What follows belongs to an exercise in optimizing a design on an open flow for small area, a short achievable clock period and few clock cycles per item; a production flow would make more cautious choices.
RTL that was checked went through simulation tests only; none was proved equivalent to the original.
The series may have gaps, and a smaller design here may also do less where the tests do not look.
Only the layout flow was run in runs 2 and 3; the RTL was not checked for function there.

**Run 1: PDN straps and rails**

Drawn at 1 px/um. Pins as bars on the die edge.
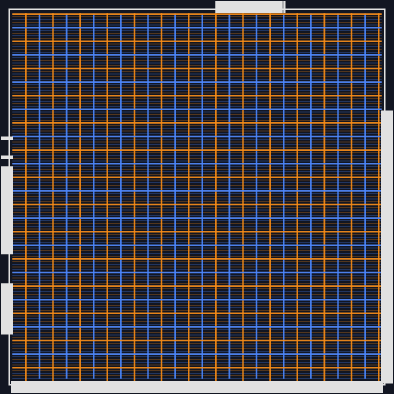
**Run 1: placed cells, one colour a class**

Drawn at 1.5 px/um.
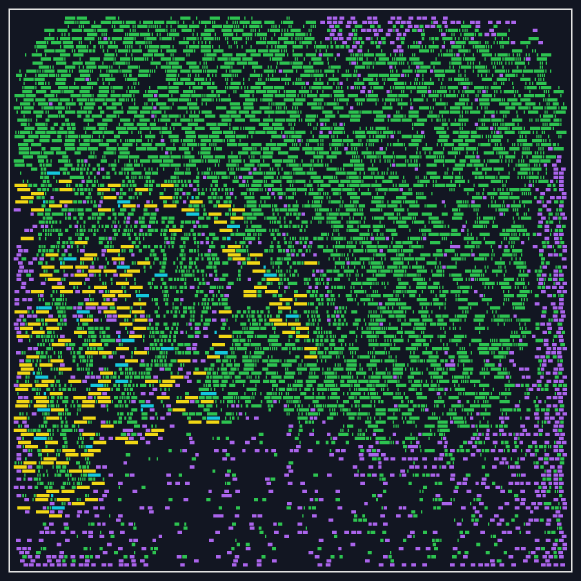
**Run 1: clock distribution**

Drawn at 1.5 px/um.
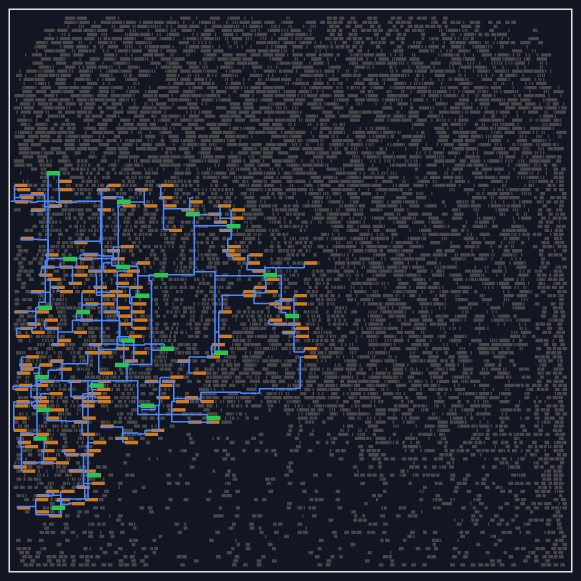
**Run 1: metal layers overlaid**

Drawn at 1 px/um. Only two layers are drawn.
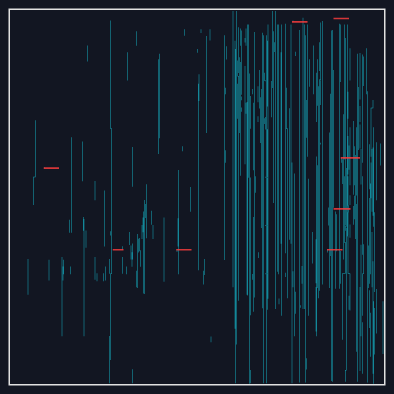
`design.v`:
```
module dotproduct (
    input  logic         clk_i,
    input  logic         rst_ni,    
    input  logic         start_i,
    input  logic [7:0]   nnz_i,
    input  logic [31:0]  a0_i, a1_i, a2_i, a3_i, a4_i,
                         a5_i, a6_i, a7_i, a8_i, a9_i,
    input  logic [31:0]  b0_i, b1_i, b2_i, b3_i, b4_i,
                         b5_i, b6_i, b7_i, b8_i, b9_i,
    input  logic [31:0]  c_i,
    output logic [63:0]  result_o,
    output logic         busy_o,
    output logic         result_valid_o,
    output logic [31:0]  cycle_count_o
);
    typedef enum logic [1:0] {
        IDLE,
        COMPUTE,
        DONE
    } state_t;
    state_t state;
    logic signed [63:0] acc;
    logic signed [63:0] result_reg;
    logic        [3:0]  idx;
    logic [31:0] cycle_cnt;
    logic [31:0] cycle_cnt_reg;
    logic start_d;
    wire start_pulse;
    logic signed [63:0] acc_next;
    logic signed [31:0] a [0:9];
    logic signed [31:0] b [0:9];
    always_comb begin
        a[0]=a0_i; b[0]=b0_i;
        a[1]=a1_i; b[1]=b1_i;
        a[2]=a2_i; b[2]=b2_i;
        a[3]=a3_i; b[3]=b3_i;
        a[4]=a4_i; b[4]=b4_i;
        a[5]=a5_i; b[5]=b5_i;
        a[6]=a6_i; b[6]=b6_i;
        a[7]=a7_i; b[7]=b7_i;
        a[8]=a8_i; b[8]=b8_i;
        a[9]=a9_i; b[9]=b9_i;
    end
    always_ff @(posedge clk_i or negedge rst_ni) begin
        if (!rst_ni)
            start_d <= 1'b0;
        else
            start_d <= start_i;
    end
    assign start_pulse = start_i & ~start_d;
    assign acc_next = acc + ($signed(a[idx]) * $signed(b[idx]));
    always_ff @(posedge clk_i or negedge rst_ni) begin
        if (!rst_ni) begin
            state          <= IDLE;
            acc            <= 64'sd0;
            result_reg     <= 64'sd0;
            idx            <= 4'd0;
            busy_o         <= 1'b0;
            result_valid_o <= 1'b0;
            cycle_cnt      <= 32'd0;
            cycle_cnt_reg  <= 32'd0;
        end else begin
            if (start_pulse)
                result_valid_o <= 1'b0;
            case (state)
                IDLE: begin
                    busy_o    <= 1'b0;
                    idx       <= 4'd0;
                    cycle_cnt <= 32'd0;
                    if (start_pulse && nnz_i != 0) begin
                        acc    <= 64'sd0;
                        state  <= COMPUTE;
                        busy_o <= 1'b1;
                    end
                end
                COMPUTE: begin
                    busy_o <= 1'b1;
                    acc <= acc_next;
                    cycle_cnt <= cycle_cnt + 1;
                    if (idx == nnz_i - 1) begin
                        result_reg     <= acc_next + $signed(c_i);
                        cycle_cnt_reg  <= cycle_cnt + 1;  
                        state          <= DONE;
                        result_valid_o <= 1'b1;
                    end else begin
                        idx <= idx + 1;
                    end
                end
                DONE: begin
                    busy_o <= 1'b0;
                    if (start_pulse && nnz_i != 0) begin
                        acc            <= 64'sd0;
                        idx            <= 4'd0;
                        cycle_cnt      <= 32'd0;
                        state          <= COMPUTE;
                        busy_o         <= 1'b1;
                        result_valid_o <= 1'b0;
                    end
                end
            endcase
        end
    end
    assign result_o       = result_reg;
    assign cycle_count_o  = cycle_cnt_reg;
endmodule
```
`run.sh`:
```
#!/bin/bash
# synth_recipe.tcl (not shown) runs the flow's synth.tcl, then flattens the netlist and writes it again
# the make line also repeats each setting of config.mk as NAME=value (left out here)
make -C /OpenROAD-flow-scripts/flow DESIGN_CONFIG=/design/flow/config.mk WORK_HOME=/design/flow/orfs CLKGATE_MAP_FILE= SYNTH_SCRIPT=/design/flow/synth_recipe.tcl finish
```
`config.mk`:
```
export PLATFORM = sky130hd
export DESIGN_NAME = dotproduct
export DESIGN_NICKNAME = dotproduct
export VERILOG_FILES = /design/flow/design.v
export SDC_FILE = /design/flow/constraint.sdc
export NUM_CORES = 4
export LEC_CHECK = 0
export CAP_MARGIN = 20
export CORE_MARGIN = 2
export CORE_UTILIZATION = 40
export SLEW_MARGIN = 20
```
`constraint.sdc`:
```
create_clock -name core_clock -period 15.0 [get_ports {clk_i}]
set_input_delay 3.0000 -clock core_clock [delete_from_list [all_inputs] [get_ports {clk_i}]]
set_output_delay 3.0000 -clock core_clock [all_outputs]
set_load 0.01 [all_outputs]
```
==> flow_metrics.py, run 1 <==
metrics = {
    "outcome": {
        "status": "finished clean",
    },
    "setup_path": {
        "crit_family": "adder cells",
        "setup.reg_to_reg.worst_slack_ns": 1.98,
        "arrival_ns": 14.61,
        "path_class": "in2reg",
        "timing.critical_path.mode_cell": "fa_1",
        "r2r-end": "result_reg[61]$_DFFE_PN0P_",
        "r2r-start": "idx[1]$_DFFE_PN0P_",
        "path_max_fanout": 11,
        "endpoint": "result_reg[61]$_DFFE_PN0P_",
        "critPathLaunchType": "input pin",
        "critPathLaunch": "a6_i[15]",
    },
    "final_layout": {
        "stdcell_area_mm2": 0.0666,
        "drive_above_1_share": 0.0561,
        "fin_cells": 8783,
    },
    "global_route": {
        "gr-max-usage-layer": "met2",
        "grt-ovfl-total": 0,
        "antenna_found_initial": 90,
        "first_global_vias": 51200,
        "grt.met2_usage": 0.593,
    },
    "hold_path": {
        "min_to": "result_reg[14]$_DFFE_PN0P_",
        "min_path_cells": 2,
    },
    "synthesis": {
        "synth_edf_count": 0,
        "synth_most_common_cell": "inv_1",
        "synth_top_cell_by_area": "fa_1",
        "synth_async_sr_flop_share": 1.00,
        "synthMuxAreaShare": 0.00199,
        "synth_commonest_cells": "1268 x inv_1, 1211 x fa_1, 969 x nand2_1, 501 x nor2_1, 296 x ha_1",
        "synthesis.area_mm2": 0.0548,
        "synth_cell_types": 85,
        "synth_compound_area_frac": 0.115,
        "synthSimpleGateAreaFrac": 0.141,
        "synth_flop_cell": "dfrtp_1",
        "syn_area_per_cell_um2": 8.87,
        "netlist.area_leader.share": 0.443,
        "ys_seq_area_frac": 0.0918,
        "netlist_instances": 6177,
    },
    "floorplan": {
        "start_util": 0.404,
        "dieArea_mm2": 0.140,
        "row_count": 135,
        "die_h_um": 374,
        "ios": 781,
    },
    "run": {
        "cap_violations": 0,
    },
    "placed_design": {
        "placed_area_mm2": 0.0658,
        "place_congestion": 1.05,
        "pre_cts_slack_ns": 0.527,
        "hpwl_mm": 238,
        "numPortBuffers": 780,
    },
    "sta": {
        "fmax_mhz": 70.5,
        "rsz0062_at_grt": "false",
        "clock_skew_ns": 0.0224,
    },
    "clock_network": {
        "ctsResizeCount": 0,
        "cts_tree": "yes",
        "clkTransAtPathRegs_ns": 0.07,
        "cts_setup_buffers": 0,
        "clk_latency_ns": 0.55,
        "clock_sinks": 201,
    },
    "detailed_routing": {
        "final_antenna_net_count": 0,
        "drc": 0,
        "totalWireLength_mm": 275,
        "num_vias": 49300,
    },
}
Testbench counts for the RTL of run 1, summed over its fixed seeds: cycles 15,638, items 2,400.
About 'PDN straps and rails':
legend:
  VSS:
    colour: orange
  VDD:
    colour: blue
rows: 135
met5 straps: 27

About 'placed cells, one colour a class':
legend:
  remaining logic cells:
    colour: green
    cells: 5651
  sequential cells:
    colour: yellow
    cells: 201
  clock drivers and dummy loads:
    colour: cyan
    cells: 41
  remaining buffers and delay cells:
    colour: purple
    cells: 1064

About 'clock distribution':
legend:
  clock-net drivers:
    colour: green
    count: 24
  clock wires:
    colour: blue
    length: 3400 um
  flip-flops:
    colour: orange
    count: 201
routed clock nets: 25

About 'metal layers overlaid':
legend:
  M4:
    colour: cyan
    wire_length: 19900 um
  M5:
    colour: red
    wire_length: 111 um

run 1: layer usage:
| metal | share of wire | wire length (um) |
|---|---|---|
| met5 | 0.00040 | 111 |
| met2 | 0.43 | 119000 |
| met4 | 0.072 | 19900 |
| met1 | 0.40 | 111000 |
| met3 | 0.090 | 24800 |
run 1: kinds of logic after synthesis:
logic type / after synthesis
AOI/OAI and AO/OA: 888
xor gates and xnor gates: 171
DFF: 201
buffers and inverters: 1593
and+or+nand+nor: 1807
muxes: 10
adders and majority gates: 1507
run 1: per-stage QoR:
stage | utilization | hold WS, ns
after floorplan | - | 0.450
after global placement | 0.485 | 0.464
after detailed placement | 0.485 | 0.470
after CTS | 0.490 | 0.484
after global routing | 0.491 | 0.510
final | 0.491 | 0.480
run 1: worst reg2reg max path, delay by kind of cell (launching register included):
family / cells / cell delay, ns
fa+ha+maj: 11 / 5.13
compound gates: 15 / 2.98
simple gates: 7 / 2.12
buf+inv: 12 / 2.10
flops: 1 / 0.46
xor+xnor: 1 / 0.13
run 1: cell usage in the layout, fill, tap and decap left out, drive strengths merged, types with 26 or more instances in the layout:
cell and instances:
a21boi 26, a21o 69, a21oi 144, a221oi 78
a222oi 39, a22o 110, a22oi 80, and2 44
and4 54, buf 284, clkbuf 32, clkdlybuf4s50 779
dfrtp 201, diode 45, fa 1211, ha 296
inv 1268, nand2 969, nand3 60, nand4 73
nor2 501, o21ai 196, xnor2 101, xor2 69
run 1: area by class of cell:
class	count	share of cell area
repair buffers	1064	0.151
diodes	45	0.00169
clock buffers	31	0.00988
clock inverters	10	0.00116
well taps	1781	0.0334
inverters	1268	0.0714
flip-flops and latches	201	0.0755
multi-input cells	4383	0.656
--- run 2 (changed files replaced; the others as in run 1) ---
removed: run.sh
==> design.v <==
module dotproduct (
    input  logic         clk_i,
    input  logic         rst_ni,
    input  logic         start_i,
    input  logic [7:0]   nnz_i,
    input  logic [31:0]  a0_i, a1_i, a2_i, a3_i, a4_i,
                         a5_i, a6_i, a7_i, a8_i, a9_i,
    input  logic [31:0]  b0_i, b1_i, b2_i, b3_i, b4_i,
                         b5_i, b6_i, b7_i, b8_i, b9_i,
    input  logic [31:0]  c_i,
    output logic [63:0]  result_o,
    output logic         busy_o,
    output logic         result_valid_o,
    output logic [31:0]  cycle_count_o
);
    logic        fvalid;      
    logic        fetching;    
    logic        flast;       
    logic        valid_q;
    logic [3:0]  cnt_q;       
    logic [9:0]  sel;         
    logic        pend;        
    logic        plast;       
    logic [16:0] P;           
    logic [31:0] M;           
    logic [7:0]  bneg, bone, btwo;    
    logic        sh;          
    logic [63:0] acc;
    wire start_ok = start_i & ~fvalid;
    wire issue0   = start_ok | (fetching & ~pend);    
    wire go       = issue0 | pend;                     
    logic [31:0] A, B;
    always_comb begin
        A = ({32{sel[0]}} & a0_i) | ({32{sel[1]}} & a1_i) | ({32{sel[2]}} & a2_i) |
            ({32{sel[3]}} & a3_i) | ({32{sel[4]}} & a4_i) | ({32{sel[5]}} & a5_i) |
            ({32{sel[6]}} & a6_i) | ({32{sel[7]}} & a7_i) | ({32{sel[8]}} & a8_i) |
            ({32{sel[9]}} & a9_i);
        B = ({32{sel[0]}} & b0_i) | ({32{sel[1]}} & b1_i) | ({32{sel[2]}} & b2_i) |
            ({32{sel[3]}} & b3_i) | ({32{sel[4]}} & b4_i) | ({32{sel[5]}} & b5_i) |
            ({32{sel[6]}} & b6_i) | ({32{sel[7]}} & b7_i) | ({32{sel[8]}} & b8_i) |
            ({32{sel[9]}} & b9_i);
    end
    logic [9:0] lastsel;
    always_comb begin
        for (int k = 0; k < 10; k++) lastsel[k] = (nnz_i == 8'(k + 1));
    end
    wire nA = (A[31:15] == {17{A[31]}});    
    wire nB = (B[31:15] == {17{B[31]}});
    wire two  = ~nA & ~nB;
    wire [31:0] X  = pend ? M : (nB ? A : B);
    wire [16:0] Qn = pend ? P : (nB ? {B[15:0], 1'b0} : {A[15:0], 1'b0});
    wire last_elem  = |(sel & lastsel);
    always_ff @(posedge clk_i) begin
        M     <= X;
        P     <= A[31:15];
        plast <= last_elem;
        for (int i = 0; i < 8; i++) begin
            bneg[i] <= go & Qn[2*i+2];
            bone[i] <= go & (Qn[2*i] ^ Qn[2*i+1]);
            btwo[i] <= go & ((Qn[2*i+2] & ~Qn[2*i+1] & ~Qn[2*i]) |
                             (~Qn[2*i+2] & Qn[2*i+1] & Qn[2*i]));
        end
        sh    <= pend;
        flast <= pend ? plast : (last_elem & ~two);
    end
    always_ff @(posedge clk_i or negedge rst_ni) begin
        if (!rst_ni) begin
            fvalid   <= 1'b0;
            fetching <= 1'b0;
            pend     <= 1'b0;
            valid_q  <= 1'b0;
            cnt_q    <= 4'd0;
            sel      <= 10'd1;
        end else begin
            fvalid   <= go;
            pend     <= issue0 & two;
            if (issue0) begin
                fetching <= ~last_elem;
                sel      <= last_elem ? 10'd1 : {sel[8:0], 1'b0};
            end
            if (start_ok) begin
                valid_q <= 1'b0;
                cnt_q   <= nnz_i[3:0];
            end else if (fvalid & flast) begin
                valid_q <= 1'b1;
            end
        end
    end
    wire [33:0] Xe  = {M[31], M[31], M};
    wire [33:0] Xe2 = {M[31], M, 1'b0};
    logic [33:0] pp0, pp1, pp2, pp3, pp4, pp5, pp6, pp7;
    assign pp0 = (({34{bone[0]}} & Xe) | ({34{btwo[0]}} & Xe2)) ^ {34{bneg[0]}};
    assign pp1 = (({34{bone[1]}} & Xe) | ({34{btwo[1]}} & Xe2)) ^ {34{bneg[1]}};
    assign pp2 = (({34{bone[2]}} & Xe) | ({34{btwo[2]}} & Xe2)) ^ {34{bneg[2]}};
    assign pp3 = (({34{bone[3]}} & Xe) | ({34{btwo[3]}} & Xe2)) ^ {34{bneg[3]}};
    assign pp4 = (({34{bone[4]}} & Xe) | ({34{btwo[4]}} & Xe2)) ^ {34{bneg[4]}};
    assign pp5 = (({34{bone[5]}} & Xe) | ({34{btwo[5]}} & Xe2)) ^ {34{bneg[5]}};
    assign pp6 = (({34{bone[6]}} & Xe) | ({34{btwo[6]}} & Xe2)) ^ {34{bneg[6]}};
    assign pp7 = (({34{bone[7]}} & Xe) | ({34{btwo[7]}} & Xe2)) ^ {34{bneg[7]}};
    wire [63:0] accv = sh ? {acc[63:48], acc[63:16]} : acc;
    wire [63:0] fsum, fcar;
    wire s1;
    wire c2;
    wire s3;
    wire c4;
    wire s5;
    wire c6;
    wire s7;
    wire c8;
    wire s9;
    wire c10;
    wire s11;
    wire c12;
    wire s13;
    wire c14;
    wire s15;
    wire c16;
    wire s17;
    wire c18;
    wire s19;
    wire c20;
    wire s21;
    wire c22;
    wire s23;
    wire c24;
    wire s25;
    wire c26;
    wire s27;
    wire c28;
    wire s29;
    wire c30;
    wire s31;
    wire c32;
    wire s33;
    wire c34;
    wire s35;
    wire c36;
    wire s37;
    wire c38;
    wire s39;
    wire c40;
    wire s41;
    wire s42;
    wire c43;
    wire s44;
    wire c45;
    wire s46;
    wire c47;
    wire s48;
    wire c49;
    wire s50;
    wire c51;
    wire s52;
    wire c53;
    wire s54;
    wire c55;
    wire s56;
    wire c57;
    wire s58;
    wire c59;
    wire s60;
    wire c61;
    wire s62;
    wire c63;
    wire s64;
    wire c65;
    wire s66;
    wire c67;
    wire s68;
    wire c69;
    wire s70;
    wire c71;
    wire s72;
    wire c73;
    wire s74;
    wire c75;
    wire s76;
    wire c77;
    wire s78;
    wire c79;
    wire s80;
    wire c81;
    wire s82;
    wire c83;
    wire s84;
    wire c85;
    wire s86;
    wire c87;
    wire s88;
    wire c89;
    wire s90;
    wire c91;
    wire s92;
    wire c93;
    wire s94;
    wire c95;
    wire s96;
    wire c97;
    wire s98;
    wire c99;
    wire s100;
    wire c101;
    wire s102;
    wire c103;
    wire s104;
    wire c105;
    wire s106;
    wire c107;
    wire s108;
    wire c109;
    wire s110;
    wire c111;
    wire s112;
    wire c113;
    wire s114;
    wire c115;
    wire s116;
    wire c117;
    wire s118;
    wire c119;
    wire s120;
    wire c121;
    wire s122;
    wire c123;
    wire s124;
    wire c125;
    wire s126;
    wire c127;
    wire s128;
    wire c129;
    wire s130;
    wire c131;
    wire s132;
    wire c133;
    wire s134;
    wire c135;
    wire s136;
    wire c137;
    wire s138;
    wire c139;
    wire s140;
    wire c141;
    wire s142;
    wire c143;
    wire s144;
    wire c145;
    wire s146;
    wire c147;
    wire s148;
    wire c149;
    wire s150;
    wire c151;
    wire s152;
    wire c153;
    wire s154;
    wire c155;
    wire s156;
    wire c157;
    wire s158;
    wire c159;
    wire s160;
    wire c161;
    wire s162;
    wire c163;
    wire s164;
    wire c165;
    wire s166;
    wire c167;
    wire s168;
    wire c169;
    wire s170;
    wire c171;
    wire s172;
    wire c173;
    wire s174;
    wire c175;
    wire s176;
    wire c177;
    wire s178;
    wire c179;
    wire s180;
    wire c181;
    wire s182;
    wire c183;
    wire s184;
    wire c185;
    wire s186;
    wire c187;
    wire s188;
    wire c189;
    wire s190;
    wire c191;
    wire s192;
    wire c193;
    wire s194;
    wire c195;
    wire s196;
    wire c197;
    wire s198;
    wire c199;
    wire s200;
    wire c201;
    wire s202;
    wire c203;
    wire s204;
    wire c205;
    wire s206;
    wire c207;
    wire s208;
    wire c209;
    wire s210;
    wire c211;
    wire s212;
    wire c213;
    wire s214;
    wire s215;
    wire c216;
    wire s217;
    wire c218;
    wire s219;
    wire c220;
    wire s221;
    wire c222;
    wire s223;
    wire c224;
    wire s225;
    wire c226;
    wire s227;
    wire c228;
    wire s229;
    wire c230;
    wire s231;
    wire c232;
    wire s233;
    wire c234;
    wire s235;
    wire c236;
    wire s237;
    wire c238;
    wire s239;
    wire c240;
    wire s241;
    wire c242;
    wire s243;
    wire c244;
    wire s245;
    wire c246;
    wire s247;
    wire c248;
    wire s249;
    wire c250;
    wire s251;
    wire c252;
    wire s253;
    wire c254;
    wire s255;
    wire c256;
    wire s257;
    wire c258;
    wire s259;
    wire c260;
    wire s261;
    wire c262;
    wire s263;
    wire c264;
    wire s265;
    wire c266;
    wire s267;
    wire c268;
    wire s269;
    wire c270;
    wire s271;
    wire c272;
    wire s273;
    wire c274;
    wire s275;
    wire c276;
    wire s277;
    wire c278;
    wire s279;
    wire c280;
    wire s281;
    wire c282;
    wire s283;
    wire c284;
    wire s285;
    wire c286;
    wire s287;
    wire c288;
    wire s289;
    wire c290;
    wire s291;
    wire c292;
    wire s293;
    wire c294;
    wire s295;
    wire c296;
    wire s297;
    wire c298;
    wire s299;
    wire c300;
    wire s301;
    wire c302;
    wire s303;
    wire c304;
    wire s305;
    wire c306;
    wire s307;
    wire c308;
    wire s309;
    wire c310;
    wire s311;
    wire c312;
    wire s313;
    wire c314;
    wire s315;
    wire c316;
    wire s317;
    wire c318;
    wire s319;
    wire c320;
    wire s321;
    wire c322;
    wire s323;
    wire c324;
    wire s325;
    wire c326;
    wire s327;
    wire c328;
    wire s329;
    wire c330;
    wire s331;
    wire c332;
    wire s333;
    wire c334;
    wire s335;
    wire c336;
    wire s337;
    wire c338;
    wire s339;
    wire c340;
    wire s341;
    wire c342;
    wire s343;
    wire c344;
    wire s345;
    wire c346;
    wire s347;
    wire c348;
    wire s349;
    wire c350;
    wire s351;
    wire c352;
    wire s353;
    wire c354;
    wire s355;
    wire c356;
    wire s357;
    wire c358;
    wire s359;
    wire c360;
    wire s361;
    wire c362;
    wire s363;
    wire c364;
    wire s365;
    wire c366;
    wire s367;
    wire c368;
    wire s369;
    wire s370;
    wire c371;
    wire s372;
    wire c373;
    wire s374;
    wire c375;
    wire s376;
    wire c377;
    wire s378;
    wire c379;
    wire s380;
    wire c381;
    wire s382;
    wire c383;
    wire s384;
    wire c385;
    wire s386;
    wire c387;
    wire s388;
    wire c389;
    wire s390;
    wire c391;
    wire s392;
    wire c393;
    wire s394;
    wire c395;
    wire s396;
    wire c397;
    wire s398;
    wire c399;
    wire s400;
    wire c401;
    wire s402;
    wire c403;
    wire s404;
    wire c405;
    wire s406;
    wire c407;
    wire s408;
    wire c409;
    wire s410;
    wire c411;
    wire s412;
    wire c413;
    wire s414;
    wire c415;
    wire s416;
    wire c417;
    wire s418;
    wire c419;
    wire s420;
    wire c421;
    wire s422;
    wire c423;
    wire s424;
    wire c425;
    wire s426;
    wire c427;
    wire s428;
    wire c429;
    wire s430;
    wire c431;
    wire s432;
    wire c433;
    wire s434;
    wire c435;
    wire s436;
    wire c437;
    wire s438;
    wire c439;
    wire s440;
    wire c441;
    wire s442;
    wire c443;
    wire s444;
    wire c445;
    wire s446;
    wire c447;
    wire s448;
    wire c449;
    wire s450;
    wire c451;
    wire s452;
    wire c453;
    wire s454;
    wire c455;
    wire s456;
    wire c457;
    wire s458;
    wire s459;
    wire c460;
    wire s461;
    wire c462;
    wire s463;
    wire c464;
    wire s465;
    wire c466;
    wire s467;
    wire c468;
    wire s469;
    wire c470;
    wire s471;
    wire c472;
    wire s473;
    wire c474;
    wire s475;
    wire c476;
    wire s477;
    wire c478;
    wire s479;
    wire c480;
    wire s481;
    wire c482;
    wire s483;
    wire c484;
    wire s485;
    wire c486;
    wire s487;
    wire c488;
    wire s489;
    wire c490;
    wire s491;
    wire c492;
    wire s493;
    wire c494;
    wire s495;
    wire c496;
    wire s497;
    wire c498;
    wire s499;
    wire c500;
    wire s501;
    wire c502;
    wire s503;
    wire c504;
    wire s505;
    wire c506;
    wire s507;
    wire c508;
    wire s509;
    wire c510;
    wire s511;
    wire c512;
    wire s513;
    wire c514;
    wire s515;
    wire c516;
    wire s517;
    wire c518;
    wire s519;
    wire c520;
    wire s521;
    wire c522;
    wire s523;
    wire c524;
    wire s525;
    wire c526;
    wire s527;
    wire c528;
    wire s529;
    wire c530;
    wire s531;
    wire c532;
    wire s533;
    wire c534;
    wire s535;
    wire c536;
    wire s537;
    wire c538;
    wire s539;
    wire c540;
    wire s541;
    wire c542;
    wire s543;
    wire c544;
    wire s545;
    wire c546;
    wire s547;
    wire c548;
    wire s549;
    wire c550;
    wire s551;
    wire c552;
    wire s553;
    wire c554;
    wire s555;
    wire s556;
    wire s557;
    wire s558;
    wire s559;
    wire s560;
    wire s561;
    wire s562;
    wire s563;
    wire s564;
    wire s565;
    wire s566;
    wire s567;
    wire s568;
    wire s569;
    wire s570;
    assign s1 = bneg[7] ^ accv[14];
    assign c2 = bneg[7] & accv[14];
    assign s3 = accv[15] ^ pp0[15];
    assign c4 = accv[15] & pp0[15];
    assign s5 = accv[16] ^ pp0[16];
    assign c6 = accv[16] & pp0[16];
    assign s7 = accv[17] ^ pp0[17];
    assign c8 = accv[17] & pp0[17];
    assign s9 = accv[18] ^ pp0[18];
    assign c10 = accv[18] & pp0[18];
    assign s11 = accv[19] ^ pp0[19];
    assign c12 = accv[19] & pp0[19];
    assign s13 = accv[20] ^ pp0[20];
    assign c14 = accv[20] & pp0[20];
    assign s15 = accv[21] ^ pp0[21];
    assign c16 = accv[21] & pp0[21];
    assign s17 = accv[22] ^ pp0[22];
    assign c18 = accv[22] & pp0[22];
    assign s19 = accv[23] ^ pp0[23];
    assign c20 = accv[23] & pp0[23];
    assign s21 = accv[24] ^ pp0[24];
    assign c22 = accv[24] & pp0[24];
    assign s23 = accv[25] ^ pp0[25];
    assign c24 = accv[25] & pp0[25];
    assign s25 = accv[26] ^ pp0[26];
    assign c26 = accv[26] & pp0[26];
    assign s27 = accv[27] ^ pp0[27];
    assign c28 = accv[27] & pp0[27];
    assign s29 = accv[28] ^ pp0[28];
    assign c30 = accv[28] & pp0[28];
    assign s31 = accv[29] ^ pp0[29];
    assign c32 = accv[29] & pp0[29];
    assign s33 = accv[30] ^ pp0[30];
    assign c34 = accv[30] & pp0[30];
    assign s35 = accv[31] ^ pp0[31];
    assign c36 = accv[31] & pp0[31];
    assign s37 = accv[32] ^ pp0[32];
    assign c38 = accv[32] & pp0[32];
    assign s39 = ~(accv[33] ^ ~pp0[33]);
    assign c40 = accv[33] | ~pp0[33];
    assign s41 = ~accv[34];
    assign s42 = bneg[4] ^ accv[8];
    assign c43 = bneg[4] & accv[8];
    assign s44 = accv[9] ^ pp0[9];
    assign c45 = accv[9] & pp0[9];
    assign s46 = bneg[5] ^ accv[10] ^ pp0[10];
    assign c47 = (bneg[5] & accv[10]) | (bneg[5] & pp0[10]) | (accv[10] & pp0[10]);
    assign s48 = pp1[8] ^ pp2[6];
    assign c49 = pp1[8] & pp2[6];
    assign s50 = accv[11] ^ pp0[11] ^ pp1[9];
    assign c51 = (accv[11] & pp0[11]) | (accv[11] & pp1[9]) | (pp0[11] & pp1[9]);
    assign s52 = pp2[7] ^ pp3[5];
    assign c53 = pp2[7] & pp3[5];
    assign s54 = bneg[6] ^ accv[12] ^ pp0[12];
    assign c55 = (bneg[6] & accv[12]) | (bneg[6] & pp0[12]) | (accv[12] & pp0[12]);
    assign s56 = pp1[10] ^ pp2[8] ^ pp3[6];
    assign c57 = (pp1[10] & pp2[8]) | (pp1[10] & pp3[6]) | (pp2[8] & pp3[6]);
    assign s58 = pp4[4] ^ pp5[2];
    assign c59 = pp4[4] & pp5[2];
    assign s60 = accv[13] ^ pp0[13] ^ pp1[11];
    assign c61 = (accv[13] & pp0[13]) | (accv[13] & pp1[11]) | (pp0[13] & pp1[11]);
    assign s62 = pp2[9] ^ pp3[7] ^ pp4[5];
    assign c63 = (pp2[9] & pp3[7]) | (pp2[9] & pp4[5]) | (pp3[7] & pp4[5]);
    assign s64 = pp5[3] ^ pp6[1];
    assign c65 = pp5[3] & pp6[1];
    assign s66 = s1 ^ pp0[14] ^ pp1[12];
    assign c67 = (s1 & pp0[14]) | (s1 & pp1[12]) | (pp0[14] & pp1[12]);
    assign s68 = pp2[10] ^ pp3[8] ^ pp4[6];
    assign c69 = (pp2[10] & pp3[8]) | (pp2[10] & pp4[6]) | (pp3[8] & pp4[6]);
    assign s70 = pp5[4] ^ pp6[2] ^ pp7[0];
    assign c71 = (pp5[4] & pp6[2]) | (pp5[4] & pp7[0]) | (pp6[2] & pp7[0]);
    assign s72 = c2 ^ pp1[13] ^ pp2[11];
    assign c73 = (c2 & pp1[13]) | (c2 & pp2[11]) | (pp1[13] & pp2[11]);
    assign s74 = pp3[9] ^ pp4[7] ^ pp5[5];
    assign c75 = (pp3[9] & pp4[7]) | (pp3[9] & pp5[5]) | (pp4[7] & pp5[5]);
    assign s76 = pp6[3] ^ pp7[1] ^ s3;
    assign c77 = (pp6[3] & pp7[1]) | (pp6[3] & s3) | (pp7[1] & s3);
    assign s78 = pp1[14] ^ pp2[12] ^ pp3[10];
    assign c79 = (pp1[14] & pp2[12]) | (pp1[14] & pp3[10]) | (pp2[12] & pp3[10]);
    assign s80 = pp4[8] ^ pp5[6] ^ pp6[4];
    assign c81 = (pp4[8] & pp5[6]) | (pp4[8] & pp6[4]) | (pp5[6] & pp6[4]);
    assign s82 = pp7[2] ^ s5 ^ c4;
    assign c83 = (pp7[2] & s5) | (pp7[2] & c4) | (s5 & c4);
    assign s84 = pp1[15] ^ pp2[13] ^ pp3[11];
    assign c85 = (pp1[15] & pp2[13]) | (pp1[15] & pp3[11]) | (pp2[13] & pp3[11]);
    assign s86 = pp4[9] ^ pp5[7] ^ pp6[5];
    assign c87 = (pp4[9] & pp5[7]) | (pp4[9] & pp6[5]) | (pp5[7] & pp6[5]);
    assign s88 = pp7[3] ^ s7 ^ c6;
    assign c89 = (pp7[3] & s7) | (pp7[3] & c6) | (s7 & c6);
    assign s90 = pp1[16] ^ pp2[14] ^ pp3[12];
    assign c91 = (pp1[16] & pp2[14]) | (pp1[16] & pp3[12]) | (pp2[14] & pp3[12]);
    assign s92 = pp4[10] ^ pp5[8] ^ pp6[6];
    assign c93 = (pp4[10] & pp5[8]) | (pp4[10] & pp6[6]) | (pp5[8] & pp6[6]);
    assign s94 = pp7[4] ^ s9 ^ c8;
    assign c95 = (pp7[4] & s9) | (pp7[4] & c8) | (s9 & c8);
    assign s96 = pp1[17] ^ pp2[15] ^ pp3[13];
    assign c97 = (pp1[17] & pp2[15]) | (pp1[17] & pp3[13]) | (pp2[15] & pp3[13]);
    assign s98 = pp4[11] ^ pp5[9] ^ pp6[7];
    assign c99 = (pp4[11] & pp5[9]) | (pp4[11] & pp6[7]) | (pp5[9] & pp6[7]);
    assign s100 = pp7[5] ^ s11 ^ c10;
    assign c101 = (pp7[5] & s11) | (pp7[5] & c10) | (s11 & c10);
    assign s102 = pp1[18] ^ pp2[16] ^ pp3[14];
    assign c103 = (pp1[18] & pp2[16]) | (pp1[18] & pp3[14]) | (pp2[16] & pp3[14]);
    assign s104 = pp4[12] ^ pp5[10] ^ pp6[8];
    assign c105 = (pp4[12] & pp5[10]) | (pp4[12] & pp6[8]) | (pp5[10] & pp6[8]);
    assign s106 = pp7[6] ^ s13 ^ c12;
    assign c107 = (pp7[6] & s13) | (pp7[6] & c12) | (s13 & c12);
    assign s108 = pp1[19] ^ pp2[17] ^ pp3[15];
    assign c109 = (pp1[19] & pp2[17]) | (pp1[19] & pp3[15]) | (pp2[17] & pp3[15]);
    assign s110 = pp4[13] ^ pp5[11] ^ pp6[9];
    assign c111 = (pp4[13] & pp5[11]) | (pp4[13] & pp6[9]) | (pp5[11] & pp6[9]);
    assign s112 = pp7[7] ^ s15 ^ c14;
    assign c113 = (pp7[7] & s15) | (pp7[7] & c14) | (s15 & c14);
    assign s114 = pp1[20] ^ pp2[18] ^ pp3[16];
    assign c115 = (pp1[20] & pp2[18]) | (pp1[20] & pp3[16]) | (pp2[18] & pp3[16]);
    assign s116 = pp4[14] ^ pp5[12] ^ pp6[10];
    assign c117 = (pp4[14] & pp5[12]) | (pp4[14] & pp6[10]) | (pp5[12] & pp6[10]);
    assign s118 = pp7[8] ^ s17 ^ c16;
    assign c119 = (pp7[8] & s17) | (pp7[8] & c16) | (s17 & c16);
    assign s120 = pp1[21] ^ pp2[19] ^ pp3[17];
    assign c121 = (pp1[21] & pp2[19]) | (pp1[21] & pp3[17]) | (pp2[19] & pp3[17]);
    assign s122 = pp4[15] ^ pp5[13] ^ pp6[11];
    assign c123 = (pp4[15] & pp5[13]) | (pp4[15] & pp6[11]) | (pp5[13] & pp6[11]);
    assign s124 = pp7[9] ^ s19 ^ c18;
    assign c125 = (pp7[9] & s19) | (pp7[9] & c18) | (s19 & c18);
    assign s126 = pp1[22] ^ pp2[20] ^ pp3[18];
    assign c127 = (pp1[22] & pp2[20]) | (pp1[22] & pp3[18]) | (pp2[20] & pp3[18]);
    assign s128 = pp4[16] ^ pp5[14] ^ pp6[12];
    assign c129 = (pp4[16] & pp5[14]) | (pp4[16] & pp6[12]) | (pp5[14] & pp6[12]);
    assign s130 = pp7[10] ^ s21 ^ c20;
    assign c131 = (pp7[10] & s21) | (pp7[10] & c20) | (s21 & c20);
    assign s132 = pp1[23] ^ pp2[21] ^ pp3[19];
    assign c133 = (pp1[23] & pp2[21]) | (pp1[23] & pp3[19]) | (pp2[21] & pp3[19]);
    assign s134 = pp4[17] ^ pp5[15] ^ pp6[13];
    assign c135 = (pp4[17] & pp5[15]) | (pp4[17] & pp6[13]) | (pp5[15] & pp6[13]);
    assign s136 = pp7[11] ^ s23 ^ c22;
    assign c137 = (pp7[11] & s23) | (pp7[11] & c22) | (s23 & c22);
    assign s138 = pp1[24] ^ pp2[22] ^ pp3[20];
    assign c139 = (pp1[24] & pp2[22]) | (pp1[24] & pp3[20]) | (pp2[22] & pp3[20]);
    assign s140 = pp4[18] ^ pp5[16] ^ pp6[14];
    assign c141 = (pp4[18] & pp5[16]) | (pp4[18] & pp6[14]) | (pp5[16] & pp6[14]);
    assign s142 = pp7[12] ^ s25 ^ c24;
    assign c143 = (pp7[12] & s25) | (pp7[12] & c24) | (s25 & c24);
    assign s144 = pp1[25] ^ pp2[23] ^ pp3[21];
    assign c145 = (pp1[25] & pp2[23]) | (pp1[25] & pp3[21]) | (pp2[23] & pp3[21]);
    assign s146 = pp4[19] ^ pp5[17] ^ pp6[15];
    assign c147 = (pp4[19] & pp5[17]) | (pp4[19] & pp6[15]) | (pp5[17] & pp6[15]);
    assign s148 = pp7[13] ^ s27 ^ c26;
    assign c149 = (pp7[13] & s27) | (pp7[13] & c26) | (s27 & c26);
    assign s150 = pp1[26] ^ pp2[24] ^ pp3[22];
    assign c151 = (pp1[26] & pp2[24]) | (pp1[26] & pp3[22]) | (pp2[24] & pp3[22]);
    assign s152 = pp4[20] ^ pp5[18] ^ pp6[16];
    assign c153 = (pp4[20] & pp5[18]) | (pp4[20] & pp6[16]) | (pp5[18] & pp6[16]);
    assign s154 = pp7[14] ^ s29 ^ c28;
    assign c155 = (pp7[14] & s29) | (pp7[14] & c28) | (s29 & c28);
    assign s156 = pp1[27] ^ pp2[25] ^ pp3[23];
    assign c157 = (pp1[27] & pp2[25]) | (pp1[27] & pp3[23]) | (pp2[25] & pp3[23]);
    assign s158 = pp4[21] ^ pp5[19] ^ pp6[17];
    assign c159 = (pp4[21] & pp5[19]) | (pp4[21] & pp6[17]) | (pp5[19] & pp6[17]);
    assign s160 = pp7[15] ^ s31 ^ c30;
    assign c161 = (pp7[15] & s31) | (pp7[15] & c30) | (s31 & c30);
    assign s162 = pp1[28] ^ pp2[26] ^ pp3[24];
    assign c163 = (pp1[28] & pp2[26]) | (pp1[28] & pp3[24]) | (pp2[26] & pp3[24]);
    assign s164 = pp4[22] ^ pp5[20] ^ pp6[18];
    assign c165 = (pp4[22] & pp5[20]) | (pp4[22] & pp6[18]) | (pp5[20] & pp6[18]);
    assign s166 = pp7[16] ^ s33 ^ c32;
    assign c167 = (pp7[16] & s33) | (pp7[16] & c32) | (s33 & c32);
    assign s168 = pp1[29] ^ pp2[27] ^ pp3[25];
    assign c169 = (pp1[29] & pp2[27]) | (pp1[29] & pp3[25]) | (pp2[27] & pp3[25]);
    assign s170 = pp4[23] ^ pp5[21] ^ pp6[19];
    assign c171 = (pp4[23] & pp5[21]) | (pp4[23] & pp6[19]) | (pp5[21] & pp6[19]);
    assign s172 = pp7[17] ^ s35 ^ c34;
    assign c173 = (pp7[17] & s35) | (pp7[17] & c34) | (s35 & c34);
    assign s174 = pp1[30] ^ pp2[28] ^ pp3[26];
    assign c175 = (pp1[30] & pp2[28]) | (pp1[30] & pp3[26]) | (pp2[28] & pp3[26]);
    assign s176 = pp4[24] ^ pp5[22] ^ pp6[20];
    assign c177 = (pp4[24] & pp5[22]) | (pp4[24] & pp6[20]) | (pp5[22] & pp6[20]);
    assign s178 = pp7[18] ^ s37 ^ c36;
    assign c179 = (pp7[18] & s37) | (pp7[18] & c36) | (s37 & c36);
    assign s180 = pp1[31] ^ pp2[29] ^ pp3[27];
    assign c181 = (pp1[31] & pp2[29]) | (pp1[31] & pp3[27]) | (pp2[29] & pp3[27]);
    assign s182 = pp4[25] ^ pp5[23] ^ pp6[21];
    assign c183 = (pp4[25] & pp5[23]) | (pp4[25] & pp6[21]) | (pp5[23] & pp6[21]);
    assign s184 = pp7[19] ^ s39 ^ c38;
    assign c185 = (pp7[19] & s39) | (pp7[19] & c38) | (s39 & c38);
    assign s186 = s41 ^ pp1[32] ^ pp2[30];
    assign c187 = (s41 & pp1[32]) | (s41 & pp2[30]) | (pp1[32] & pp2[30]);
    assign s188 = pp3[28] ^ pp4[26] ^ pp5[24];
    assign c189 = (pp3[28] & pp4[26]) | (pp3[28] & pp5[24]) | (pp4[26] & pp5[24]);
    assign s190 = pp6[22] ^ pp7[20] ^ c40;
    assign c191 = (pp6[22] & pp7[20]) | (pp6[22] & c40) | (pp7[20] & c40);
    assign s192 = accv[35] ^ accv[34] ^ ~pp1[33];
    assign c193 = (accv[35] & accv[34]) | (accv[35] & ~pp1[33]) | (accv[34] & ~pp1[33]);
    assign s194 = pp2[31] ^ pp3[29] ^ pp4[27];
    assign c195 = (pp2[31] & pp3[29]) | (pp2[31] & pp4[27]) | (pp3[29] & pp4[27]);
    assign s196 = pp5[25] ^ pp6[23] ^ pp7[21];
    assign c197 = (pp5[25] & pp6[23]) | (pp5[25] & pp7[21]) | (pp6[23] & pp7[21]);
    assign s198 = ~(accv[36] ^ pp2[32]);
    assign c199 = accv[36] | pp2[32];
    assign s200 = pp3[30] ^ pp4[28] ^ pp5[26];
    assign c201 = (pp3[30] & pp4[28]) | (pp3[30] & pp5[26]) | (pp4[28] & pp5[26]);
    assign s202 = pp6[24] ^ pp7[22];
    assign c203 = pp6[24] & pp7[22];
    assign s204 = accv[37] ^ ~pp2[33] ^ pp3[31];
    assign c205 = (accv[37] & ~pp2[33]) | (accv[37] & pp3[31]) | (~pp2[33] & pp3[31]);
    assign s206 = pp4[29] ^ pp5[27] ^ pp6[25];
    assign c207 = (pp4[29] & pp5[27]) | (pp4[29] & pp6[25]) | (pp5[27] & pp6[25]);
    assign s208 = ~(accv[38] ^ pp3[32]);
    assign c209 = accv[38] | pp3[32];
    assign s210 = pp4[30] ^ pp5[28];
    assign c211 = pp4[30] & pp5[28];
    assign s212 = accv[39] ^ ~pp3[33] ^ pp4[31];
    assign c213 = (accv[39] & ~pp3[33]) | (accv[39] & pp4[31]) | (~pp3[33] & pp4[31]);
    assign s214 = ~accv[40];
    assign s215 = bneg[2] ^ accv[4];
    assign c216 = bneg[2] & accv[4];
    assign s217 = accv[5] ^ pp0[5];
    assign c218 = accv[5] & pp0[5];
    assign s219 = bneg[3] ^ accv[6] ^ pp0[6];
    assign c220 = (bneg[3] & accv[6]) | (bneg[3] & pp0[6]) | (accv[6] & pp0[6]);
    assign s221 = pp1[4] ^ pp2[2];
    assign c222 = pp1[4] & pp2[2];
    assign s223 = accv[7] ^ pp0[7] ^ pp1[5];
    assign c224 = (accv[7] & pp0[7]) | (accv[7] & pp1[5]) | (pp0[7] & pp1[5]);
    assign s225 = pp2[3] ^ pp3[1];
    assign c226 = pp2[3] & pp3[1];
    assign s227 = s42 ^ pp0[8] ^ pp1[6];
    assign c228 = (s42 & pp0[8]) | (s42 & pp1[6]) | (pp0[8] & pp1[6]);
    assign s229 = pp2[4] ^ pp3[2] ^ pp4[0];
    assign c230 = (pp2[4] & pp3[2]) | (pp2[4] & pp4[0]) | (pp3[2] & pp4[0]);
    assign s231 = c43 ^ pp1[7] ^ pp2[5];
    assign c232 = (c43 & pp1[7]) | (c43 & pp2[5]) | (pp1[7] & pp2[5]);
    assign s233 = pp3[3] ^ pp4[1] ^ s44;
    assign c234 = (pp3[3] & pp4[1]) | (pp3[3] & s44) | (pp4[1] & s44);
    assign s235 = pp3[4] ^ pp4[2] ^ pp5[0];
    assign c236 = (pp3[4] & pp4[2]) | (pp3[4] & pp5[0]) | (pp4[2] & pp5[0]);
    assign s237 = s48 ^ c45 ^ s46;
    assign c238 = (s48 & c45) | (s48 & s46) | (c45 & s46);
    assign s239 = pp4[3] ^ pp5[1] ^ s52;
    assign c240 = (pp4[3] & pp5[1]) | (pp4[3] & s52) | (pp5[1] & s52);
    assign s241 = c49 ^ c47 ^ s50;
    assign c242 = (c49 & c47) | (c49 & s50) | (c47 & s50);
    assign s243 = pp6[0] ^ s58 ^ c53;
    assign c244 = (pp6[0] & s58) | (pp6[0] & c53) | (s58 & c53);
    assign s245 = c51 ^ s54 ^ s56;
    assign c246 = (c51 & s54) | (c51 & s56) | (s54 & s56);
    assign s247 = s64 ^ c59 ^ c55;
    assign c248 = (s64 & c59) | (s64 & c55) | (c59 & c55);
    assign s249 = c57 ^ s60 ^ s62;
    assign c250 = (c57 & s60) | (c57 & s62) | (s60 & s62);
    assign s251 = c65 ^ c61 ^ c63;
    assign c252 = (c65 & c61) | (c65 & c63) | (c61 & c63);
    assign s253 = s66 ^ s68 ^ s70;
    assign c254 = (s66 & s68) | (s66 & s70) | (s68 & s70);
    assign s255 = c67 ^ c69 ^ c71;
    assign c256 = (c67 & c69) | (c67 & c71) | (c69 & c71);
    assign s257 = s72 ^ s74 ^ s76;
    assign c258 = (s72 & s74) | (s72 & s76) | (s74 & s76);
    assign s259 = c73 ^ c75 ^ s78;
    assign c260 = (c73 & c75) | (c73 & s78) | (c75 & s78);
    assign s261 = s80 ^ c77 ^ s82;
    assign c262 = (s80 & c77) | (s80 & s82) | (c77 & s82);
    assign s263 = c79 ^ c81 ^ s84;
    assign c264 = (c79 & c81) | (c79 & s84) | (c81 & s84);
    assign s265 = s86 ^ c83 ^ s88;
    assign c266 = (s86 & c83) | (s86 & s88) | (c83 & s88);
    assign s267 = c85 ^ c87 ^ s90;
    assign c268 = (c85 & c87) | (c85 & s90) | (c87 & s90);
    assign s269 = s92 ^ c89 ^ s94;
    assign c270 = (s92 & c89) | (s92 & s94) | (c89 & s94);
    assign s271 = c91 ^ c93 ^ s96;
    assign c272 = (c91 & c93) | (c91 & s96) | (c93 & s96);
    assign s273 = s98 ^ c95 ^ s100;
    assign c274 = (s98 & c95) | (s98 & s100) | (c95 & s100);
    assign s275 = c97 ^ c99 ^ s102;
    assign c276 = (c97 & c99) | (c97 & s102) | (c99 & s102);
    assign s277 = s104 ^ c101 ^ s106;
    assign c278 = (s104 & c101) | (s104 & s106) | (c101 & s106);
    assign s279 = c103 ^ c105 ^ s108;
    assign c280 = (c103 & c105) | (c103 & s108) | (c105 & s108);
    assign s281 = s110 ^ c107 ^ s112;
    assign c282 = (s110 & c107) | (s110 & s112) | (c107 & s112);
    assign s283 = c109 ^ c111 ^ s114;
    assign c284 = (c109 & c111) | (c109 & s114) | (c111 & s114);
    assign s285 = s116 ^ c113 ^ s118;
    assign c286 = (s116 & c113) | (s116 & s118) | (c113 & s118);
    assign s287 = c115 ^ c117 ^ s120;
    assign c288 = (c115 & c117) | (c115 & s120) | (c117 & s120);
    assign s289 = s122 ^ c119 ^ s124;
    assign c290 = (s122 & c119) | (s122 & s124) | (c119 & s124);
    assign s291 = c121 ^ c123 ^ s126;
    assign c292 = (c121 & c123) | (c121 & s126) | (c123 & s126);
    assign s293 = s128 ^ c125 ^ s130;
    assign c294 = (s128 & c125) | (s128 & s130) | (c125 & s130);
    assign s295 = c127 ^ c129 ^ s132;
    assign c296 = (c127 & c129) | (c127 & s132) | (c129 & s132);
    assign s297 = s134 ^ c131 ^ s136;
    assign c298 = (s134 & c131) | (s134 & s136) | (c131 & s136);
    assign s299 = c133 ^ c135 ^ s138;
    assign c300 = (c133 & c135) | (c133 & s138) | (c135 & s138);
    assign s301 = s140 ^ c137 ^ s142;
    assign c302 = (s140 & c137) | (s140 & s142) | (c137 & s142);
    assign s303 = c139 ^ c141 ^ s144;
    assign c304 = (c139 & c141) | (c139 & s144) | (c141 & s144);
    assign s305 = s146 ^ c143 ^ s148;
    assign c306 = (s146 & c143) | (s146 & s148) | (c143 & s148);
    assign s307 = c145 ^ c147 ^ s150;
    assign c308 = (c145 & c147) | (c145 & s150) | (c147 & s150);
    assign s309 = s152 ^ c149 ^ s154;
    assign c310 = (s152 & c149) | (s152 & s154) | (c149 & s154);
    assign s311 = c151 ^ c153 ^ s156;
    assign c312 = (c151 & c153) | (c151 & s156) | (c153 & s156);
    assign s313 = s158 ^ c155 ^ s160;
    assign c314 = (s158 & c155) | (s158 & s160) | (c155 & s160);
    assign s315 = c157 ^ c159 ^ s162;
    assign c316 = (c157 & c159) | (c157 & s162) | (c159 & s162);
    assign s317 = s164 ^ c161 ^ s166;
    assign c318 = (s164 & c161) | (s164 & s166) | (c161 & s166);
    assign s319 = c163 ^ c165 ^ s168;
    assign c320 = (c163 & c165) | (c163 & s168) | (c165 & s168);
    assign s321 = s170 ^ c167 ^ s172;
    assign c322 = (s170 & c167) | (s170 & s172) | (c167 & s172);
    assign s323 = c169 ^ c171 ^ s174;
    assign c324 = (c169 & c171) | (c169 & s174) | (c171 & s174);
    assign s325 = s176 ^ c173 ^ s178;
    assign c326 = (s176 & c173) | (s176 & s178) | (c173 & s178);
    assign s327 = c175 ^ c177 ^ s180;
    assign c328 = (c175 & c177) | (c175 & s180) | (c177 & s180);
    assign s329 = s182 ^ c179 ^ s184;
    assign c330 = (s182 & c179) | (s182 & s184) | (c179 & s184);
    assign s331 = c181 ^ c183 ^ s186;
    assign c332 = (c181 & c183) | (c181 & s186) | (c183 & s186);
    assign s333 = s188 ^ c185 ^ s190;
    assign c334 = (s188 & c185) | (s188 & s190) | (c185 & s190);
    assign s335 = c187 ^ c189 ^ s192;
    assign c336 = (c187 & c189) | (c187 & s192) | (c189 & s192);
    assign s337 = s194 ^ s196 ^ c191;
    assign c338 = (s194 & s196) | (s194 & c191) | (s196 & c191);
    assign s339 = s198 ^ s202 ^ c193;
    assign c340 = (s198 & s202) | (s198 & c193) | (s202 & c193);
    assign s341 = c195 ^ c197 ^ s200;
    assign c342 = (c195 & c197) | (c195 & s200) | (c197 & s200);
    assign s343 = pp7[23] ^ c199 ^ c203;
    assign c344 = (pp7[23] & c199) | (pp7[23] & c203) | (c199 & c203);
    assign s345 = c201 ^ s204 ^ s206;
    assign c346 = (c201 & s204) | (c201 & s206) | (s204 & s206);
    assign s347 = pp6[26] ^ pp7[24] ^ s208;
    assign c348 = (pp6[26] & pp7[24]) | (pp6[26] & s208) | (pp7[24] & s208);
    assign s349 = s210 ^ c205 ^ c207;
    assign c350 = (s210 & c205) | (s210 & c207) | (c205 & c207);
    assign s351 = pp5[29] ^ pp6[27] ^ pp7[25];
    assign c352 = (pp5[29] & pp6[27]) | (pp5[29] & pp7[25]) | (pp6[27] & pp7[25]);
    assign s353 = c209 ^ c211 ^ s212;
    assign c354 = (c209 & c211) | (c209 & s212) | (c211 & s212);
    assign s355 = s214 ^ pp4[32] ^ pp5[30];
    assign c356 = (s214 & pp4[32]) | (s214 & pp5[30]) | (pp4[32] & pp5[30]);
    assign s357 = pp6[28] ^ pp7[26] ^ c213;
    assign c358 = (pp6[28] & pp7[26]) | (pp6[28] & c213) | (pp7[26] & c213);
    assign s359 = accv[41] ^ accv[40] ^ ~pp4[33];
    assign c360 = (accv[41] & accv[40]) | (accv[41] & ~pp4[33]) | (accv[40] & ~pp4[33]);
    assign s361 = pp5[31] ^ pp6[29] ^ pp7[27];
    assign c362 = (pp5[31] & pp6[29]) | (pp5[31] & pp7[27]) | (pp6[29] & pp7[27]);
    assign s363 = ~(accv[42] ^ pp5[32]);
    assign c364 = accv[42] | pp5[32];
    assign s365 = pp6[30] ^ pp7[28];
    assign c366 = pp6[30] & pp7[28];
    assign s367 = accv[43] ^ ~pp5[33] ^ pp6[31];
    assign c368 = (accv[43] & ~pp5[33]) | (accv[43] & pp6[31]) | (~pp5[33] & pp6[31]);
    assign s369 = ~accv[44];
    assign s370 = bneg[1] ^ accv[2];
    assign c371 = bneg[1] & accv[2];
    assign s372 = accv[3] ^ pp0[3];
    assign c373 = accv[3] & pp0[3];
    assign s374 = s215 ^ pp0[4] ^ pp1[2];
    assign c375 = (s215 & pp0[4]) | (s215 & pp1[2]) | (pp0[4] & pp1[2]);
    assign s376 = c216 ^ pp1[3] ^ pp2[1];
    assign c377 = (c216 & pp1[3]) | (c216 & pp2[1]) | (pp1[3] & pp2[1]);
    assign s378 = pp3[0] ^ s221 ^ c218;
    assign c379 = (pp3[0] & s221) | (pp3[0] & c218) | (s221 & c218);
    assign s380 = s225 ^ c222 ^ c220;
    assign c381 = (s225 & c222) | (s225 & c220) | (c222 & c220);
    assign s382 = c226 ^ c224 ^ s227;
    assign c383 = (c226 & c224) | (c226 & s227) | (c224 & s227);
    assign s384 = c228 ^ c230 ^ s231;
    assign c385 = (c228 & c230) | (c228 & s231) | (c230 & s231);
    assign s386 = c232 ^ s235 ^ c234;
    assign c387 = (c232 & s235) | (c232 & c234) | (s235 & c234);
    assign s388 = c236 ^ s239 ^ c238;
    assign c389 = (c236 & s239) | (c236 & c238) | (s239 & c238);
    assign s390 = c240 ^ s243 ^ c242;
    assign c391 = (c240 & s243) | (c240 & c242) | (s243 & c242);
    assign s392 = c244 ^ s247 ^ c246;
    assign c393 = (c244 & s247) | (c244 & c246) | (s247 & c246);
    assign s394 = c248 ^ s251 ^ c250;
    assign c395 = (c248 & s251) | (c248 & c250) | (s251 & c250);
    assign s396 = c252 ^ s255 ^ c254;
    assign c397 = (c252 & s255) | (c252 & c254) | (s255 & c254);
    assign s398 = c256 ^ s259 ^ c258;
    assign c399 = (c256 & s259) | (c256 & c258) | (s259 & c258);
    assign s400 = c260 ^ s263 ^ c262;
    assign c401 = (c260 & s263) | (c260 & c262) | (s263 & c262);
    assign s402 = c264 ^ s267 ^ c266;
    assign c403 = (c264 & s267) | (c264 & c266) | (s267 & c266);
    assign s404 = c268 ^ s271 ^ c270;
    assign c405 = (c268 & s271) | (c268 & c270) | (s271 & c270);
    assign s406 = c272 ^ s275 ^ c274;
    assign c407 = (c272 & s275) | (c272 & c274) | (s275 & c274);
    assign s408 = c276 ^ s279 ^ c278;
    assign c409 = (c276 & s279) | (c276 & c278) | (s279 & c278);
    assign s410 = c280 ^ s283 ^ c282;
    assign c411 = (c280 & s283) | (c280 & c282) | (s283 & c282);
    assign s412 = c284 ^ s287 ^ c286;
    assign c413 = (c284 & s287) | (c284 & c286) | (s287 & c286);
    assign s414 = c288 ^ s291 ^ c290;
    assign c415 = (c288 & s291) | (c288 & c290) | (s291 & c290);
    assign s416 = c292 ^ s295 ^ c294;
    assign c417 = (c292 & s295) | (c292 & c294) | (s295 & c294);
    assign s418 = c296 ^ s299 ^ c298;
    assign c419 = (c296 & s299) | (c296 & c298) | (s299 & c298);
    assign s420 = c300 ^ s303 ^ c302;
    assign c421 = (c300 & s303) | (c300 & c302) | (s303 & c302);
    assign s422 = c304 ^ s307 ^ c306;
    assign c423 = (c304 & s307) | (c304 & c306) | (s307 & c306);
    assign s424 = c308 ^ s311 ^ c310;
    assign c425 = (c308 & s311) | (c308 & c310) | (s311 & c310);
    assign s426 = c312 ^ s315 ^ c314;
    assign c427 = (c312 & s315) | (c312 & c314) | (s315 & c314);
    assign s428 = c316 ^ s319 ^ c318;
    assign c429 = (c316 & s319) | (c316 & c318) | (s319 & c318);
    assign s430 = c320 ^ s323 ^ c322;
    assign c431 = (c320 & s323) | (c320 & c322) | (s323 & c322);
    assign s432 = c324 ^ s327 ^ c326;
    assign c433 = (c324 & s327) | (c324 & c326) | (s327 & c326);
    assign s434 = c328 ^ s331 ^ c330;
    assign c435 = (c328 & s331) | (c328 & c330) | (s331 & c330);
    assign s436 = c332 ^ s335 ^ s337;
    assign c437 = (c332 & s335) | (c332 & s337) | (s335 & s337);
    assign s438 = s339 ^ c336 ^ s341;
    assign c439 = (s339 & c336) | (s339 & s341) | (c336 & s341);
    assign s440 = s343 ^ c340 ^ c342;
    assign c441 = (s343 & c340) | (s343 & c342) | (c340 & c342);
    assign s442 = c344 ^ s347 ^ s349;
    assign c443 = (c344 & s347) | (c344 & s349) | (s347 & s349);
    assign s444 = s351 ^ c348 ^ c350;
    assign c445 = (s351 & c348) | (s351 & c350) | (c348 & c350);
    assign s446 = c352 ^ s355 ^ s357;
    assign c447 = (c352 & s355) | (c352 & s357) | (s355 & s357);
    assign s448 = c356 ^ s359 ^ s361;
    assign c449 = (c356 & s359) | (c356 & s361) | (s359 & s361);
    assign s450 = s363 ^ s365 ^ c360;
    assign c451 = (s363 & s365) | (s363 & c360) | (s365 & c360);
    assign s452 = pp7[29] ^ c364 ^ c366;
    assign c453 = (pp7[29] & c364) | (pp7[29] & c366) | (c364 & c366);
    assign s454 = s369 ^ pp6[32] ^ pp7[30];
    assign c455 = (s369 & pp6[32]) | (s369 & pp7[30]) | (pp6[32] & pp7[30]);
    assign s456 = accv[45] ^ accv[44] ^ ~pp6[33];
    assign c457 = (accv[45] & accv[44]) | (accv[45] & ~pp6[33]) | (accv[44] & ~pp6[33]);
    assign s458 = ~accv[46];
    assign s459 = bneg[0] ^ accv[0];
    assign c460 = bneg[0] & accv[0];
    assign s461 = accv[1] ^ pp0[1];
    assign c462 = accv[1] & pp0[1];
    assign s463 = s370 ^ pp0[2] ^ pp1[0];
    assign c464 = (s370 & pp0[2]) | (s370 & pp1[0]) | (pp0[2] & pp1[0]);
    assign s465 = c371 ^ pp1[1] ^ s372;
    assign c466 = (c371 & pp1[1]) | (c371 & s372) | (pp1[1] & s372);
    assign s467 = pp2[0] ^ c373 ^ s374;
    assign c468 = (pp2[0] & c373) | (pp2[0] & s374) | (c373 & s374);
    assign s469 = s217 ^ c375 ^ s376;
    assign c470 = (s217 & c375) | (s217 & s376) | (c375 & s376);
    assign s471 = c377 ^ s219 ^ s378;
    assign c472 = (c377 & s219) | (c377 & s378) | (s219 & s378);
    assign s473 = s223 ^ c379 ^ s380;
    assign c474 = (s223 & c379) | (s223 & s380) | (c379 & s380);
    assign s475 = s229 ^ c381 ^ s382;
    assign c476 = (s229 & c381) | (s229 & s382) | (c381 & s382);
    assign s477 = s233 ^ c383 ^ s384;
    assign c478 = (s233 & c383) | (s233 & s384) | (c383 & s384);
    assign s479 = c385 ^ s237 ^ s386;
    assign c480 = (c385 & s237) | (c385 & s386) | (s237 & s386);
    assign s481 = s241 ^ c387 ^ s388;
    assign c482 = (s241 & c387) | (s241 & s388) | (c387 & s388);
    assign s483 = s245 ^ c389 ^ s390;
    assign c484 = (s245 & c389) | (s245 & s390) | (c389 & s390);
    assign s485 = s249 ^ c391 ^ s392;
    assign c486 = (s249 & c391) | (s249 & s392) | (c391 & s392);
    assign s487 = s253 ^ c393 ^ s394;
    assign c488 = (s253 & c393) | (s253 & s394) | (c393 & s394);
    assign s489 = s257 ^ c395 ^ s396;
    assign c490 = (s257 & c395) | (s257 & s396) | (c395 & s396);
    assign s491 = s261 ^ c397 ^ s398;
    assign c492 = (s261 & c397) | (s261 & s398) | (c397 & s398);
    assign s493 = s265 ^ c399 ^ s400;
    assign c494 = (s265 & c399) | (s265 & s400) | (c399 & s400);
    assign s495 = s269 ^ c401 ^ s402;
    assign c496 = (s269 & c401) | (s269 & s402) | (c401 & s402);
    assign s497 = s273 ^ c403 ^ s404;
    assign c498 = (s273 & c403) | (s273 & s404) | (c403 & s404);
    assign s499 = s277 ^ c405 ^ s406;
    assign c500 = (s277 & c405) | (s277 & s406) | (c405 & s406);
    assign s501 = s281 ^ c407 ^ s408;
    assign c502 = (s281 & c407) | (s281 & s408) | (c407 & s408);
    assign s503 = s285 ^ c409 ^ s410;
    assign c504 = (s285 & c409) | (s285 & s410) | (c409 & s410);
    assign s505 = s289 ^ c411 ^ s412;
    assign c506 = (s289 & c411) | (s289 & s412) | (c411 & s412);
    assign s507 = s293 ^ c413 ^ s414;
    assign c508 = (s293 & c413) | (s293 & s414) | (c413 & s414);
    assign s509 = s297 ^ c415 ^ s416;
    assign c510 = (s297 & c415) | (s297 & s416) | (c415 & s416);
    assign s511 = s301 ^ c417 ^ s418;
    assign c512 = (s301 & c417) | (s301 & s418) | (c417 & s418);
    assign s513 = s305 ^ c419 ^ s420;
    assign c514 = (s305 & c419) | (s305 & s420) | (c419 & s420);
    assign s515 = s309 ^ c421 ^ s422;
    assign c516 = (s309 & c421) | (s309 & s422) | (c421 & s422);
    assign s517 = s313 ^ c423 ^ s424;
    assign c518 = (s313 & c423) | (s313 & s424) | (c423 & s424);
    assign s519 = s317 ^ c425 ^ s426;
    assign c520 = (s317 & c425) | (s317 & s426) | (c425 & s426);
    assign s521 = s321 ^ c427 ^ s428;
    assign c522 = (s321 & c427) | (s321 & s428) | (c427 & s428);
    assign s523 = s325 ^ c429 ^ s430;
    assign c524 = (s325 & c429) | (s325 & s430) | (c429 & s430);
    assign s525 = s329 ^ c431 ^ s432;
    assign c526 = (s329 & c431) | (s329 & s432) | (c431 & s432);
    assign s527 = s333 ^ c433 ^ s434;
    assign c528 = (s333 & c433) | (s333 & s434) | (c433 & s434);
    assign s529 = c334 ^ c435 ^ s436;
    assign c530 = (c334 & c435) | (c334 & s436) | (c435 & s436);
    assign s531 = c338 ^ s438 ^ c437;
    assign c532 = (c338 & s438) | (c338 & c437) | (s438 & c437);
    assign s533 = s345 ^ s440 ^ c439;
    assign c534 = (s345 & s440) | (s345 & c439) | (s440 & c439);
    assign s535 = c346 ^ c441 ^ s442;
    assign c536 = (c346 & c441) | (c346 & s442) | (c441 & s442);
    assign s537 = s353 ^ s444 ^ c443;
    assign c538 = (s353 & s444) | (s353 & c443) | (s444 & c443);
    assign s539 = c354 ^ c445 ^ s446;
    assign c540 = (c354 & c445) | (c354 & s446) | (c445 & s446);
    assign s541 = c358 ^ s448 ^ c447;
    assign c542 = (c358 & s448) | (c358 & c447) | (s448 & c447);
    assign s543 = c362 ^ s450 ^ c449;
    assign c544 = (c362 & s450) | (c362 & c449) | (s450 & c449);
    assign s545 = s367 ^ s452 ^ c451;
    assign c546 = (s367 & s452) | (s367 & c451) | (s452 & c451);
    assign s547 = c368 ^ s454 ^ c453;
    assign c548 = (c368 & s454) | (c368 & c453) | (s454 & c453);
    assign s549 = pp7[31] ^ c455 ^ s456;
    assign c550 = (pp7[31] & c455) | (pp7[31] & s456) | (c455 & s456);
    assign s551 = s458 ^ pp7[32] ^ c457;
    assign c552 = (s458 & pp7[32]) | (s458 & c457) | (pp7[32] & c457);
    assign s553 = accv[47] ^ accv[46] ^ ~pp7[33];
    assign c554 = (accv[47] & accv[46]) | (accv[47] & ~pp7[33]) | (accv[46] & ~pp7[33]);
    assign s555 = ~accv[48];
    assign s556 = ~accv[49];
    assign s557 = ~accv[50];
    assign s558 = ~accv[51];
    assign s559 = ~accv[52];
    assign s560 = ~accv[53];
    assign s561 = ~accv[54];
    assign s562 = ~accv[55];
    assign s563 = ~accv[56];
    assign s564 = ~accv[57];
    assign s565 = ~accv[58];
    assign s566 = ~accv[59];
    assign s567 = ~accv[60];
    assign s568 = ~accv[61];
    assign s569 = ~accv[62];
    assign s570 = ~accv[63];
    assign fsum = {s570, s569, s568, s567, s566, s565, s564, s563, s562, s561, s560, s559, s558, s557, s556, s555, s553, s551, s549, s547, s545, s543, s541, s539, s537, s535, s533, s531, s529, s527, s525, s523, s521, s519, s517, s515, s513, s511, s509, s507, s505, s503, s501, s499, s497, s495, s493, s491, s489, s487, s485, s483, s481, s479, s477, s475, s473, s471, s469, s467, s465, s463, s461, s459};
    assign fcar = {accv[62], accv[61], accv[60], accv[59], accv[58], accv[57], accv[56], accv[55], accv[54], accv[53], accv[52], accv[51], accv[50], accv[49], accv[48], c554, c552, c550, c548, c546, c544, c542, c540, c538, c536, c534, c532, c530, c528, c526, c524, c522, c520, c518, c516, c514, c512, c510, c508, c506, c504, c502, c500, c498, c496, c494, c492, c490, c488, c486, c484, c482, c480, c478, c476, c474, c472, c470, c468, c466, c464, c462, c460, pp0[0]};
    wire [63:0] sum = fsum + fcar;
    wire [63:0] acc_next = sh ? {sum[47:0], acc[15:0]} : sum;
    always_ff @(posedge clk_i) begin
        if (start_ok)
            acc <= {{32{c_i[31]}}, c_i};
        else
            acc <= acc_next;
    end
    assign result_o       = acc;
    assign busy_o         = fvalid;
    assign result_valid_o = valid_q;
    assign cycle_count_o  = {28'd0, cnt_q};
endmodule
==> flow/run.sh <==
#!/bin/bash
set -o pipefail
export BUFFER_PORTS_ARGS="-buffer_cell sky130_fd_sc_hd__buf_1"
bash standard.sh SETUP_SLACK_MARGIN=9.0 finish > standard.log 2>&1
==> standard.sh <==
#!/bin/bash
# synth_recipe.tcl (not shown) runs the flow's synth.tcl, then flattens the netlist and writes it again
# the make line also repeats each setting of config.mk as NAME=value (left out here)
make -C /OpenROAD-flow-scripts/flow DESIGN_CONFIG=/design/flow/config.mk WORK_HOME=/design/flow/orfs CLKGATE_MAP_FILE= SYNTH_SCRIPT=/design/flow/synth_recipe.tcl "${@:-finish}"
==> config.mk <==
export PLATFORM = sky130hd
export DESIGN_NAME = dotproduct
export DESIGN_NICKNAME = dotproduct
export VERILOG_FILES = /design/flow/design.v
export SDC_FILE = /design/flow/constraint.sdc
export NUM_CORES = 4
export LEC_CHECK = 0
export ABC_AREA = 1
export CAP_MARGIN = 20
export CORE_MARGIN = 2
export CORE_UTILIZATION = 40
export CTS_BUF_LIST = sky130_fd_sc_hd__clkbuf_4 sky130_fd_sc_hd__clkbuf_8
export SLEW_MARGIN = 20
==> flow_metrics.py, run 2 <==
metrics = {
    "outcome": {
        "status": "finished clean",
    },
    "final_layout": {
        "syn_to_final_growth_pct": 16.1,
        "fillers": 7232,
        "stdcell_area_mm2": 0.0314,
        "drive_above_1_share": 0.0589,
        "nets": 5573,
        "mostFrequentLayoutCell": "nand2_1",
        "top_register": "acc",
        "fin_cells": 5453,
        "final_cell_mix": "904 x nand2_1, 752 x buf_1, 571 x inv_1, 274 x xor2_1, 259 x o22ai_1",
    },
    "detailed_routing": {
        "wl_met3_mm": 19.2,
        "dr.max_layer_used": "met5",
        "met2_length_mm": 66.5,
        "final_antenna_net_count": 0,
        "wl_per_cell_um": 28.3,
        "drtIter0Drc": 3884,
        "totalWireLength_mm": 154,
        "num_vias": 31600,
        "drc": 0,
        "wl_met1_mm": 60.0,
    },
    "clock_network": {
        "clkTransAtPathRegs_ns": 0.12,
        "clk_path_buf_depth": 2,
        "ctsResizeCount": 21,
        "cts_setup_buffers": 0,
        "h-tree-depth": 4,
        "clockRootBuffer": "clkbuf_8",
        "clock_sinks": 158,
        "cts_tree": "yes",
        "clk_latency_ns": 0.61,
        "numCtsBuffers": 17,
        "holdBufCountCts": 0,
    },
    "synthesis": {
        "synth-seq-cells": 158,
        "synth_xor_area_frac": 0.0957,
        "synthesis.area_mm2": 0.0270,
        "synthMuxAreaShare": 0,
        "ys_seq_area_frac": 0.138,
        "synth_compound_area_frac": 0.180,
        "synth_cell_types": 60,
        "synth_commonest_cells": "908 x nand2_1, 596 x inv_1, 277 x xor2_1, 259 x o22ai_1, 236 x fa_1",
        "synth_edf_count": 48,
        "netlist_instances": 3907,
        "synth_flop_cell": "dfxtp_1",
        "syn_area_per_cell_um2": 6.91,
        "synth_top_cell_by_area": "fa_1",
        "synth_async_sr_flop_share": 0.114,
        "synthSimpleGateAreaFrac": 0.235,
        "synth_top_family_by_area": "simple AND/OR/NAND/NOR gates",
        "synth_most_common_cell": "nand2_1",
        "netlist.area_leader.share": 0.175,
        "ys_top_cells_by_area": "fa_1 17%, nand2_1 13%, xor2_1 9.0%",
    },
    "sta": {
        "fin_crit_sh": 0.397,
        "rsz0062_at_grt": "true",
        "slew_viol_final": 0,
        "slew_headroom": 0.174,
        "clock_skew_ns": 0.0304,
        "fin_hold_ws_ns": 0.498,
        "fmax_mhz": 168,
        "final_hold_viol_count": 0,
        "final.setup.tns_ns": 0,
        "setup_viol": 0,
    },
    "setup_path": {
        "path_max_fanout": 32,
        "end_kind": "flop",
        "cp.required_ns": 15.45,
        "crit_buf_inv": 4,
        "cp_slowest_cell": "o21ai_0",
        "path_class": "reg2reg",
        "critPathLaunchType": "flop",
        "timing.critical_path.mode_cell": "fa_1",
        "crit_family": "adder cells",
        "critPathMaxStageDelay_ns": 0.75,
        "crit_path_cell_trace": "buf_12, o21ai_0, ha_1, inv_1, fa_1, fa_1, inv_1, fa_1, fa_1, ha_1, inv_1, o21bai_1, a21oi_1, o21ai_0, a21oi_1, nand3_1, a21oi_1, nand2_1, nand2_1, nor2_1, o21ai_0",
        "arrival_ns": 6.41,
    },
    "global_route": {
        "grt_max_degree": 73,
        "first_global_vias": 29600,
        "grt_pass1_wl_mm": 214,
        "antenna_found_initial": 20,
        "grtUsageTotal": 0.431,
        "grt-ovfl-total": 0,
    },
    "placed_design": {
        "place_congestion": 1.11,
        "placed_area_mm2": 0.0302,
        "hpwl_mm": 127,
        "numPortBuffers": 752,
        "pre_cts_slack_ns": 8.30,
        "dp_cells": 5359,
    },
    "floorplan": {
        "ios": 781,
        "dieArea_mm2": 0.0696,
        "row_count": 95,
        "start_util": 0.403,
    },
    "run": {
        "cap_violations": 0,
    },
}
-- run 2: changes by cell type in the layout (fill, tap and decap cells not counted), sizes merged, moves of 64 or more --
cell and change:
fa -975, nor2 -264, a21o -64, buf +553
a22oi -79, ha -193, xor2 +208, dfxtp +92
o22ai +257, clkdlybuf4s50 -779, dfrtp -184, inv -671
nand3 +157, xnor2 -83
-- run 2: path summary, 6_finish.rpt --
kind | startpoint | end | slack [ns] | depth (start not counted)
min | cnt_q[0]$_DFFE_PN0P_ | cnt_q[0]$_DFFE_PN0P_ | 0.50 | 2
max reg2reg | sh$_DFF_P_ | acc[61]$_DFF_P_ | 9.04 | 21
min in group asynchronous | rst_ni | valid_q$_DFFE_PN0P_ | 2.39 | 2
max | sh$_DFF_P_ | acc[61]$_DFF_P_ | 9.04 | 21
min reg2reg | cnt_q[0]$_DFFE_PN0P_ | cnt_q[0]$_DFFE_PN0P_ | 0.50 | 2
max in group asynchronous | rst_ni | sel[0]$_DFFE_PN1P_ | 12.23 | 2
-- run 2: logic make-up (layout without fill, tap and decap cells) --
| logic type | count (synthesis) | after routing |
|---|---|---|
| buffers and inverters | 853 | 1483 |
| other | 1 | 44 |
| flip-flops | 158 | 158 |
| AO/OA/AOI/OAI | 765 | 765 |
| AND/OR/NAND/NOR | 1496 | 1496 |
| adder cells (fa/ha/maj) | 339 | 339 |
| XOR/XNOR | 295 | 295 |
-- run 2: final cells by class --
cell class	instances	area, um2	area share
antenna	16	40.0	0.00128
inverter	611	2390	0.0763
tap	873	1090	0.0348
multi-input combinational	2923	20100	0.640
clock buffer	18	248	0.00790
timing repair buffer	840	3620	0.115
clock inverter	14	136	0.00435
sequential	158	3760	0.120
-- run 2: routing by layer --
layer / GRT usage / vias up
met5: 0 / -
met4: 0.206 / 4
met3: 0.144 / 311
met2: 0.653 / 2105
met1: 0.553 / 15200
li1: - / 14000
-- run 2: worst reg2reg max path, delay by kind of cell (launching register included) --
family / cells / cell delay (ns)
fa+ha+maj: 6 / 2.65
compound gates: 7 / 1.92
buf+inv: 4 / 0.47
flops: 1 / 0.40
simple gates: 4 / 0.37
**Run 2: PDN straps and rails**

Drawn at 2 px/um. Pins as bars on the die edge.
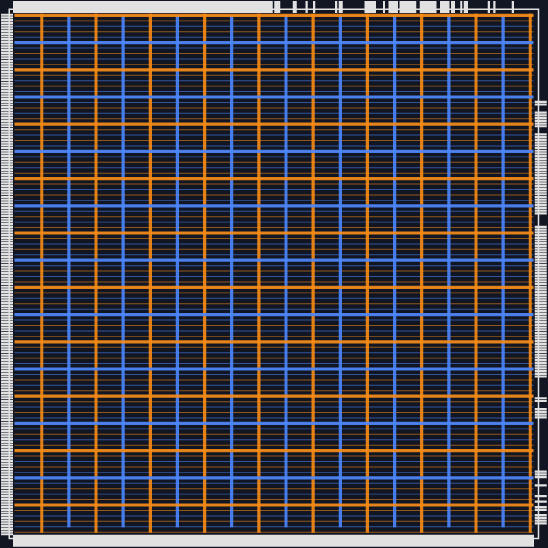
DIE WIDTH: 264 um

**Run 2: clock distribution**

Drawn at 2 px/um.
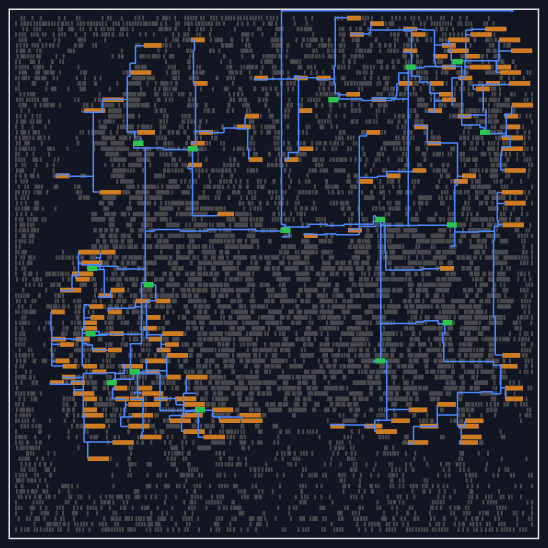
legend:
  flip-flops:
    colour: orange
    count: 158
  clock wires:
    colour: blue
    length: 3200 um
  clock-net drivers:
    colour: green
    count: 17
flops lie: all over the die
routed clock nets: 18

**Run 2: placed cells, one colour a class**

Drawn at 2 px/um.
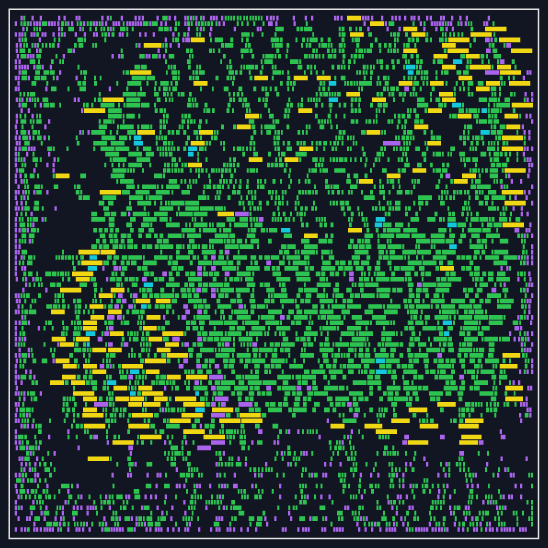
legend:
  clock drivers and dummy loads:
    colour: cyan
    cells: 32
  remaining logic cells:
    colour: green
    cells: 3534
  remaining buffers and delay cells:
    colour: purple
    cells: 840
  sequential cells:
    colour: yellow
    cells: 158

**Run 2: worst path highlighted**

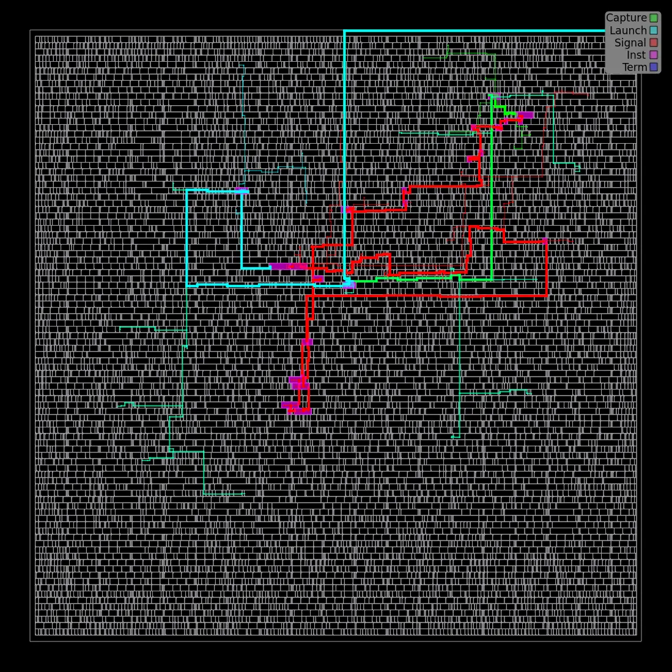
Final Util: 0.468
PnR worst setup slack: 9.04 ns
post-route minimum period: 5.96 ns

--- run 3 (diff from run 2) ---
--- a/design.v
+++ b/design.v
@@ -25,7 +25,8 @@
     logic [31:0] M;           
     logic [7:0]  bneg, bone, btwo;    
     logic        sh;          
-    logic [63:0] acc;
+    logic [63:0] accv;        
+    logic [15:0] acclo;       
     wire start_ok = start_i & ~fvalid;
     wire issue0   = start_ok | (fetching & ~pend);    
     wire go       = issue0 | pend;                     
@@ -97,7 +98,6 @@
     assign pp5 = (({34{bone[5]}} & Xe) | ({34{btwo[5]}} & Xe2)) ^ {34{bneg[5]}};
     assign pp6 = (({34{bone[6]}} & Xe) | ({34{btwo[6]}} & Xe2)) ^ {34{bneg[6]}};
     assign pp7 = (({34{bone[7]}} & Xe) | ({34{btwo[7]}} & Xe2)) ^ {34{bneg[7]}};
-    wire [63:0] accv = sh ? {acc[63:48], acc[63:16]} : acc;
     wire [63:0] fsum, fcar;
     wire s1;
     wire c2;
@@ -1241,15 +1241,17 @@
     assign s570 = ~accv[63];
     assign fsum = {s570, s569, s568, s567, s566, s565, s564, s563, s562, s561, s560, s559, s558, s557, s556, s555, s553, s551, s549, s547, s545, s543, s541, s539, s537, s535, s533, s531, s529, s527, s525, s523, s521, s519, s517, s515, s513, s511, s509, s507, s505, s503, s501, s499, s497, s495, s493, s491, s489, s487, s485, s483, s481, s479, s477, s475, s473, s471, s469, s467, s465, s463, s461, s459};
     assign fcar = {accv[62], accv[61], accv[60], accv[59], accv[58], accv[57], accv[56], accv[55], accv[54], accv[53], accv[52], accv[51], accv[50], accv[49], accv[48], c554, c552, c550, c548, c546, c544, c542, c540, c538, c536, c534, c532, c530, c528, c526, c524, c522, c520, c518, c516, c514, c512, c510, c508, c506, c504, c502, c500, c498, c496, c494, c492, c490, c488, c486, c484, c482, c480, c478, c476, c474, c472, c470, c468, c466, c464, c462, c460, pp0[0]};
-    wire [63:0] sum = fsum + fcar;
-    wire [63:0] acc_next = sh ? {sum[47:0], acc[15:0]} : sum;
+    wire [63:0] sum  = fsum + fcar;
+    wire [63:0] val  = sh ? {sum[47:0], acclo} : sum;
+    wire [63:0] nxtv = pend ? {val[63:48], val[63:16]} : val;
     always_ff @(posedge clk_i) begin
         if (start_ok)
-            acc <= {{32{c_i[31]}}, c_i};
+            accv <= {{32{c_i[31]}}, c_i};
         else
-            acc <= acc_next;
+            accv <= nxtv;
+        acclo <= val[15:0];
     end
-    assign result_o       = acc;
+    assign result_o       = accv;
     assign busy_o         = fvalid;
     assign result_valid_o = valid_q;
     assign cycle_count_o  = {28'd0, cnt_q};
==> flow/run.sh (replaced) <==
#!/bin/bash
set -o pipefail
export BUFFER_PORTS_ARGS="-buffer_cell sky130_fd_sc_hd__buf_1"
bash standard.sh SYNTH_ARGS=-noabc SETUP_SLACK_MARGIN=9.25 finish > standard.log 2>&1
--- a/config.mk
+++ b/config.mk
@@ -6,8 +6,7 @@
 export NUM_CORES = 4
 export LEC_CHECK = 0
 export ABC_AREA = 1
-export CAP_MARGIN = 20
+export CAP_MARGIN = 50
 export CORE_MARGIN = 2
 export CORE_UTILIZATION = 40
-export CTS_BUF_LIST = sky130_fd_sc_hd__clkbuf_4 sky130_fd_sc_hd__clkbuf_8
-export SLEW_MARGIN = 20
+export SLEW_MARGIN = 60
==> flow_metrics.py, run 3 <==
metrics = {
    "floorplan": {
        "dieArea_mm2": 0.0707,
        "die_h_um": 266,
        "row_count": 95,
    },
    "final_layout": {
        "stdcell_area_mm2": 0.0319,
        "final_core_util": 0.473,
        "nets": 5654,
        "drive_above_1_share": 0.0654,
    },
    "placed_design": {
        "place_congestion": 1.02,
        "hpwl_mm": 127,
        "pre_cts_slack_ns": 8.86,
        "dp_cells": 5478,
        "numPortBuffers": 752,
    },
    "setup_path": {
        "cp.required_ns": 15.41,
        "critPathMaxStageDelay_ns": 0.58,
        "critPathLaunch": "btwo[3]$_DFF_P_",
        "r2r-end": "accv[36]$_DFF_P_",
        "path_max_fanout": 26,
        "arrival_ns": 6.03,
        "r2r-start": "btwo[3]$_DFF_P_",
    },
    "sta": {
        "final_hold_viol_count": 0,
        "fin_crit_sh": 0.375,
        "worst_slack_ns": 9.38,
    },
    "global_route": {
        "antenna_found_initial": 27,
        "first_global_vias": 30500,
    },
    "detailed_routing": {
        "drtIter0Drc": 3733,
        "num_vias": 32400,
    },
    "run": {
        "cap_violations": 0,
    },
    "synthesis": {
        "ys_top_cells_by_area": "fa_1 17%, nand2_1 17%, xor2_1 9.1%",
        "ys_seq_area_frac": 0.142,
        "synth-seq-cells": 174,
        "synth_edf_count": 32,
        "netlist_instances": 4046,
        "synthesis.area_mm2": 0.0274,
    },
    "clock_network": {
        "cts_tree": "yes",
        "clockRootBuffer": "clkbuf_16",
        "numCtsBuffers": 17,
    },
    "outcome": {
        "status": "finished clean",
    },
}
[run 3: tightest hold or removal path: cells and delay by family (launching register included)]
family        cells  cell delay (ns)
flops             1             0.31
simple gates      2             0.11
[run 3: worst max-delay path by stage]
stage                       endpoint  slack (ns)
floorplan           accv[36]$_DFF_P_       10.23
global placement    accv[36]$_DFF_P_        8.77
detailed placement  accv[39]$_DFF_P_        8.86
CTS                 accv[36]$_DFF_P_        9.27
global route        accv[36]$_DFF_P_        9.20
finish              accv[36]$_DFF_P_        9.38
[run 3: what timing repair did]
| action | 4_1_cts | 5_1_grt |
|---|---|---|
| gates resized for setup | 34 | 58 |
| hold buffers | 0 | 0 |
| endpoints found under the setup margin | 35 | 39 |
| buffers inserted | 2 | 2 |
[run 3: layout make-up]
type,instances,area [um2]
Timing Repair Buffer,818,3480
Antenna cell,25,62.6
Clock buffer,17,425
Fill cell,7448,35600
Multi-Input combinational cell,3232,21200
Tap cell,873,1090
Inverter,389,1510
Clock inverter,15,230
Sequential cell,174,3940
[run 3: logic make-up after synthesis]
group           Yosys count  share of synthesized area
buf+inv                 667                      0.104
fa+ha+maj               339                      0.219
simple gates           1980                      0.305
mux                      16                    0.00584
xor+xnor                285                     0.0910
other cells               1                   0.000137
flops                   174                      0.142
compound gates          584                      0.133
[run 3: routing by layer]
layer	global-route usage	part of all wire	vias to the layer above
li1	-	-	14400
met1	0.546	0.39	15500
met2	0.638	0.42	2132
met3	0.140	0.12	331
met4	0.251	0.066	10
met5	0	0.00073	-
**Run 3: clock distribution**

Drawn at 2 px/um.
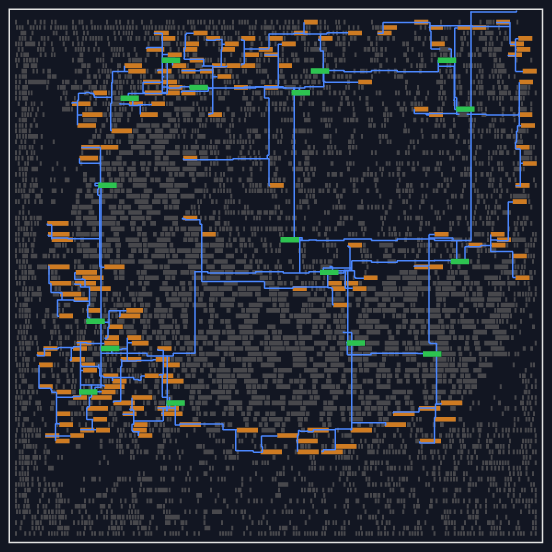
legend:
  clock wires:
    colour: blue
    length: 3340 um
  flip-flops:
    colour: orange
    count: 174
  clock-net drivers:
    colour: green
    count: 17
flops lie: all over the die
routed clock nets: 18

**Run 3: metal layers overlaid**

Drawn at 2 px/um. Only two layers are drawn.
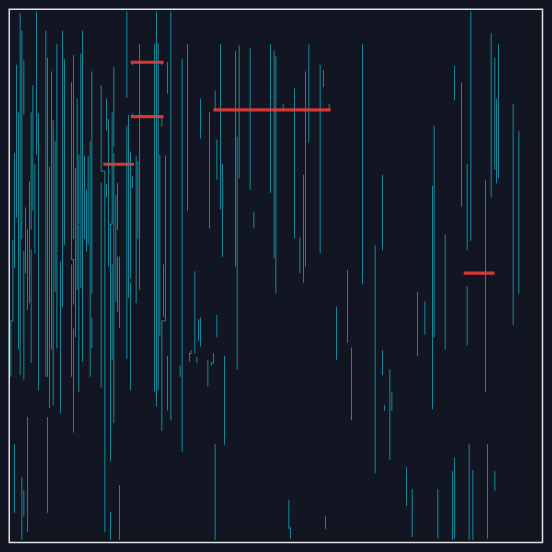
legend:
  M4:
    colour: cyan
    wire_length: 10300 um
  M5:
    colour: red
    wire_length: 114 um

**Run 3: placed cells, one colour a class**

Drawn at 2 px/um.
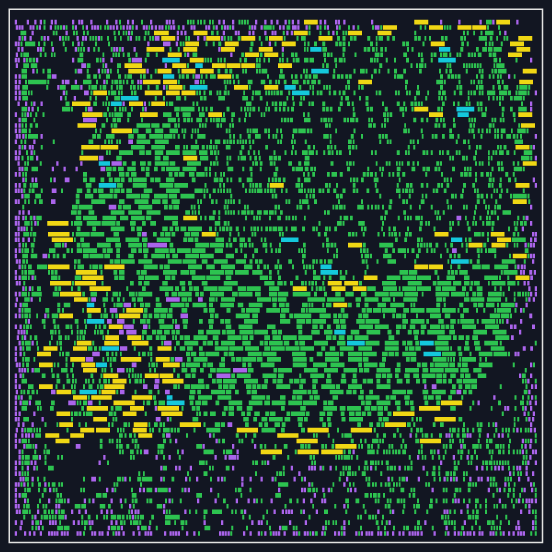
legend:
  remaining buffers and delay cells:
    colour: purple
    cells: 818
  remaining logic cells:
    colour: green
    cells: 3621
  sequential cells:
    colour: yellow
    cells: 174
  clock drivers and dummy loads:
    colour: cyan
    cells: 32

**Run 3: worst path highlighted**

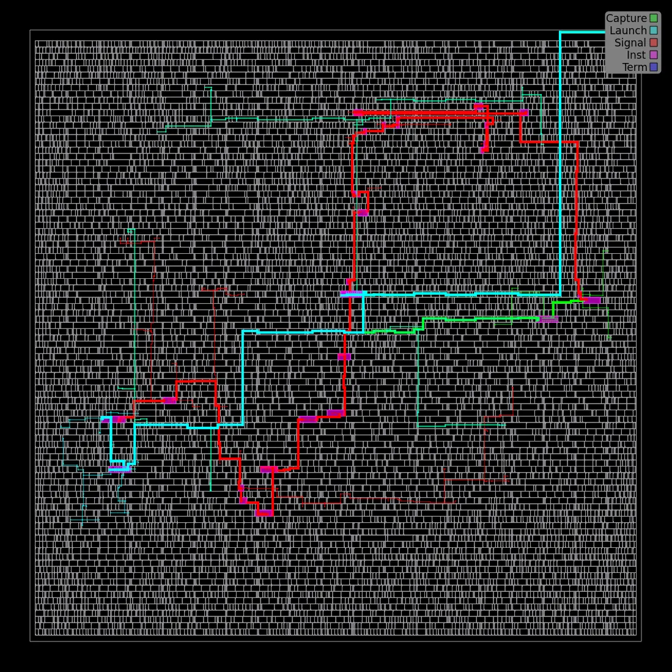
final setup TNS: 0 ns
final cell count without fillers: 5543

--- run 4: outline of the changes from run 3 ---
design.v: 1258 -> 1612 lines; modules unchanged: 0
  dotproduct: edited, 1258 -> 1612 lines
==> run.sh (new file) <==
#!/bin/bash
# synth_recipe.tcl (not shown) runs the flow's synth.tcl, then flattens the netlist and writes it again
# the make line also repeats each setting of config.mk as NAME=value (left out here)
make -C /OpenROAD-flow-scripts/flow DESIGN_CONFIG=/design/flow/config.mk WORK_HOME=/design/flow/orfs CLKGATE_MAP_FILE= SYNTH_SCRIPT=/design/flow/synth_recipe.tcl finish
--- a/config.mk
+++ b/config.mk
@@ -6,7 +6,6 @@
 export NUM_CORES = 4
 export LEC_CHECK = 0
-export ABC_AREA = 1
-export CAP_MARGIN = 50
+export CAP_MARGIN = 20
 export CORE_MARGIN = 2
 export CORE_UTILIZATION = 40
-export SLEW_MARGIN = 60
+export SLEW_MARGIN = 20
removed: flow/run.sh
removed: standard.sh
==> flow_metrics.py, run 4 <==
metrics = {
    "global_route": {
        "gr-max-usage-layer": "met2",
        "grt_pass1_wl_mm": 244,
        "first_global_vias": 34100,
        "grt.met2_usage": 0.643,
        "grt-ovfl-total": 0,
        "grt_util_met3": 0.128,
    },
    "synthesis": {
        "synth_cell_types": 88,
        "synth_top_cell_by_area": "fa_1",
        "netlist.area_leader.share": 0.159,
        "ys_seq_area_frac": 0.0860,
        "synth-seq-cells": 127,
        "synth_flop_cell": "dfxtp_1",
        "synth_async_sr_flop_share": 0.0945,
        "syn_area_per_cell_um2": 7.16,
        "ys_top_cells_by_area": "fa_1 16%, dfxtp_1 7.6%, a21oi_1 7.5%",
    },
    "clock_network": {
        "cts_tree": "yes",
        "clk_path_buf_depth": 2,
        "cts_setup_buffers": 0,
        "numCtsBuffers": 17,
        "holdBufCountCts": 0,
        "h-tree-depth": 4,
        "clkTransAtPathRegs_ns": 0.08,
    },
    "placed_design": {
        "numPortBuffers": 752,
        "pre_cts_slack_ns": 6.39,
        "placed_area_mm2": 0.0378,
        "hpwl_mm": 135,
    },
    "detailed_routing": {
        "drtIter0Drc": 4557,
        "num_vias": 35900,
        "wl_per_cell_um": 30.6,
        "wl_met3_mm": 18.8,
        "wl_met1_mm": 65.1,
        "final_antenna_net_count": 0,
        "met2_length_mm": 73.8,
    },
    "setup_path": {
        "timing.critical_path.mode_cell": "fa_1",
        "arrival_ns": 9.29,
        "critPathLaunchType": "flop",
        "critPathMaxStageDelay_ns": 1.04,
    },
    "final_layout": {
        "final_cell_mix": "752 x clkdlybuf4s50_1, 452 x nand2_1, 451 x a21oi_1, 378 x nor2_1, 241 x fa_1",
        "syn_to_final_growth_pct": 27.4,
        "top_register": "acc",
        "final_core_util": 0.516,
        "stdcell_area_mm2": 0.0385,
    },
    "outcome": {
        "status": "finished clean",
    },
    "sta": {
        "fin_hold_ws_ns": 0.468,
        "fin_crit_sh": 0.598,
        "slew_headroom": 0.157,
        "final.setup.tns_ns": 0,
        "final_hold_viol_count": 0,
    },
    "floorplan": {
        "ios": 781,
        "dieArea_mm2": 0.0779,
    },
}
Testbench counts for the RTL of run 4, summed over its fixed seeds: cycles 18,851, items 2,400.
==> run 4: cell types whose count changed after synthesis, sizes merged, moves of 139 or more <==
| cell | change |
|---|---|
| nand3 | -300 |
| clkbuf | +202 |
| a221oi | +183 |
| nand2 | -793 |
| xor2 | -247 |
| a21oi | +338 |
| inv | -152 |
| a22oi | +139 |
==> run 4: worst paths after layout <==
| kind | from | end | slack [ns] | cells past startpoint |
|---|---|---|---|---|
| setup / recovery | Q[2]$_SDFF_PP0_ | acc[58]$_DFF_P_ | 6.03 | 25 |
| hold / removal | flast$_DFF_P_ | valid_q$_DFFE_PN0P_ | 0.47 | 2 |
| setup reg to reg | Q[2]$_SDFF_PP0_ | acc[58]$_DFF_P_ | 6.03 | 25 |
| hold reg to reg | flast$_DFF_P_ | valid_q$_DFFE_PN0P_ | 0.47 | 2 |
| max in group asynchronous | rst_ni | idx[2]$_DFFE_PN0P_ | 11.49 | 1 |
| min in group asynchronous | rst_ni | idx[1]$_DFFE_PN0P_ | 2.94 | 1 |
==> run 4: critical path, delay by kind of cell (launching register included) <==
family	cells	cell delay, ns
AOI/OAI and AO/OA	9	3.05
adders and majority gates	6	2.89
and+or+nand+nor	7	1.70
DFF	1	0.77
muxes	1	0.27
buffers and inverters	2	0.10
==> run 4: final cells by class <==
| type | instances | area, um2 | share of cell area |
|---|---|---|---|
| Multi-Input combinational cell | 3373 | 24800 | 0.644 |
| Timing Repair Buffer | 855 | 8310 | 0.215 |
| Sequential cell | 127 | 2640 | 0.0684 |
| Tap cell | 969 | 1210 | 0.0315 |
| Inverter | 238 | 893 | 0.0232 |
| Clock buffer | 20 | 468 | 0.0121 |
| Antenna cell | 44 | 110 | 0.00286 |
| Clock inverter | 12 | 108 | 0.00279 |
==> run 4: logic make-up after synthesis <==
family / after synthesis / share of synthesized area
AOI/OAI and AO/OA: 1484 / 0.324
and+or+nand+nor: 1173 / 0.173
buffers and inverters: 752 / 0.102
adders and majority gates: 434 / 0.233
muxes: 141 / 0.0497
DFF: 127 / 0.0860
xor gates and xnor gates: 113 / 0.0327
other: 1 / 0.000124
**Run 4: placed cells, one colour a class**

Drawn at 2 px/um.
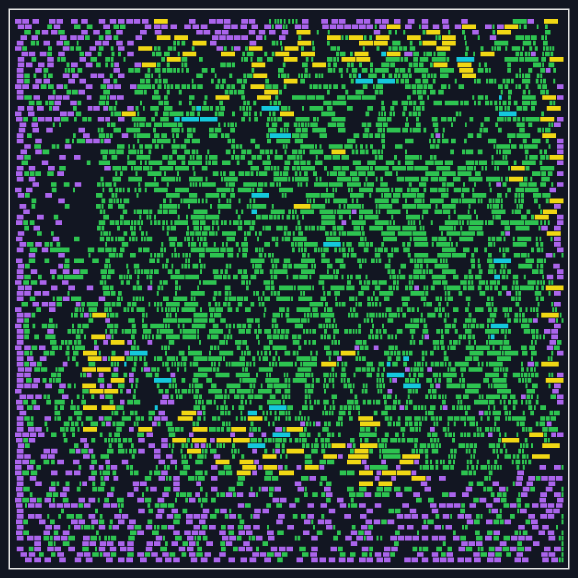
legend:
  remaining logic cells:
    colour: green
    cells: 3611
  clock drivers and dummy loads:
    colour: cyan
    cells: 32
  sequential cells:
    colour: yellow
    cells: 127
  remaining buffers and delay cells:
    colour: purple
    cells: 855

**Run 4: metal layers overlaid**

Drawn at 1.5 px/um. Only two layers are drawn.
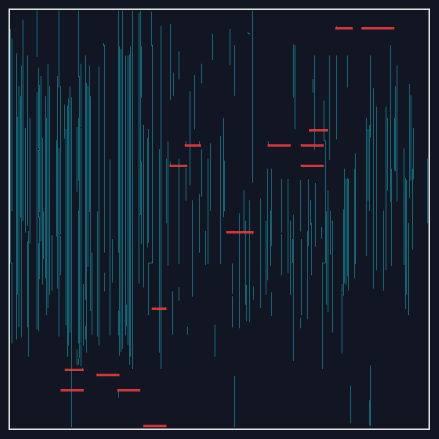
legend:
  M5:
    colour: red
    wire_length: 193 um
  M4:
    colour: cyan
    wire_length: 14700 um

**Run 4: clock distribution**

Drawn at 2 px/um.
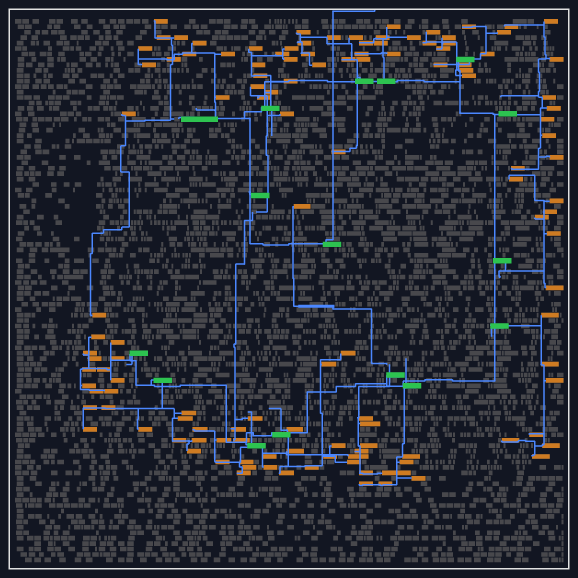
clock latency on the worst-skew pair: 0.52 ns
Final Skew: 0.0359 ns

**Run 4: PDN straps and rails**

Drawn at 1.5 px/um. Pins as bars on the die edge.
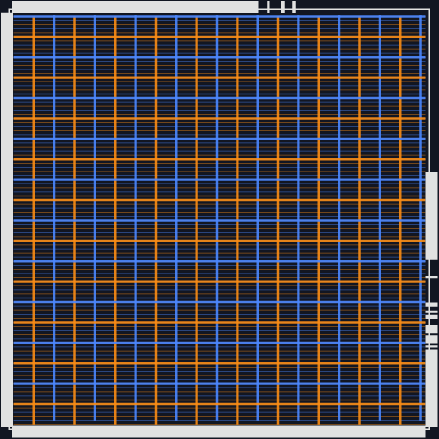
DIE WIDTH: 279 um
Core Area: 0.0747 mm2
die height: 279 um

## Run 5: large edit since run 4, in outline
design.v: 1612 -> 1546 lines; modules unchanged: 0
  dotproduct: edited, 1612 -> 1546 lines
==> flow/run.sh (new file) <==
#!/bin/bash
set -o pipefail
export BUFFER_PORTS_ARGS="-buffer_cell sky130_fd_sc_hd__buf_1"
bash standard.sh finish > standard.log 2>&1
==> standard.sh (new file) <==
#!/bin/bash
# synth_recipe.tcl (not shown) runs the flow's synth.tcl, then flattens the netlist and writes it again
# the make line also repeats each setting of config.mk as NAME=value (left out here)
make -C /OpenROAD-flow-scripts/flow DESIGN_CONFIG=/design/flow/config.mk WORK_HOME=/design/flow/orfs CLKGATE_MAP_FILE= SYNTH_SCRIPT=/design/flow/synth_recipe.tcl "${@:-finish}"
--- a/config.mk
+++ b/config.mk
@@ -6,4 +6,5 @@
 export NUM_CORES = 4
 export LEC_CHECK = 0
+export ABC_AREA = 1
 export CAP_MARGIN = 20
 export CORE_MARGIN = 2
removed: run.sh
==> flow_metrics.py, run 5 <==
metrics = {
    "clock_network": {
        "clockRootBuffer": "clkbuf_16",
        "clk_latency_ns": 0.50,
        "numCtsBuffers": 17,
        "clkTransAtPathRegs_ns": 0.07,
        "holdBufCountCts": 0,
        "cts_tree": "yes",
        "ctsResizeCount": 0,
        "cts_setup_buffers": 0,
        "clock_sinks": 134,
    },
    "setup_path": {
        "r2r-start": "bone[2]$_DFF_P_",
        "cp.required_ns": 15.36,
        "arrival_ns": 7.35,
        "critPathLaunch": "bone[2]$_DFF_P_",
        "path_max_fanout": 20,
        "end_kind": "flop",
        "cp_slowest_cell": "fa_1",
        "endpoint": "acc[42]$_DFF_P_",
        "critPathMaxStageDelay_ns": 0.52,
        "crit_buf_inv": 5,
        "cp.depth": 25,
        "r2r-end": "acc[42]$_DFF_P_",
        "setup.reg_to_reg.worst_slack_ns": 8.01,
        "path_class": "reg2reg",
        "timing.critical_path.mode_cell": "fa_1",
        "crit_family": "adder cells",
        "critPathLaunchType": "flop",
        "rr_worst_depth": 25,
    },
    "synthesis": {
        "synth_top_cell_by_area": "fa_1",
        "synth_async_sr_flop_share": 0.0896,
        "synth_commonest_cells": "916 x nand2_1, 534 x inv_1, 287 x nor2_1, 283 x xor2_1, 250 x o22ai_1",
        "ys_seq_area_frac": 0.105,
        "synth-seq-cells": 134,
        "synth_cell_types": 56,
        "synth_flop_cell": "dfxtp_1",
        "netlist_instances": 3905,
        "netlist.area_leader.share": 0.186,
        "synth_most_common_cell": "nand2_1",
        "ys_top_cells_by_area": "fa_1 19%, nand2_1 13%, xor2_1 9.5%",
    },
    "global_route": {
        "first_global_vias": 30000,
        "grtUsageTotal": 0.446,
        "grt_pass1_wl_mm": 213,
        "grt_max_degree": 95,
        "grt-ovfl-total": 0,
        "antenna_found_initial": 34,
    },
    "detailed_routing": {
        "totalWireLength_mm": 153,
        "num_vias": 31200,
        "drtIter0Drc": 3755,
        "drc": 0,
        "final_antenna_net_count": 0,
        "wl_per_cell_um": 28.4,
    },
    "floorplan": {
        "start_util": 0.405,
        "fp.dieW_um": 259,
        "ios": 781,
        "die_h_um": 259,
        "dieArea_mm2": 0.0673,
    },
    "hold_path": {
        "min_path_cells": 2,
    },
    "sta": {
        "rsz0062_at_grt": "false",
        "final_hold_viol_count": 0,
        "clock_skew_ns": 0.0203,
        "fin_crit_sh": 0.466,
        "slew_headroom": 0.113,
        "slew_viol_final": 0,
        "final.setup.tns_ns": 0,
        "fmax_mhz": 143,
    },
    "final_layout": {
        "top_register": "acc",
        "nets": 5538,
        "drive_above_1_share": 0.0394,
        "stdcell_area_mm2": 0.0300,
        "final_cell_mix": "916 x nand2_1, 752 x buf_1, 533 x inv_1, 285 x nor2_1, 283 x xor2_1",
        "mostFrequentLayoutCell": "nand2_1",
        "syn_to_final_growth_pct": 14.7,
    },
    "placed_design": {
        "hpwl_mm": 124,
        "place_congestion": 1.04,
        "numPortBuffers": 752,
        "placed_area_mm2": 0.0293,
    },
    "outcome": {
        "status": "finished clean",
    },
    "run": {
        "cap_violations": 0,
    },
}
Testbench counts for the RTL of run 5, summed over its fixed seeds: cycles 18,851, items 2,400.
## run 5: worst register-to-register path, stage by stage (launching register included)
cell	delay, ns
dfxtp_1	0.33
inv_1	0.41
buf_4	0.41
o22ai_1	0.17
xor2_1	0.20
fa_1	0.52
fa_1	0.49
inv_1	0.09
fa_1	0.51
inv_1	0.06
fa_1	0.47
inv_1	0.08
o21ai_0	0.24
fa_1	0.47
ha_1	0.41
nand2_1	0.13
nor2_1	0.25
a21oi_1	0.15
o21ai_0	0.39
a21oi_1	0.12
o21ai_0	0.43
nand2_1	0.11
nand2_1	0.10
a21oi_1	0.07
o21ai_0	0.16
nand2_1	0.07
## run 5: metrics by stage
step / setup WS [ns] / std cells / hold slack (ns)
finish: 8.01 / 5391 / 0.483
global route: 7.62 / 5387 / 0.520
CTS: 8.21 / 5371 / 0.482
detailed placement: 8.24 / 5339 / 0.468
global placement: 8.22 / 5339 / 0.462
floorplan: 9.06 / 3932 / 0.345
## run 5: cells by family (layout without fill, tap and decap cells)
family	after synthesis	in the layout	share of synthesized area
compound gates	795	795	0.185
xor+xnor	293	293	0.0983
fa+ha+maj	352	352	0.238
buf+inv	809	1393	0.128
flops	134	134	0.105
mux	15	15	0.00575
other cells	1	48	0.000144
simple gates	1506	1506	0.239
## run 5: per-layer routing
metal | share of wire | global-route usage | vias to the layer above | routed length [um]
met2 | 0.42 | 0.662 | 2030 | 64800
met5 | 0.00071 | 0 | - | 108
met1 | 0.38 | 0.561 | 14900 | 58900
met4 | 0.059 | 0.233 | 16 | 9010
met3 | 0.13 | 0.168 | 325 | 20400
li1 | - | - | 13900 | -
## run 5: cell type report
type	count	area (um2)
fillers	7216	34500
multi-input cells	2989	20200
repair buffers	810	3260
flip-flops and latches	134	2750
inverters	551	2070
well taps	855	1070
clock buffers	20	478
clock inverters	12	109
diodes	20	50.0
**Run 5: PDN straps and rails**

Drawn at 2 px/um. Pins as bars on the die edge.
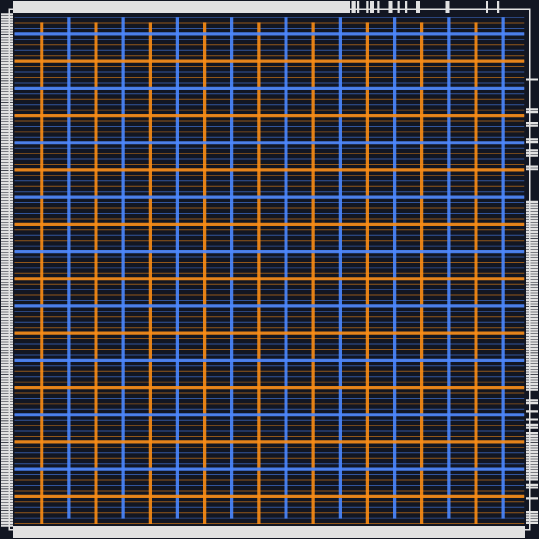
legend:
  VSS:
    colour: orange
  VDD:
    colour: blue
met5 straps: 18
rows: 93
met4 straps: 18
met1 rails: 94

**Run 5: metal layers overlaid**

Drawn at 2 px/um. Only two layers are drawn.
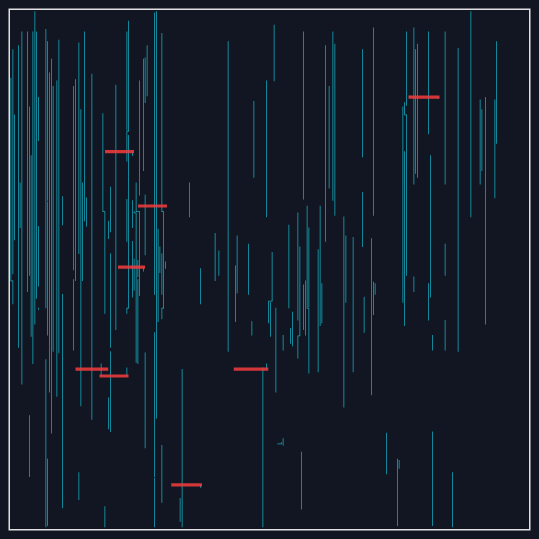
legend:
  M5:
    colour: red
    wire_length: 109 um
  M4:
    colour: cyan
    wire_length: 9010 um

**Run 5: worst path highlighted**

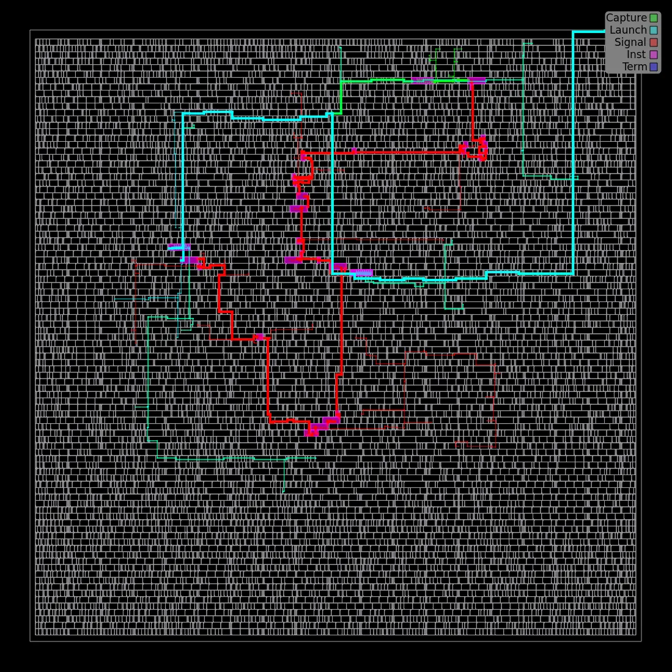
Final Util: 0.465
post-route minimum period: 6.99 ns

**Run 5: placed cells, one colour a class**

Drawn at 2 px/um.
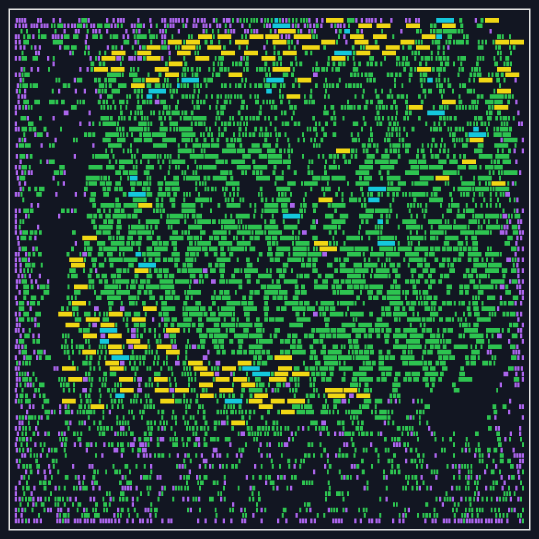
sequential share of cell area: 0.0917
Core Area: 0.0645 mm2
Rows: 93

--- run 6 (diff from run 5) ---
==> flow/run.sh (replaced) <==
#!/bin/bash
set -o pipefail
export BUFFER_PORTS_ARGS="-buffer_cell sky130_fd_sc_hd__buf_1"
bash standard.sh SETUP_SLACK_MARGIN=8 finish > standard.log 2>&1
==> flow_metrics.py, run 6 <==
metrics = {
    "sta": {
        "slew_viol_final": 0,
        "slew_headroom": 0.0813,
        "rsz0062_at_grt": "false",
        "final_hold_viol_count": 0,
        "fmax_mhz": 149,
        "setup_viol": 0,
    },
    "synthesis": {
        "synthSimpleGateAreaFrac": 0.239,
        "synth_top_cell_by_area": "fa_1",
        "synth_flop_cell": "dfxtp_1",
        "synthesis.area_mm2": 0.0261,
        "synth-seq-cells": 134,
        "ys_top_cells_by_area": "fa_1 19%, nand2_1 13%, xor2_1 9.5%",
        "synth_async_sr_flop_share": 0.0896,
        "synth_commonest_cells": "916 x nand2_1, 534 x inv_1, 287 x nor2_1, 283 x xor2_1, 250 x o22ai_1",
    },
    "hold_path": {
        "min_to": "cnt_q[2]$_DFFE_PN0P_",
    },
    "setup_path": {
        "end_kind": "flop",
        "setup.reg_to_reg.worst_slack_ns": 8.29,
        "critPathLaunch": "btwo[0]$_DFF_P_",
        "endpoint": "acc[56]$_DFF_P_",
        "critPathLaunchType": "flop",
    },
    "detailed_routing": {
        "totalWireLength_mm": 153,
        "final_antenna_net_count": 0,
        "drtIter0Drc": 3844,
    },
    "clock_network": {
        "holdBufCountCts": 0,
        "clockRootBuffer": "clkbuf_16",
    },
    "final_layout": {
        "final_cell_mix": "916 x nand2_1, 752 x buf_1, 529 x inv_1, 285 x nor2_1, 283 x xor2_1",
        "drive_above_1_share": 0.0422,
        "syn_to_final_growth_pct": 15.1,
        "mostFrequentLayoutCell": "nand2_1",
    },
    "placed_design": {
        "pre_cts_slack_ns": 8.24,
        "place_congestion": 1.04,
        "hpwl_mm": 124,
    },
    "floorplan": {
        "fp.dieW_um": 259,
        "die_h_um": 259,
        "core_mm2": 0.0645,
    },
    "outcome": {
        "status": "finished clean",
    },
}
[run 6: kinds of logic after synthesis]
logic type | count (synthesis)
muxes | 15
AOI/OAI and AO/OA | 795
and+or+nand+nor | 1506
adders and majority gates | 352
xor gates and xnor gates | 293
DFF | 134
other | 1
buffers and inverters | 809
[run 6: through the flow]
| step | hold slack, ns | util | std cells | cell area, um2 |
|---|---|---|---|---|
| CTS | 0.482 | 0.464 | 5371 | 29900 |
| global route | 0.520 | 0.466 | 5395 | 30000 |
| finish | 0.483 | 0.466 | 5401 | 30100 |
| detailed placement | 0.468 | 0.455 | 5339 | 29300 |
| global placement | 0.462 | 0.455 | 5339 | 29300 |
| floorplan | 0.345 | - | 3932 | 26200 |
[run 6: critical path, stage by stage (launching register included)]
cell and delay [ns]:
dfxtp_1 0.36, clkinvlp_4 0.31, buf_4 0.34, a21oi_1 0.20
xor2_1 0.25, inv_1 0.09, fa_1 0.46, fa_1 0.50
inv_1 0.05, fa_1 0.48, inv_1 0.06, fa_1 0.50
inv_1 0.09, o21ai_0 0.22, fa_1 0.46, ha_1 0.39
a21oi_1 0.15, inv_1 0.07, a31oi_1 0.20, o21ai_0 0.17
a31oi_1 0.18, nand3_1 0.27, a21o_1 0.27, a21oi_1 0.25
nand2_1 0.09, nand2_1 0.06, o21ai_0 0.07
[run 6: layout make-up]
class                           count  area (um2)
Antenna cell                       22        55.1
Clock buffer                       20         478
Clock inverter                     12         109
Fill cell                        7205       34400
Inverter                          551        2090
Multi-Input combinational cell   2989       20200
Sequential cell                   134        2750
Tap cell                          855        1070
Timing Repair Buffer              818        3330
[run 6: per-layer routing]
metal	share of wire	wire, um	GRT usage	vias to the layer above
met5	0.00062	95	0	-
met4	0.060	9150	0.233	14
met3	0.13	20300	0.168	357
met2	0.42	64800	0.662	2046
met1	0.38	58900	0.561	15000
li1	-	-	-	13900
[run 6: repair_timing]
action	4_1_cts	5_1_grt
endpoints found under the hold margin	0	0
resized for setup	0	8
setup buffers	0	8
setup endpoints to repair	0	16
**Run 6: clock distribution**

Drawn at 2 px/um.
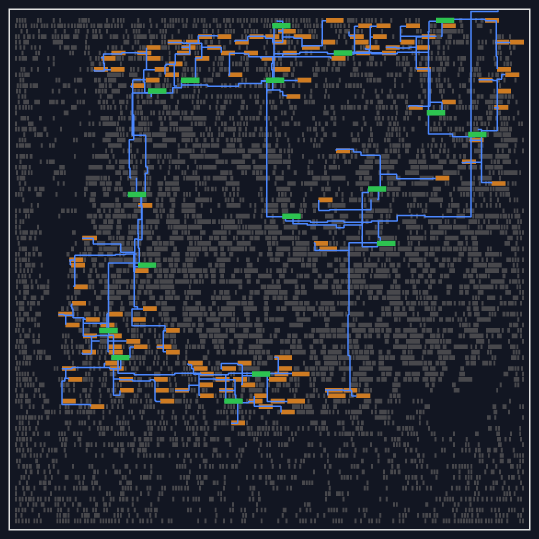
Final Skew: 0.0227 ns
clock latency on the worst-skew pair: 0.50 ns

**Run 6: metal layers overlaid**

Drawn at 2 px/um. Only two layers are drawn.
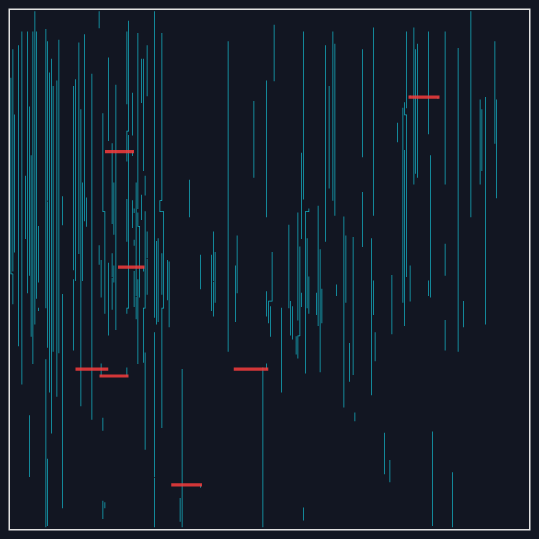
wire per inst: 28.4 um
vias: 31300

**Run 6: worst path highlighted**

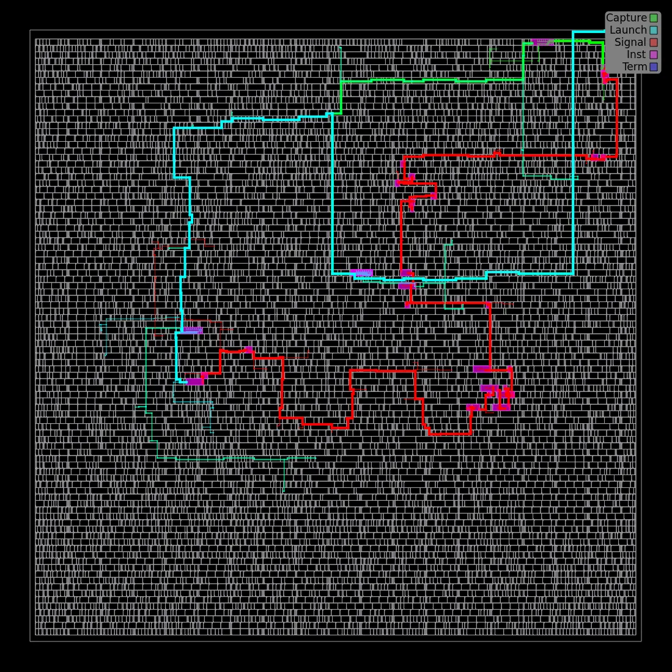
Final Util: 0.466
post-route minimum period: 6.71 ns
PnR worst setup slack: 8.29 ns

**Run 6: placed cells, one colour a class**

Drawn at 2 px/um.
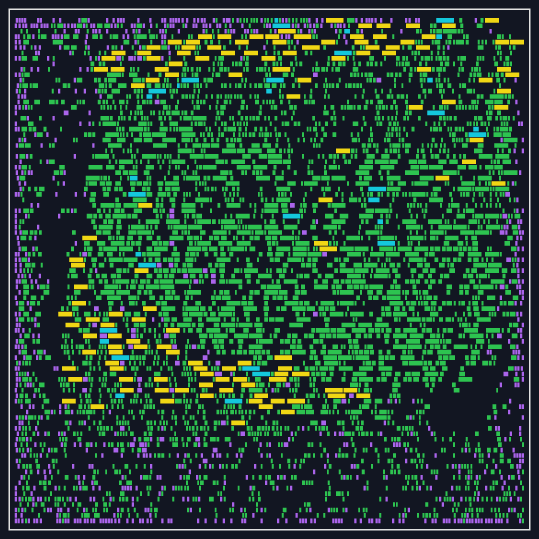
legend:
  remaining logic cells:
    colour: green
    cells: 3540
  remaining buffers and delay cells:
    colour: purple
    cells: 818
  sequential cells:
    colour: yellow
    cells: 134
  clock drivers and dummy loads:
    colour: cyan
    cells: 32

--- run 7 (diff from run 6) ---
==> flow/run.sh (replaced) <==
#!/bin/bash
set -o pipefail
export BUFFER_PORTS_ARGS="-buffer_cell sky130_fd_sc_hd__buf_1"
bash standard.sh SETUP_SLACK_MARGIN=9.5 finish > standard.log 2>&1
==> flow_metrics.py, run 7 <==
metrics = {
    "sta": {
        "fin_hold_ws_ns": 0.499,
        "slew_viol_final": 0,
        "setup_viol": 0,
        "clock_skew_ns": 0.0237,
        "final.setup.tns_ns": 0,
        "rsz0062_at_grt": "true",
        "final_hold_viol_count": 0,
        "fin_crit_sh": 0.400,
        "slew_headroom": 0.175,
    },
    "setup_path": {
        "crit_buf_inv": 5,
        "rr_worst_depth": 24,
        "path_max_fanout": 5,
        "cp_slowest_cell": "fa_1",
        "timing.critical_path.mode_cell": "fa_1",
        "critPathMaxStageDelay_ns": 0.59,
        "path_class": "reg2reg",
        "setup.reg_to_reg.worst_slack_ns": 8.99,
        "end_kind": "flop",
        "critPathLaunch": "M[7]$_DFF_P_",
        "cp.depth": 24,
        "r2r-end": "acc[51]$_DFF_P_",
        "cp.required_ns": 15.37,
        "endpoint": "acc[51]$_DFF_P_",
        "crit_family": "adder cells",
        "arrival_ns": 6.38,
        "critPathLaunchType": "flop",
        "r2r-start": "M[7]$_DFF_P_",
        "crit_path_cell_trace": "clkinvlp_4, o22ai_1, xor2_1, fa_1, fa_1, inv_1, fa_1, inv_1, fa_1, nand2_1, nand2_2, fa_1, ha_4, a21oi_4, inv_2, a31oi_4, o21a_1, inv_2, a21oi_4, nand3_4, a31o_4, or2_2, nand3_1, nand2_1",
    },
    "clock_network": {
        "numCtsBuffers": 17,
        "holdBufCountCts": 0,
        "clock_sinks": 134,
        "clk_latency_ns": 0.51,
        "clkTransAtPathRegs_ns": 0.07,
        "clk_path_buf_depth": 2,
        "cts_tree": "yes",
        "h-tree-depth": 4,
    },
    "global_route": {
        "grtUsageTotal": 0.458,
        "grt-ovfl-total": 0,
        "first_global_vias": 31200,
        "grt_max_degree": 77,
        "antenna_found_initial": 28,
    },
    "synthesis": {
        "synth_async_sr_flop_share": 0.0896,
        "synth_commonest_cells": "916 x nand2_1, 534 x inv_1, 287 x nor2_1, 283 x xor2_1, 250 x o22ai_1",
        "netlist_instances": 3905,
        "synth_top_cell_by_area": "fa_1",
        "ys_seq_area_frac": 0.105,
        "synth_most_common_cell": "nand2_1",
        "synth-seq-cells": 134,
        "synth_flop_cell": "dfxtp_1",
        "synthesis.area_mm2": 0.0261,
        "ys_top_cells_by_area": "fa_1 19%, nand2_1 13%, xor2_1 9.5%",
        "synth_cell_types": 56,
        "netlist.area_leader.share": 0.186,
        "synth_edf_count": 0,
        "syn_area_per_cell_um2": 6.69,
    },
    "detailed_routing": {
        "drc": 0,
        "final_antenna_net_count": 0,
        "drtIter0Drc": 3988,
        "totalWireLength_mm": 159,
        "wl_per_cell_um": 28.5,
        "num_vias": 32700,
        "first_pass_iters": 6,
    },
    "placed_design": {
        "place_congestion": 1.09,
        "hpwl_mm": 126,
        "pre_cts_slack_ns": 7.92,
        "dp_cells": 5334,
        "placed_area_mm2": 0.0293,
    },
    "run": {
        "cap_violations": 0,
    },
    "final_layout": {
        "final_cell_mix": "859 x nand2_1, 752 x buf_1, 450 x inv_1, 266 x xor2_1, 247 x nor2_1",
        "fillers": 6529,
        "mostFrequentLayoutCell": "nand2_1",
        "syn_to_final_growth_pct": 33.5,
        "nets": 5738,
        "drive_above_1_share": 0.182,
        "top_register": "acc",
        "stdcell_area_mm2": 0.0349,
    },
    "floorplan": {
        "start_util": 0.405,
        "ios": 781,
        "dieArea_mm2": 0.0673,
        "fp.dieW_um": 259,
        "core_mm2": 0.0645,
        "die_h_um": 259,
        "row_count": 93,
    },
    "outcome": {
        "status": "finished clean",
    },
}
[run 7: layer usage]
metal | up-vias | global-route usage | routed length (um)
li1 | 14300 | - | -
met1 | 15800 | 0.576 | 60700
met2 | 2208 | 0.666 | 66200
met3 | 450 | 0.175 | 21500
met4 | 16 | 0.260 | 10800
met5 | - | 0 | 97
[run 7: how the worst min path moves through the flow]
stage	to	cells after the start	start	slack (ns)
finish	cnt_q[3]$_DFFE_PN0P_	2	cnt_q[3]$_DFFE_PN0P_	0.50
global route	cnt_q[0]$_DFFE_PN0P_	2	cnt_q[0]$_DFFE_PN0P_	0.54
CTS	cnt_q[3]$_DFFE_PN0P_	2	cnt_q[3]$_DFFE_PN0P_	0.50
detailed placement	cnt_q[0]$_DFFE_PN0P_	2	cnt_q[0]$_DFFE_PN0P_	0.47
global placement	cnt_q[0]$_DFFE_PN0P_	2	cnt_q[0]$_DFFE_PN0P_	0.48
floorplan	sh$_DFF_P_	0	ch$_DFFE_PN0P_	0.35
[run 7: what timing repair did]
item / 4_1_cts / 5_1_grt
resized for setup: 455 / 300
pin swaps: 113 / 125
cloned: 6 / 3
endpoints found under the hold margin: 0 / 0
setup buffers: 139 / 56
endpoints found under the setup margin: 96 / 73
[run 7: area by class of cell]
type / instances / area [um2] / area share
well taps: 855 / 1070 / 0.0307
repair inverters: 5 / 37.5 / 0.00108
multi-input cells: 2989 / 22600 / 0.649
inverters: 551 / 2230 / 0.0639
clock inverters: 14 / 190 / 0.00546
flip-flops and latches: 134 / 2790 / 0.0800
diodes: 15 / 37.5 / 0.00108
clock buffers: 18 / 429 / 0.0123
repair buffers: 1005 / 5460 / 0.157
[run 7: cells by family (layout without fill, tap and decap cells)]
family | count (synthesis) | in the layout | share of synthesized area
simple gates | 1506 | 1506 | 0.239
compound gates | 795 | 795 | 0.185
flops | 134 | 134 | 0.105
other cells | 1 | 43 | 0.000144
fa+ha+maj | 352 | 352 | 0.238
buf+inv | 809 | 1593 | 0.128
xor+xnor | 293 | 293 | 0.0983
mux | 15 | 15 | 0.00575
**Run 7: worst path highlighted**

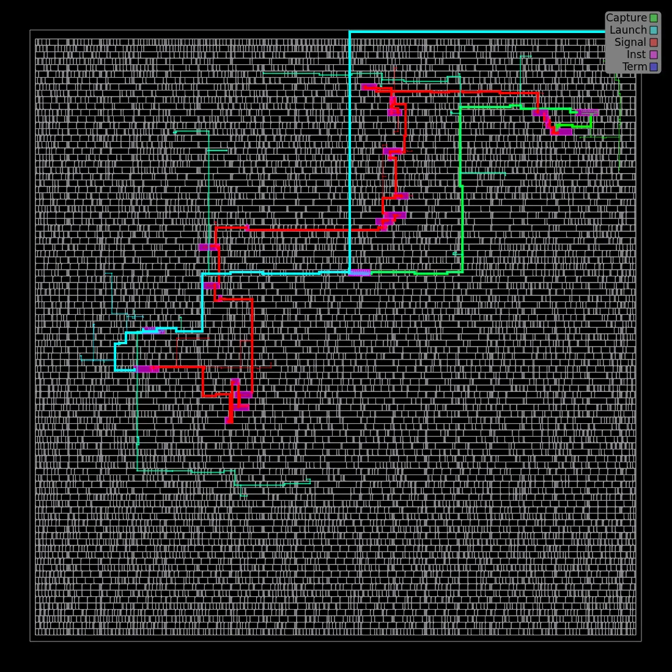
Final Util: 0.541
post-route minimum period: 6.01 ns
PnR worst setup slack: 8.99 ns
final cell count without fillers: 5586

**Run 7: clock distribution**

Drawn at 2 px/um.
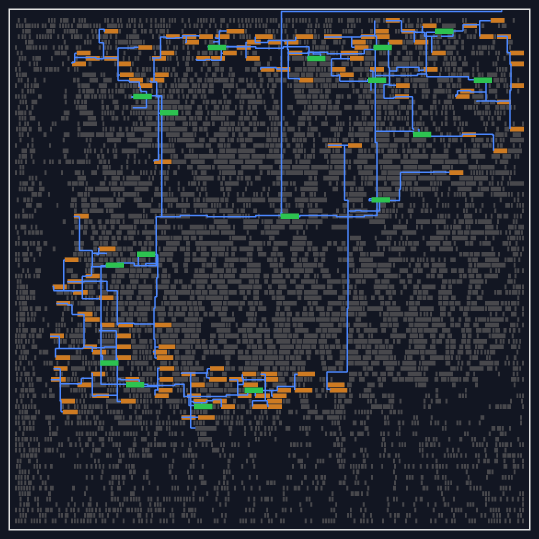
legend:
  clock-net drivers:
    colour: green
    count: 17
  clock wires:
    colour: blue
    length: 2650 um
  flip-flops:
    colour: orange
    count: 134
flops lie: all over the die

**Run 7: metal layers overlaid**

Drawn at 2 px/um. Only two layers are drawn.
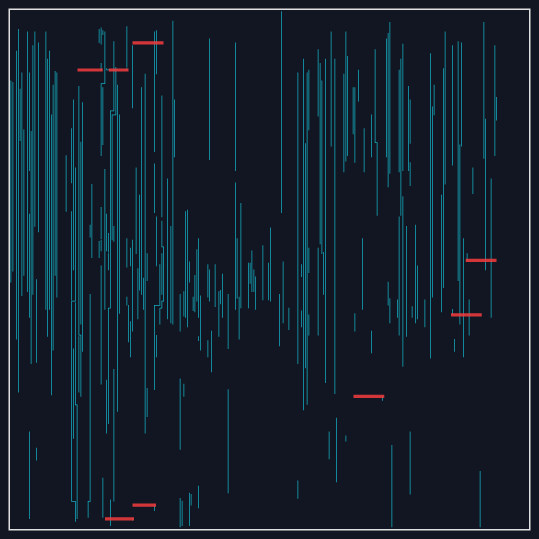
legend:
  M5:
    colour: red
    wire_length: 97.5 um
  M4:
    colour: cyan
    wire_length: 10800 um

**Run 7: placed cells, one colour a class**

Drawn at 2 px/um.
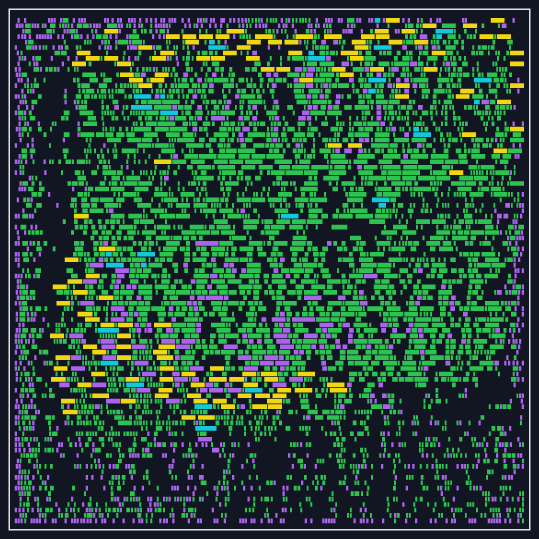
legend:
  clock drivers and dummy loads:
    colour: cyan
    cells: 32
  remaining logic cells:
    colour: green
    cells: 3545
  remaining buffers and delay cells:
    colour: purple
    cells: 1005
  sequential cells:
    colour: yellow
    cells: 134

-- static timing again, ports no longer ideal --
In the flow no input, the clock included, has a driving cell. The finished layouts below were timed again as built, in two steps. Step 1 sets driving cells, clkbuf_16 on the clock port and buf_2 on the other inputs (assumed; they add their load-dependent delay and slew). Step 2 times the ports against the registers' clock, not the clock port: input delays grow and output delays shrink by t, the midpoint of the rising clock arrivals with the driver on. Three values: ideal, step 1, step 2; two values: the first two.
| run | shift t [ns] | slack for setup (ns) | worst setup path at the end |
|---|---|---|---|
| run 1 | 0.604 | 0.819 / 0.818 / 0.214 | input to register |
| run 2 | 0.650 | 9.040 / 9.040 / 8.577 | input to register |
| run 3 | 0.591 | 9.381 / 9.381 / 9.114 | input to register |
| run 4 | 0.549 | 6.034 / 6.034 / 6.034 | register to register |
| run 5 | 0.552 | 8.008 / 8.008 / 8.008 | register to register |
| run 6 | 0.552 | 8.285 / 8.285 / 8.285 | register to register |
| run 7 | 0.550 | 8.995 / 8.995 / 8.995 | register to register |
After both steps every run listed still meets setup and hold. For run 1, which loses most, drivers alone change the setup slack by -0.001 ns; drivers and shift together by -0.605 ns.
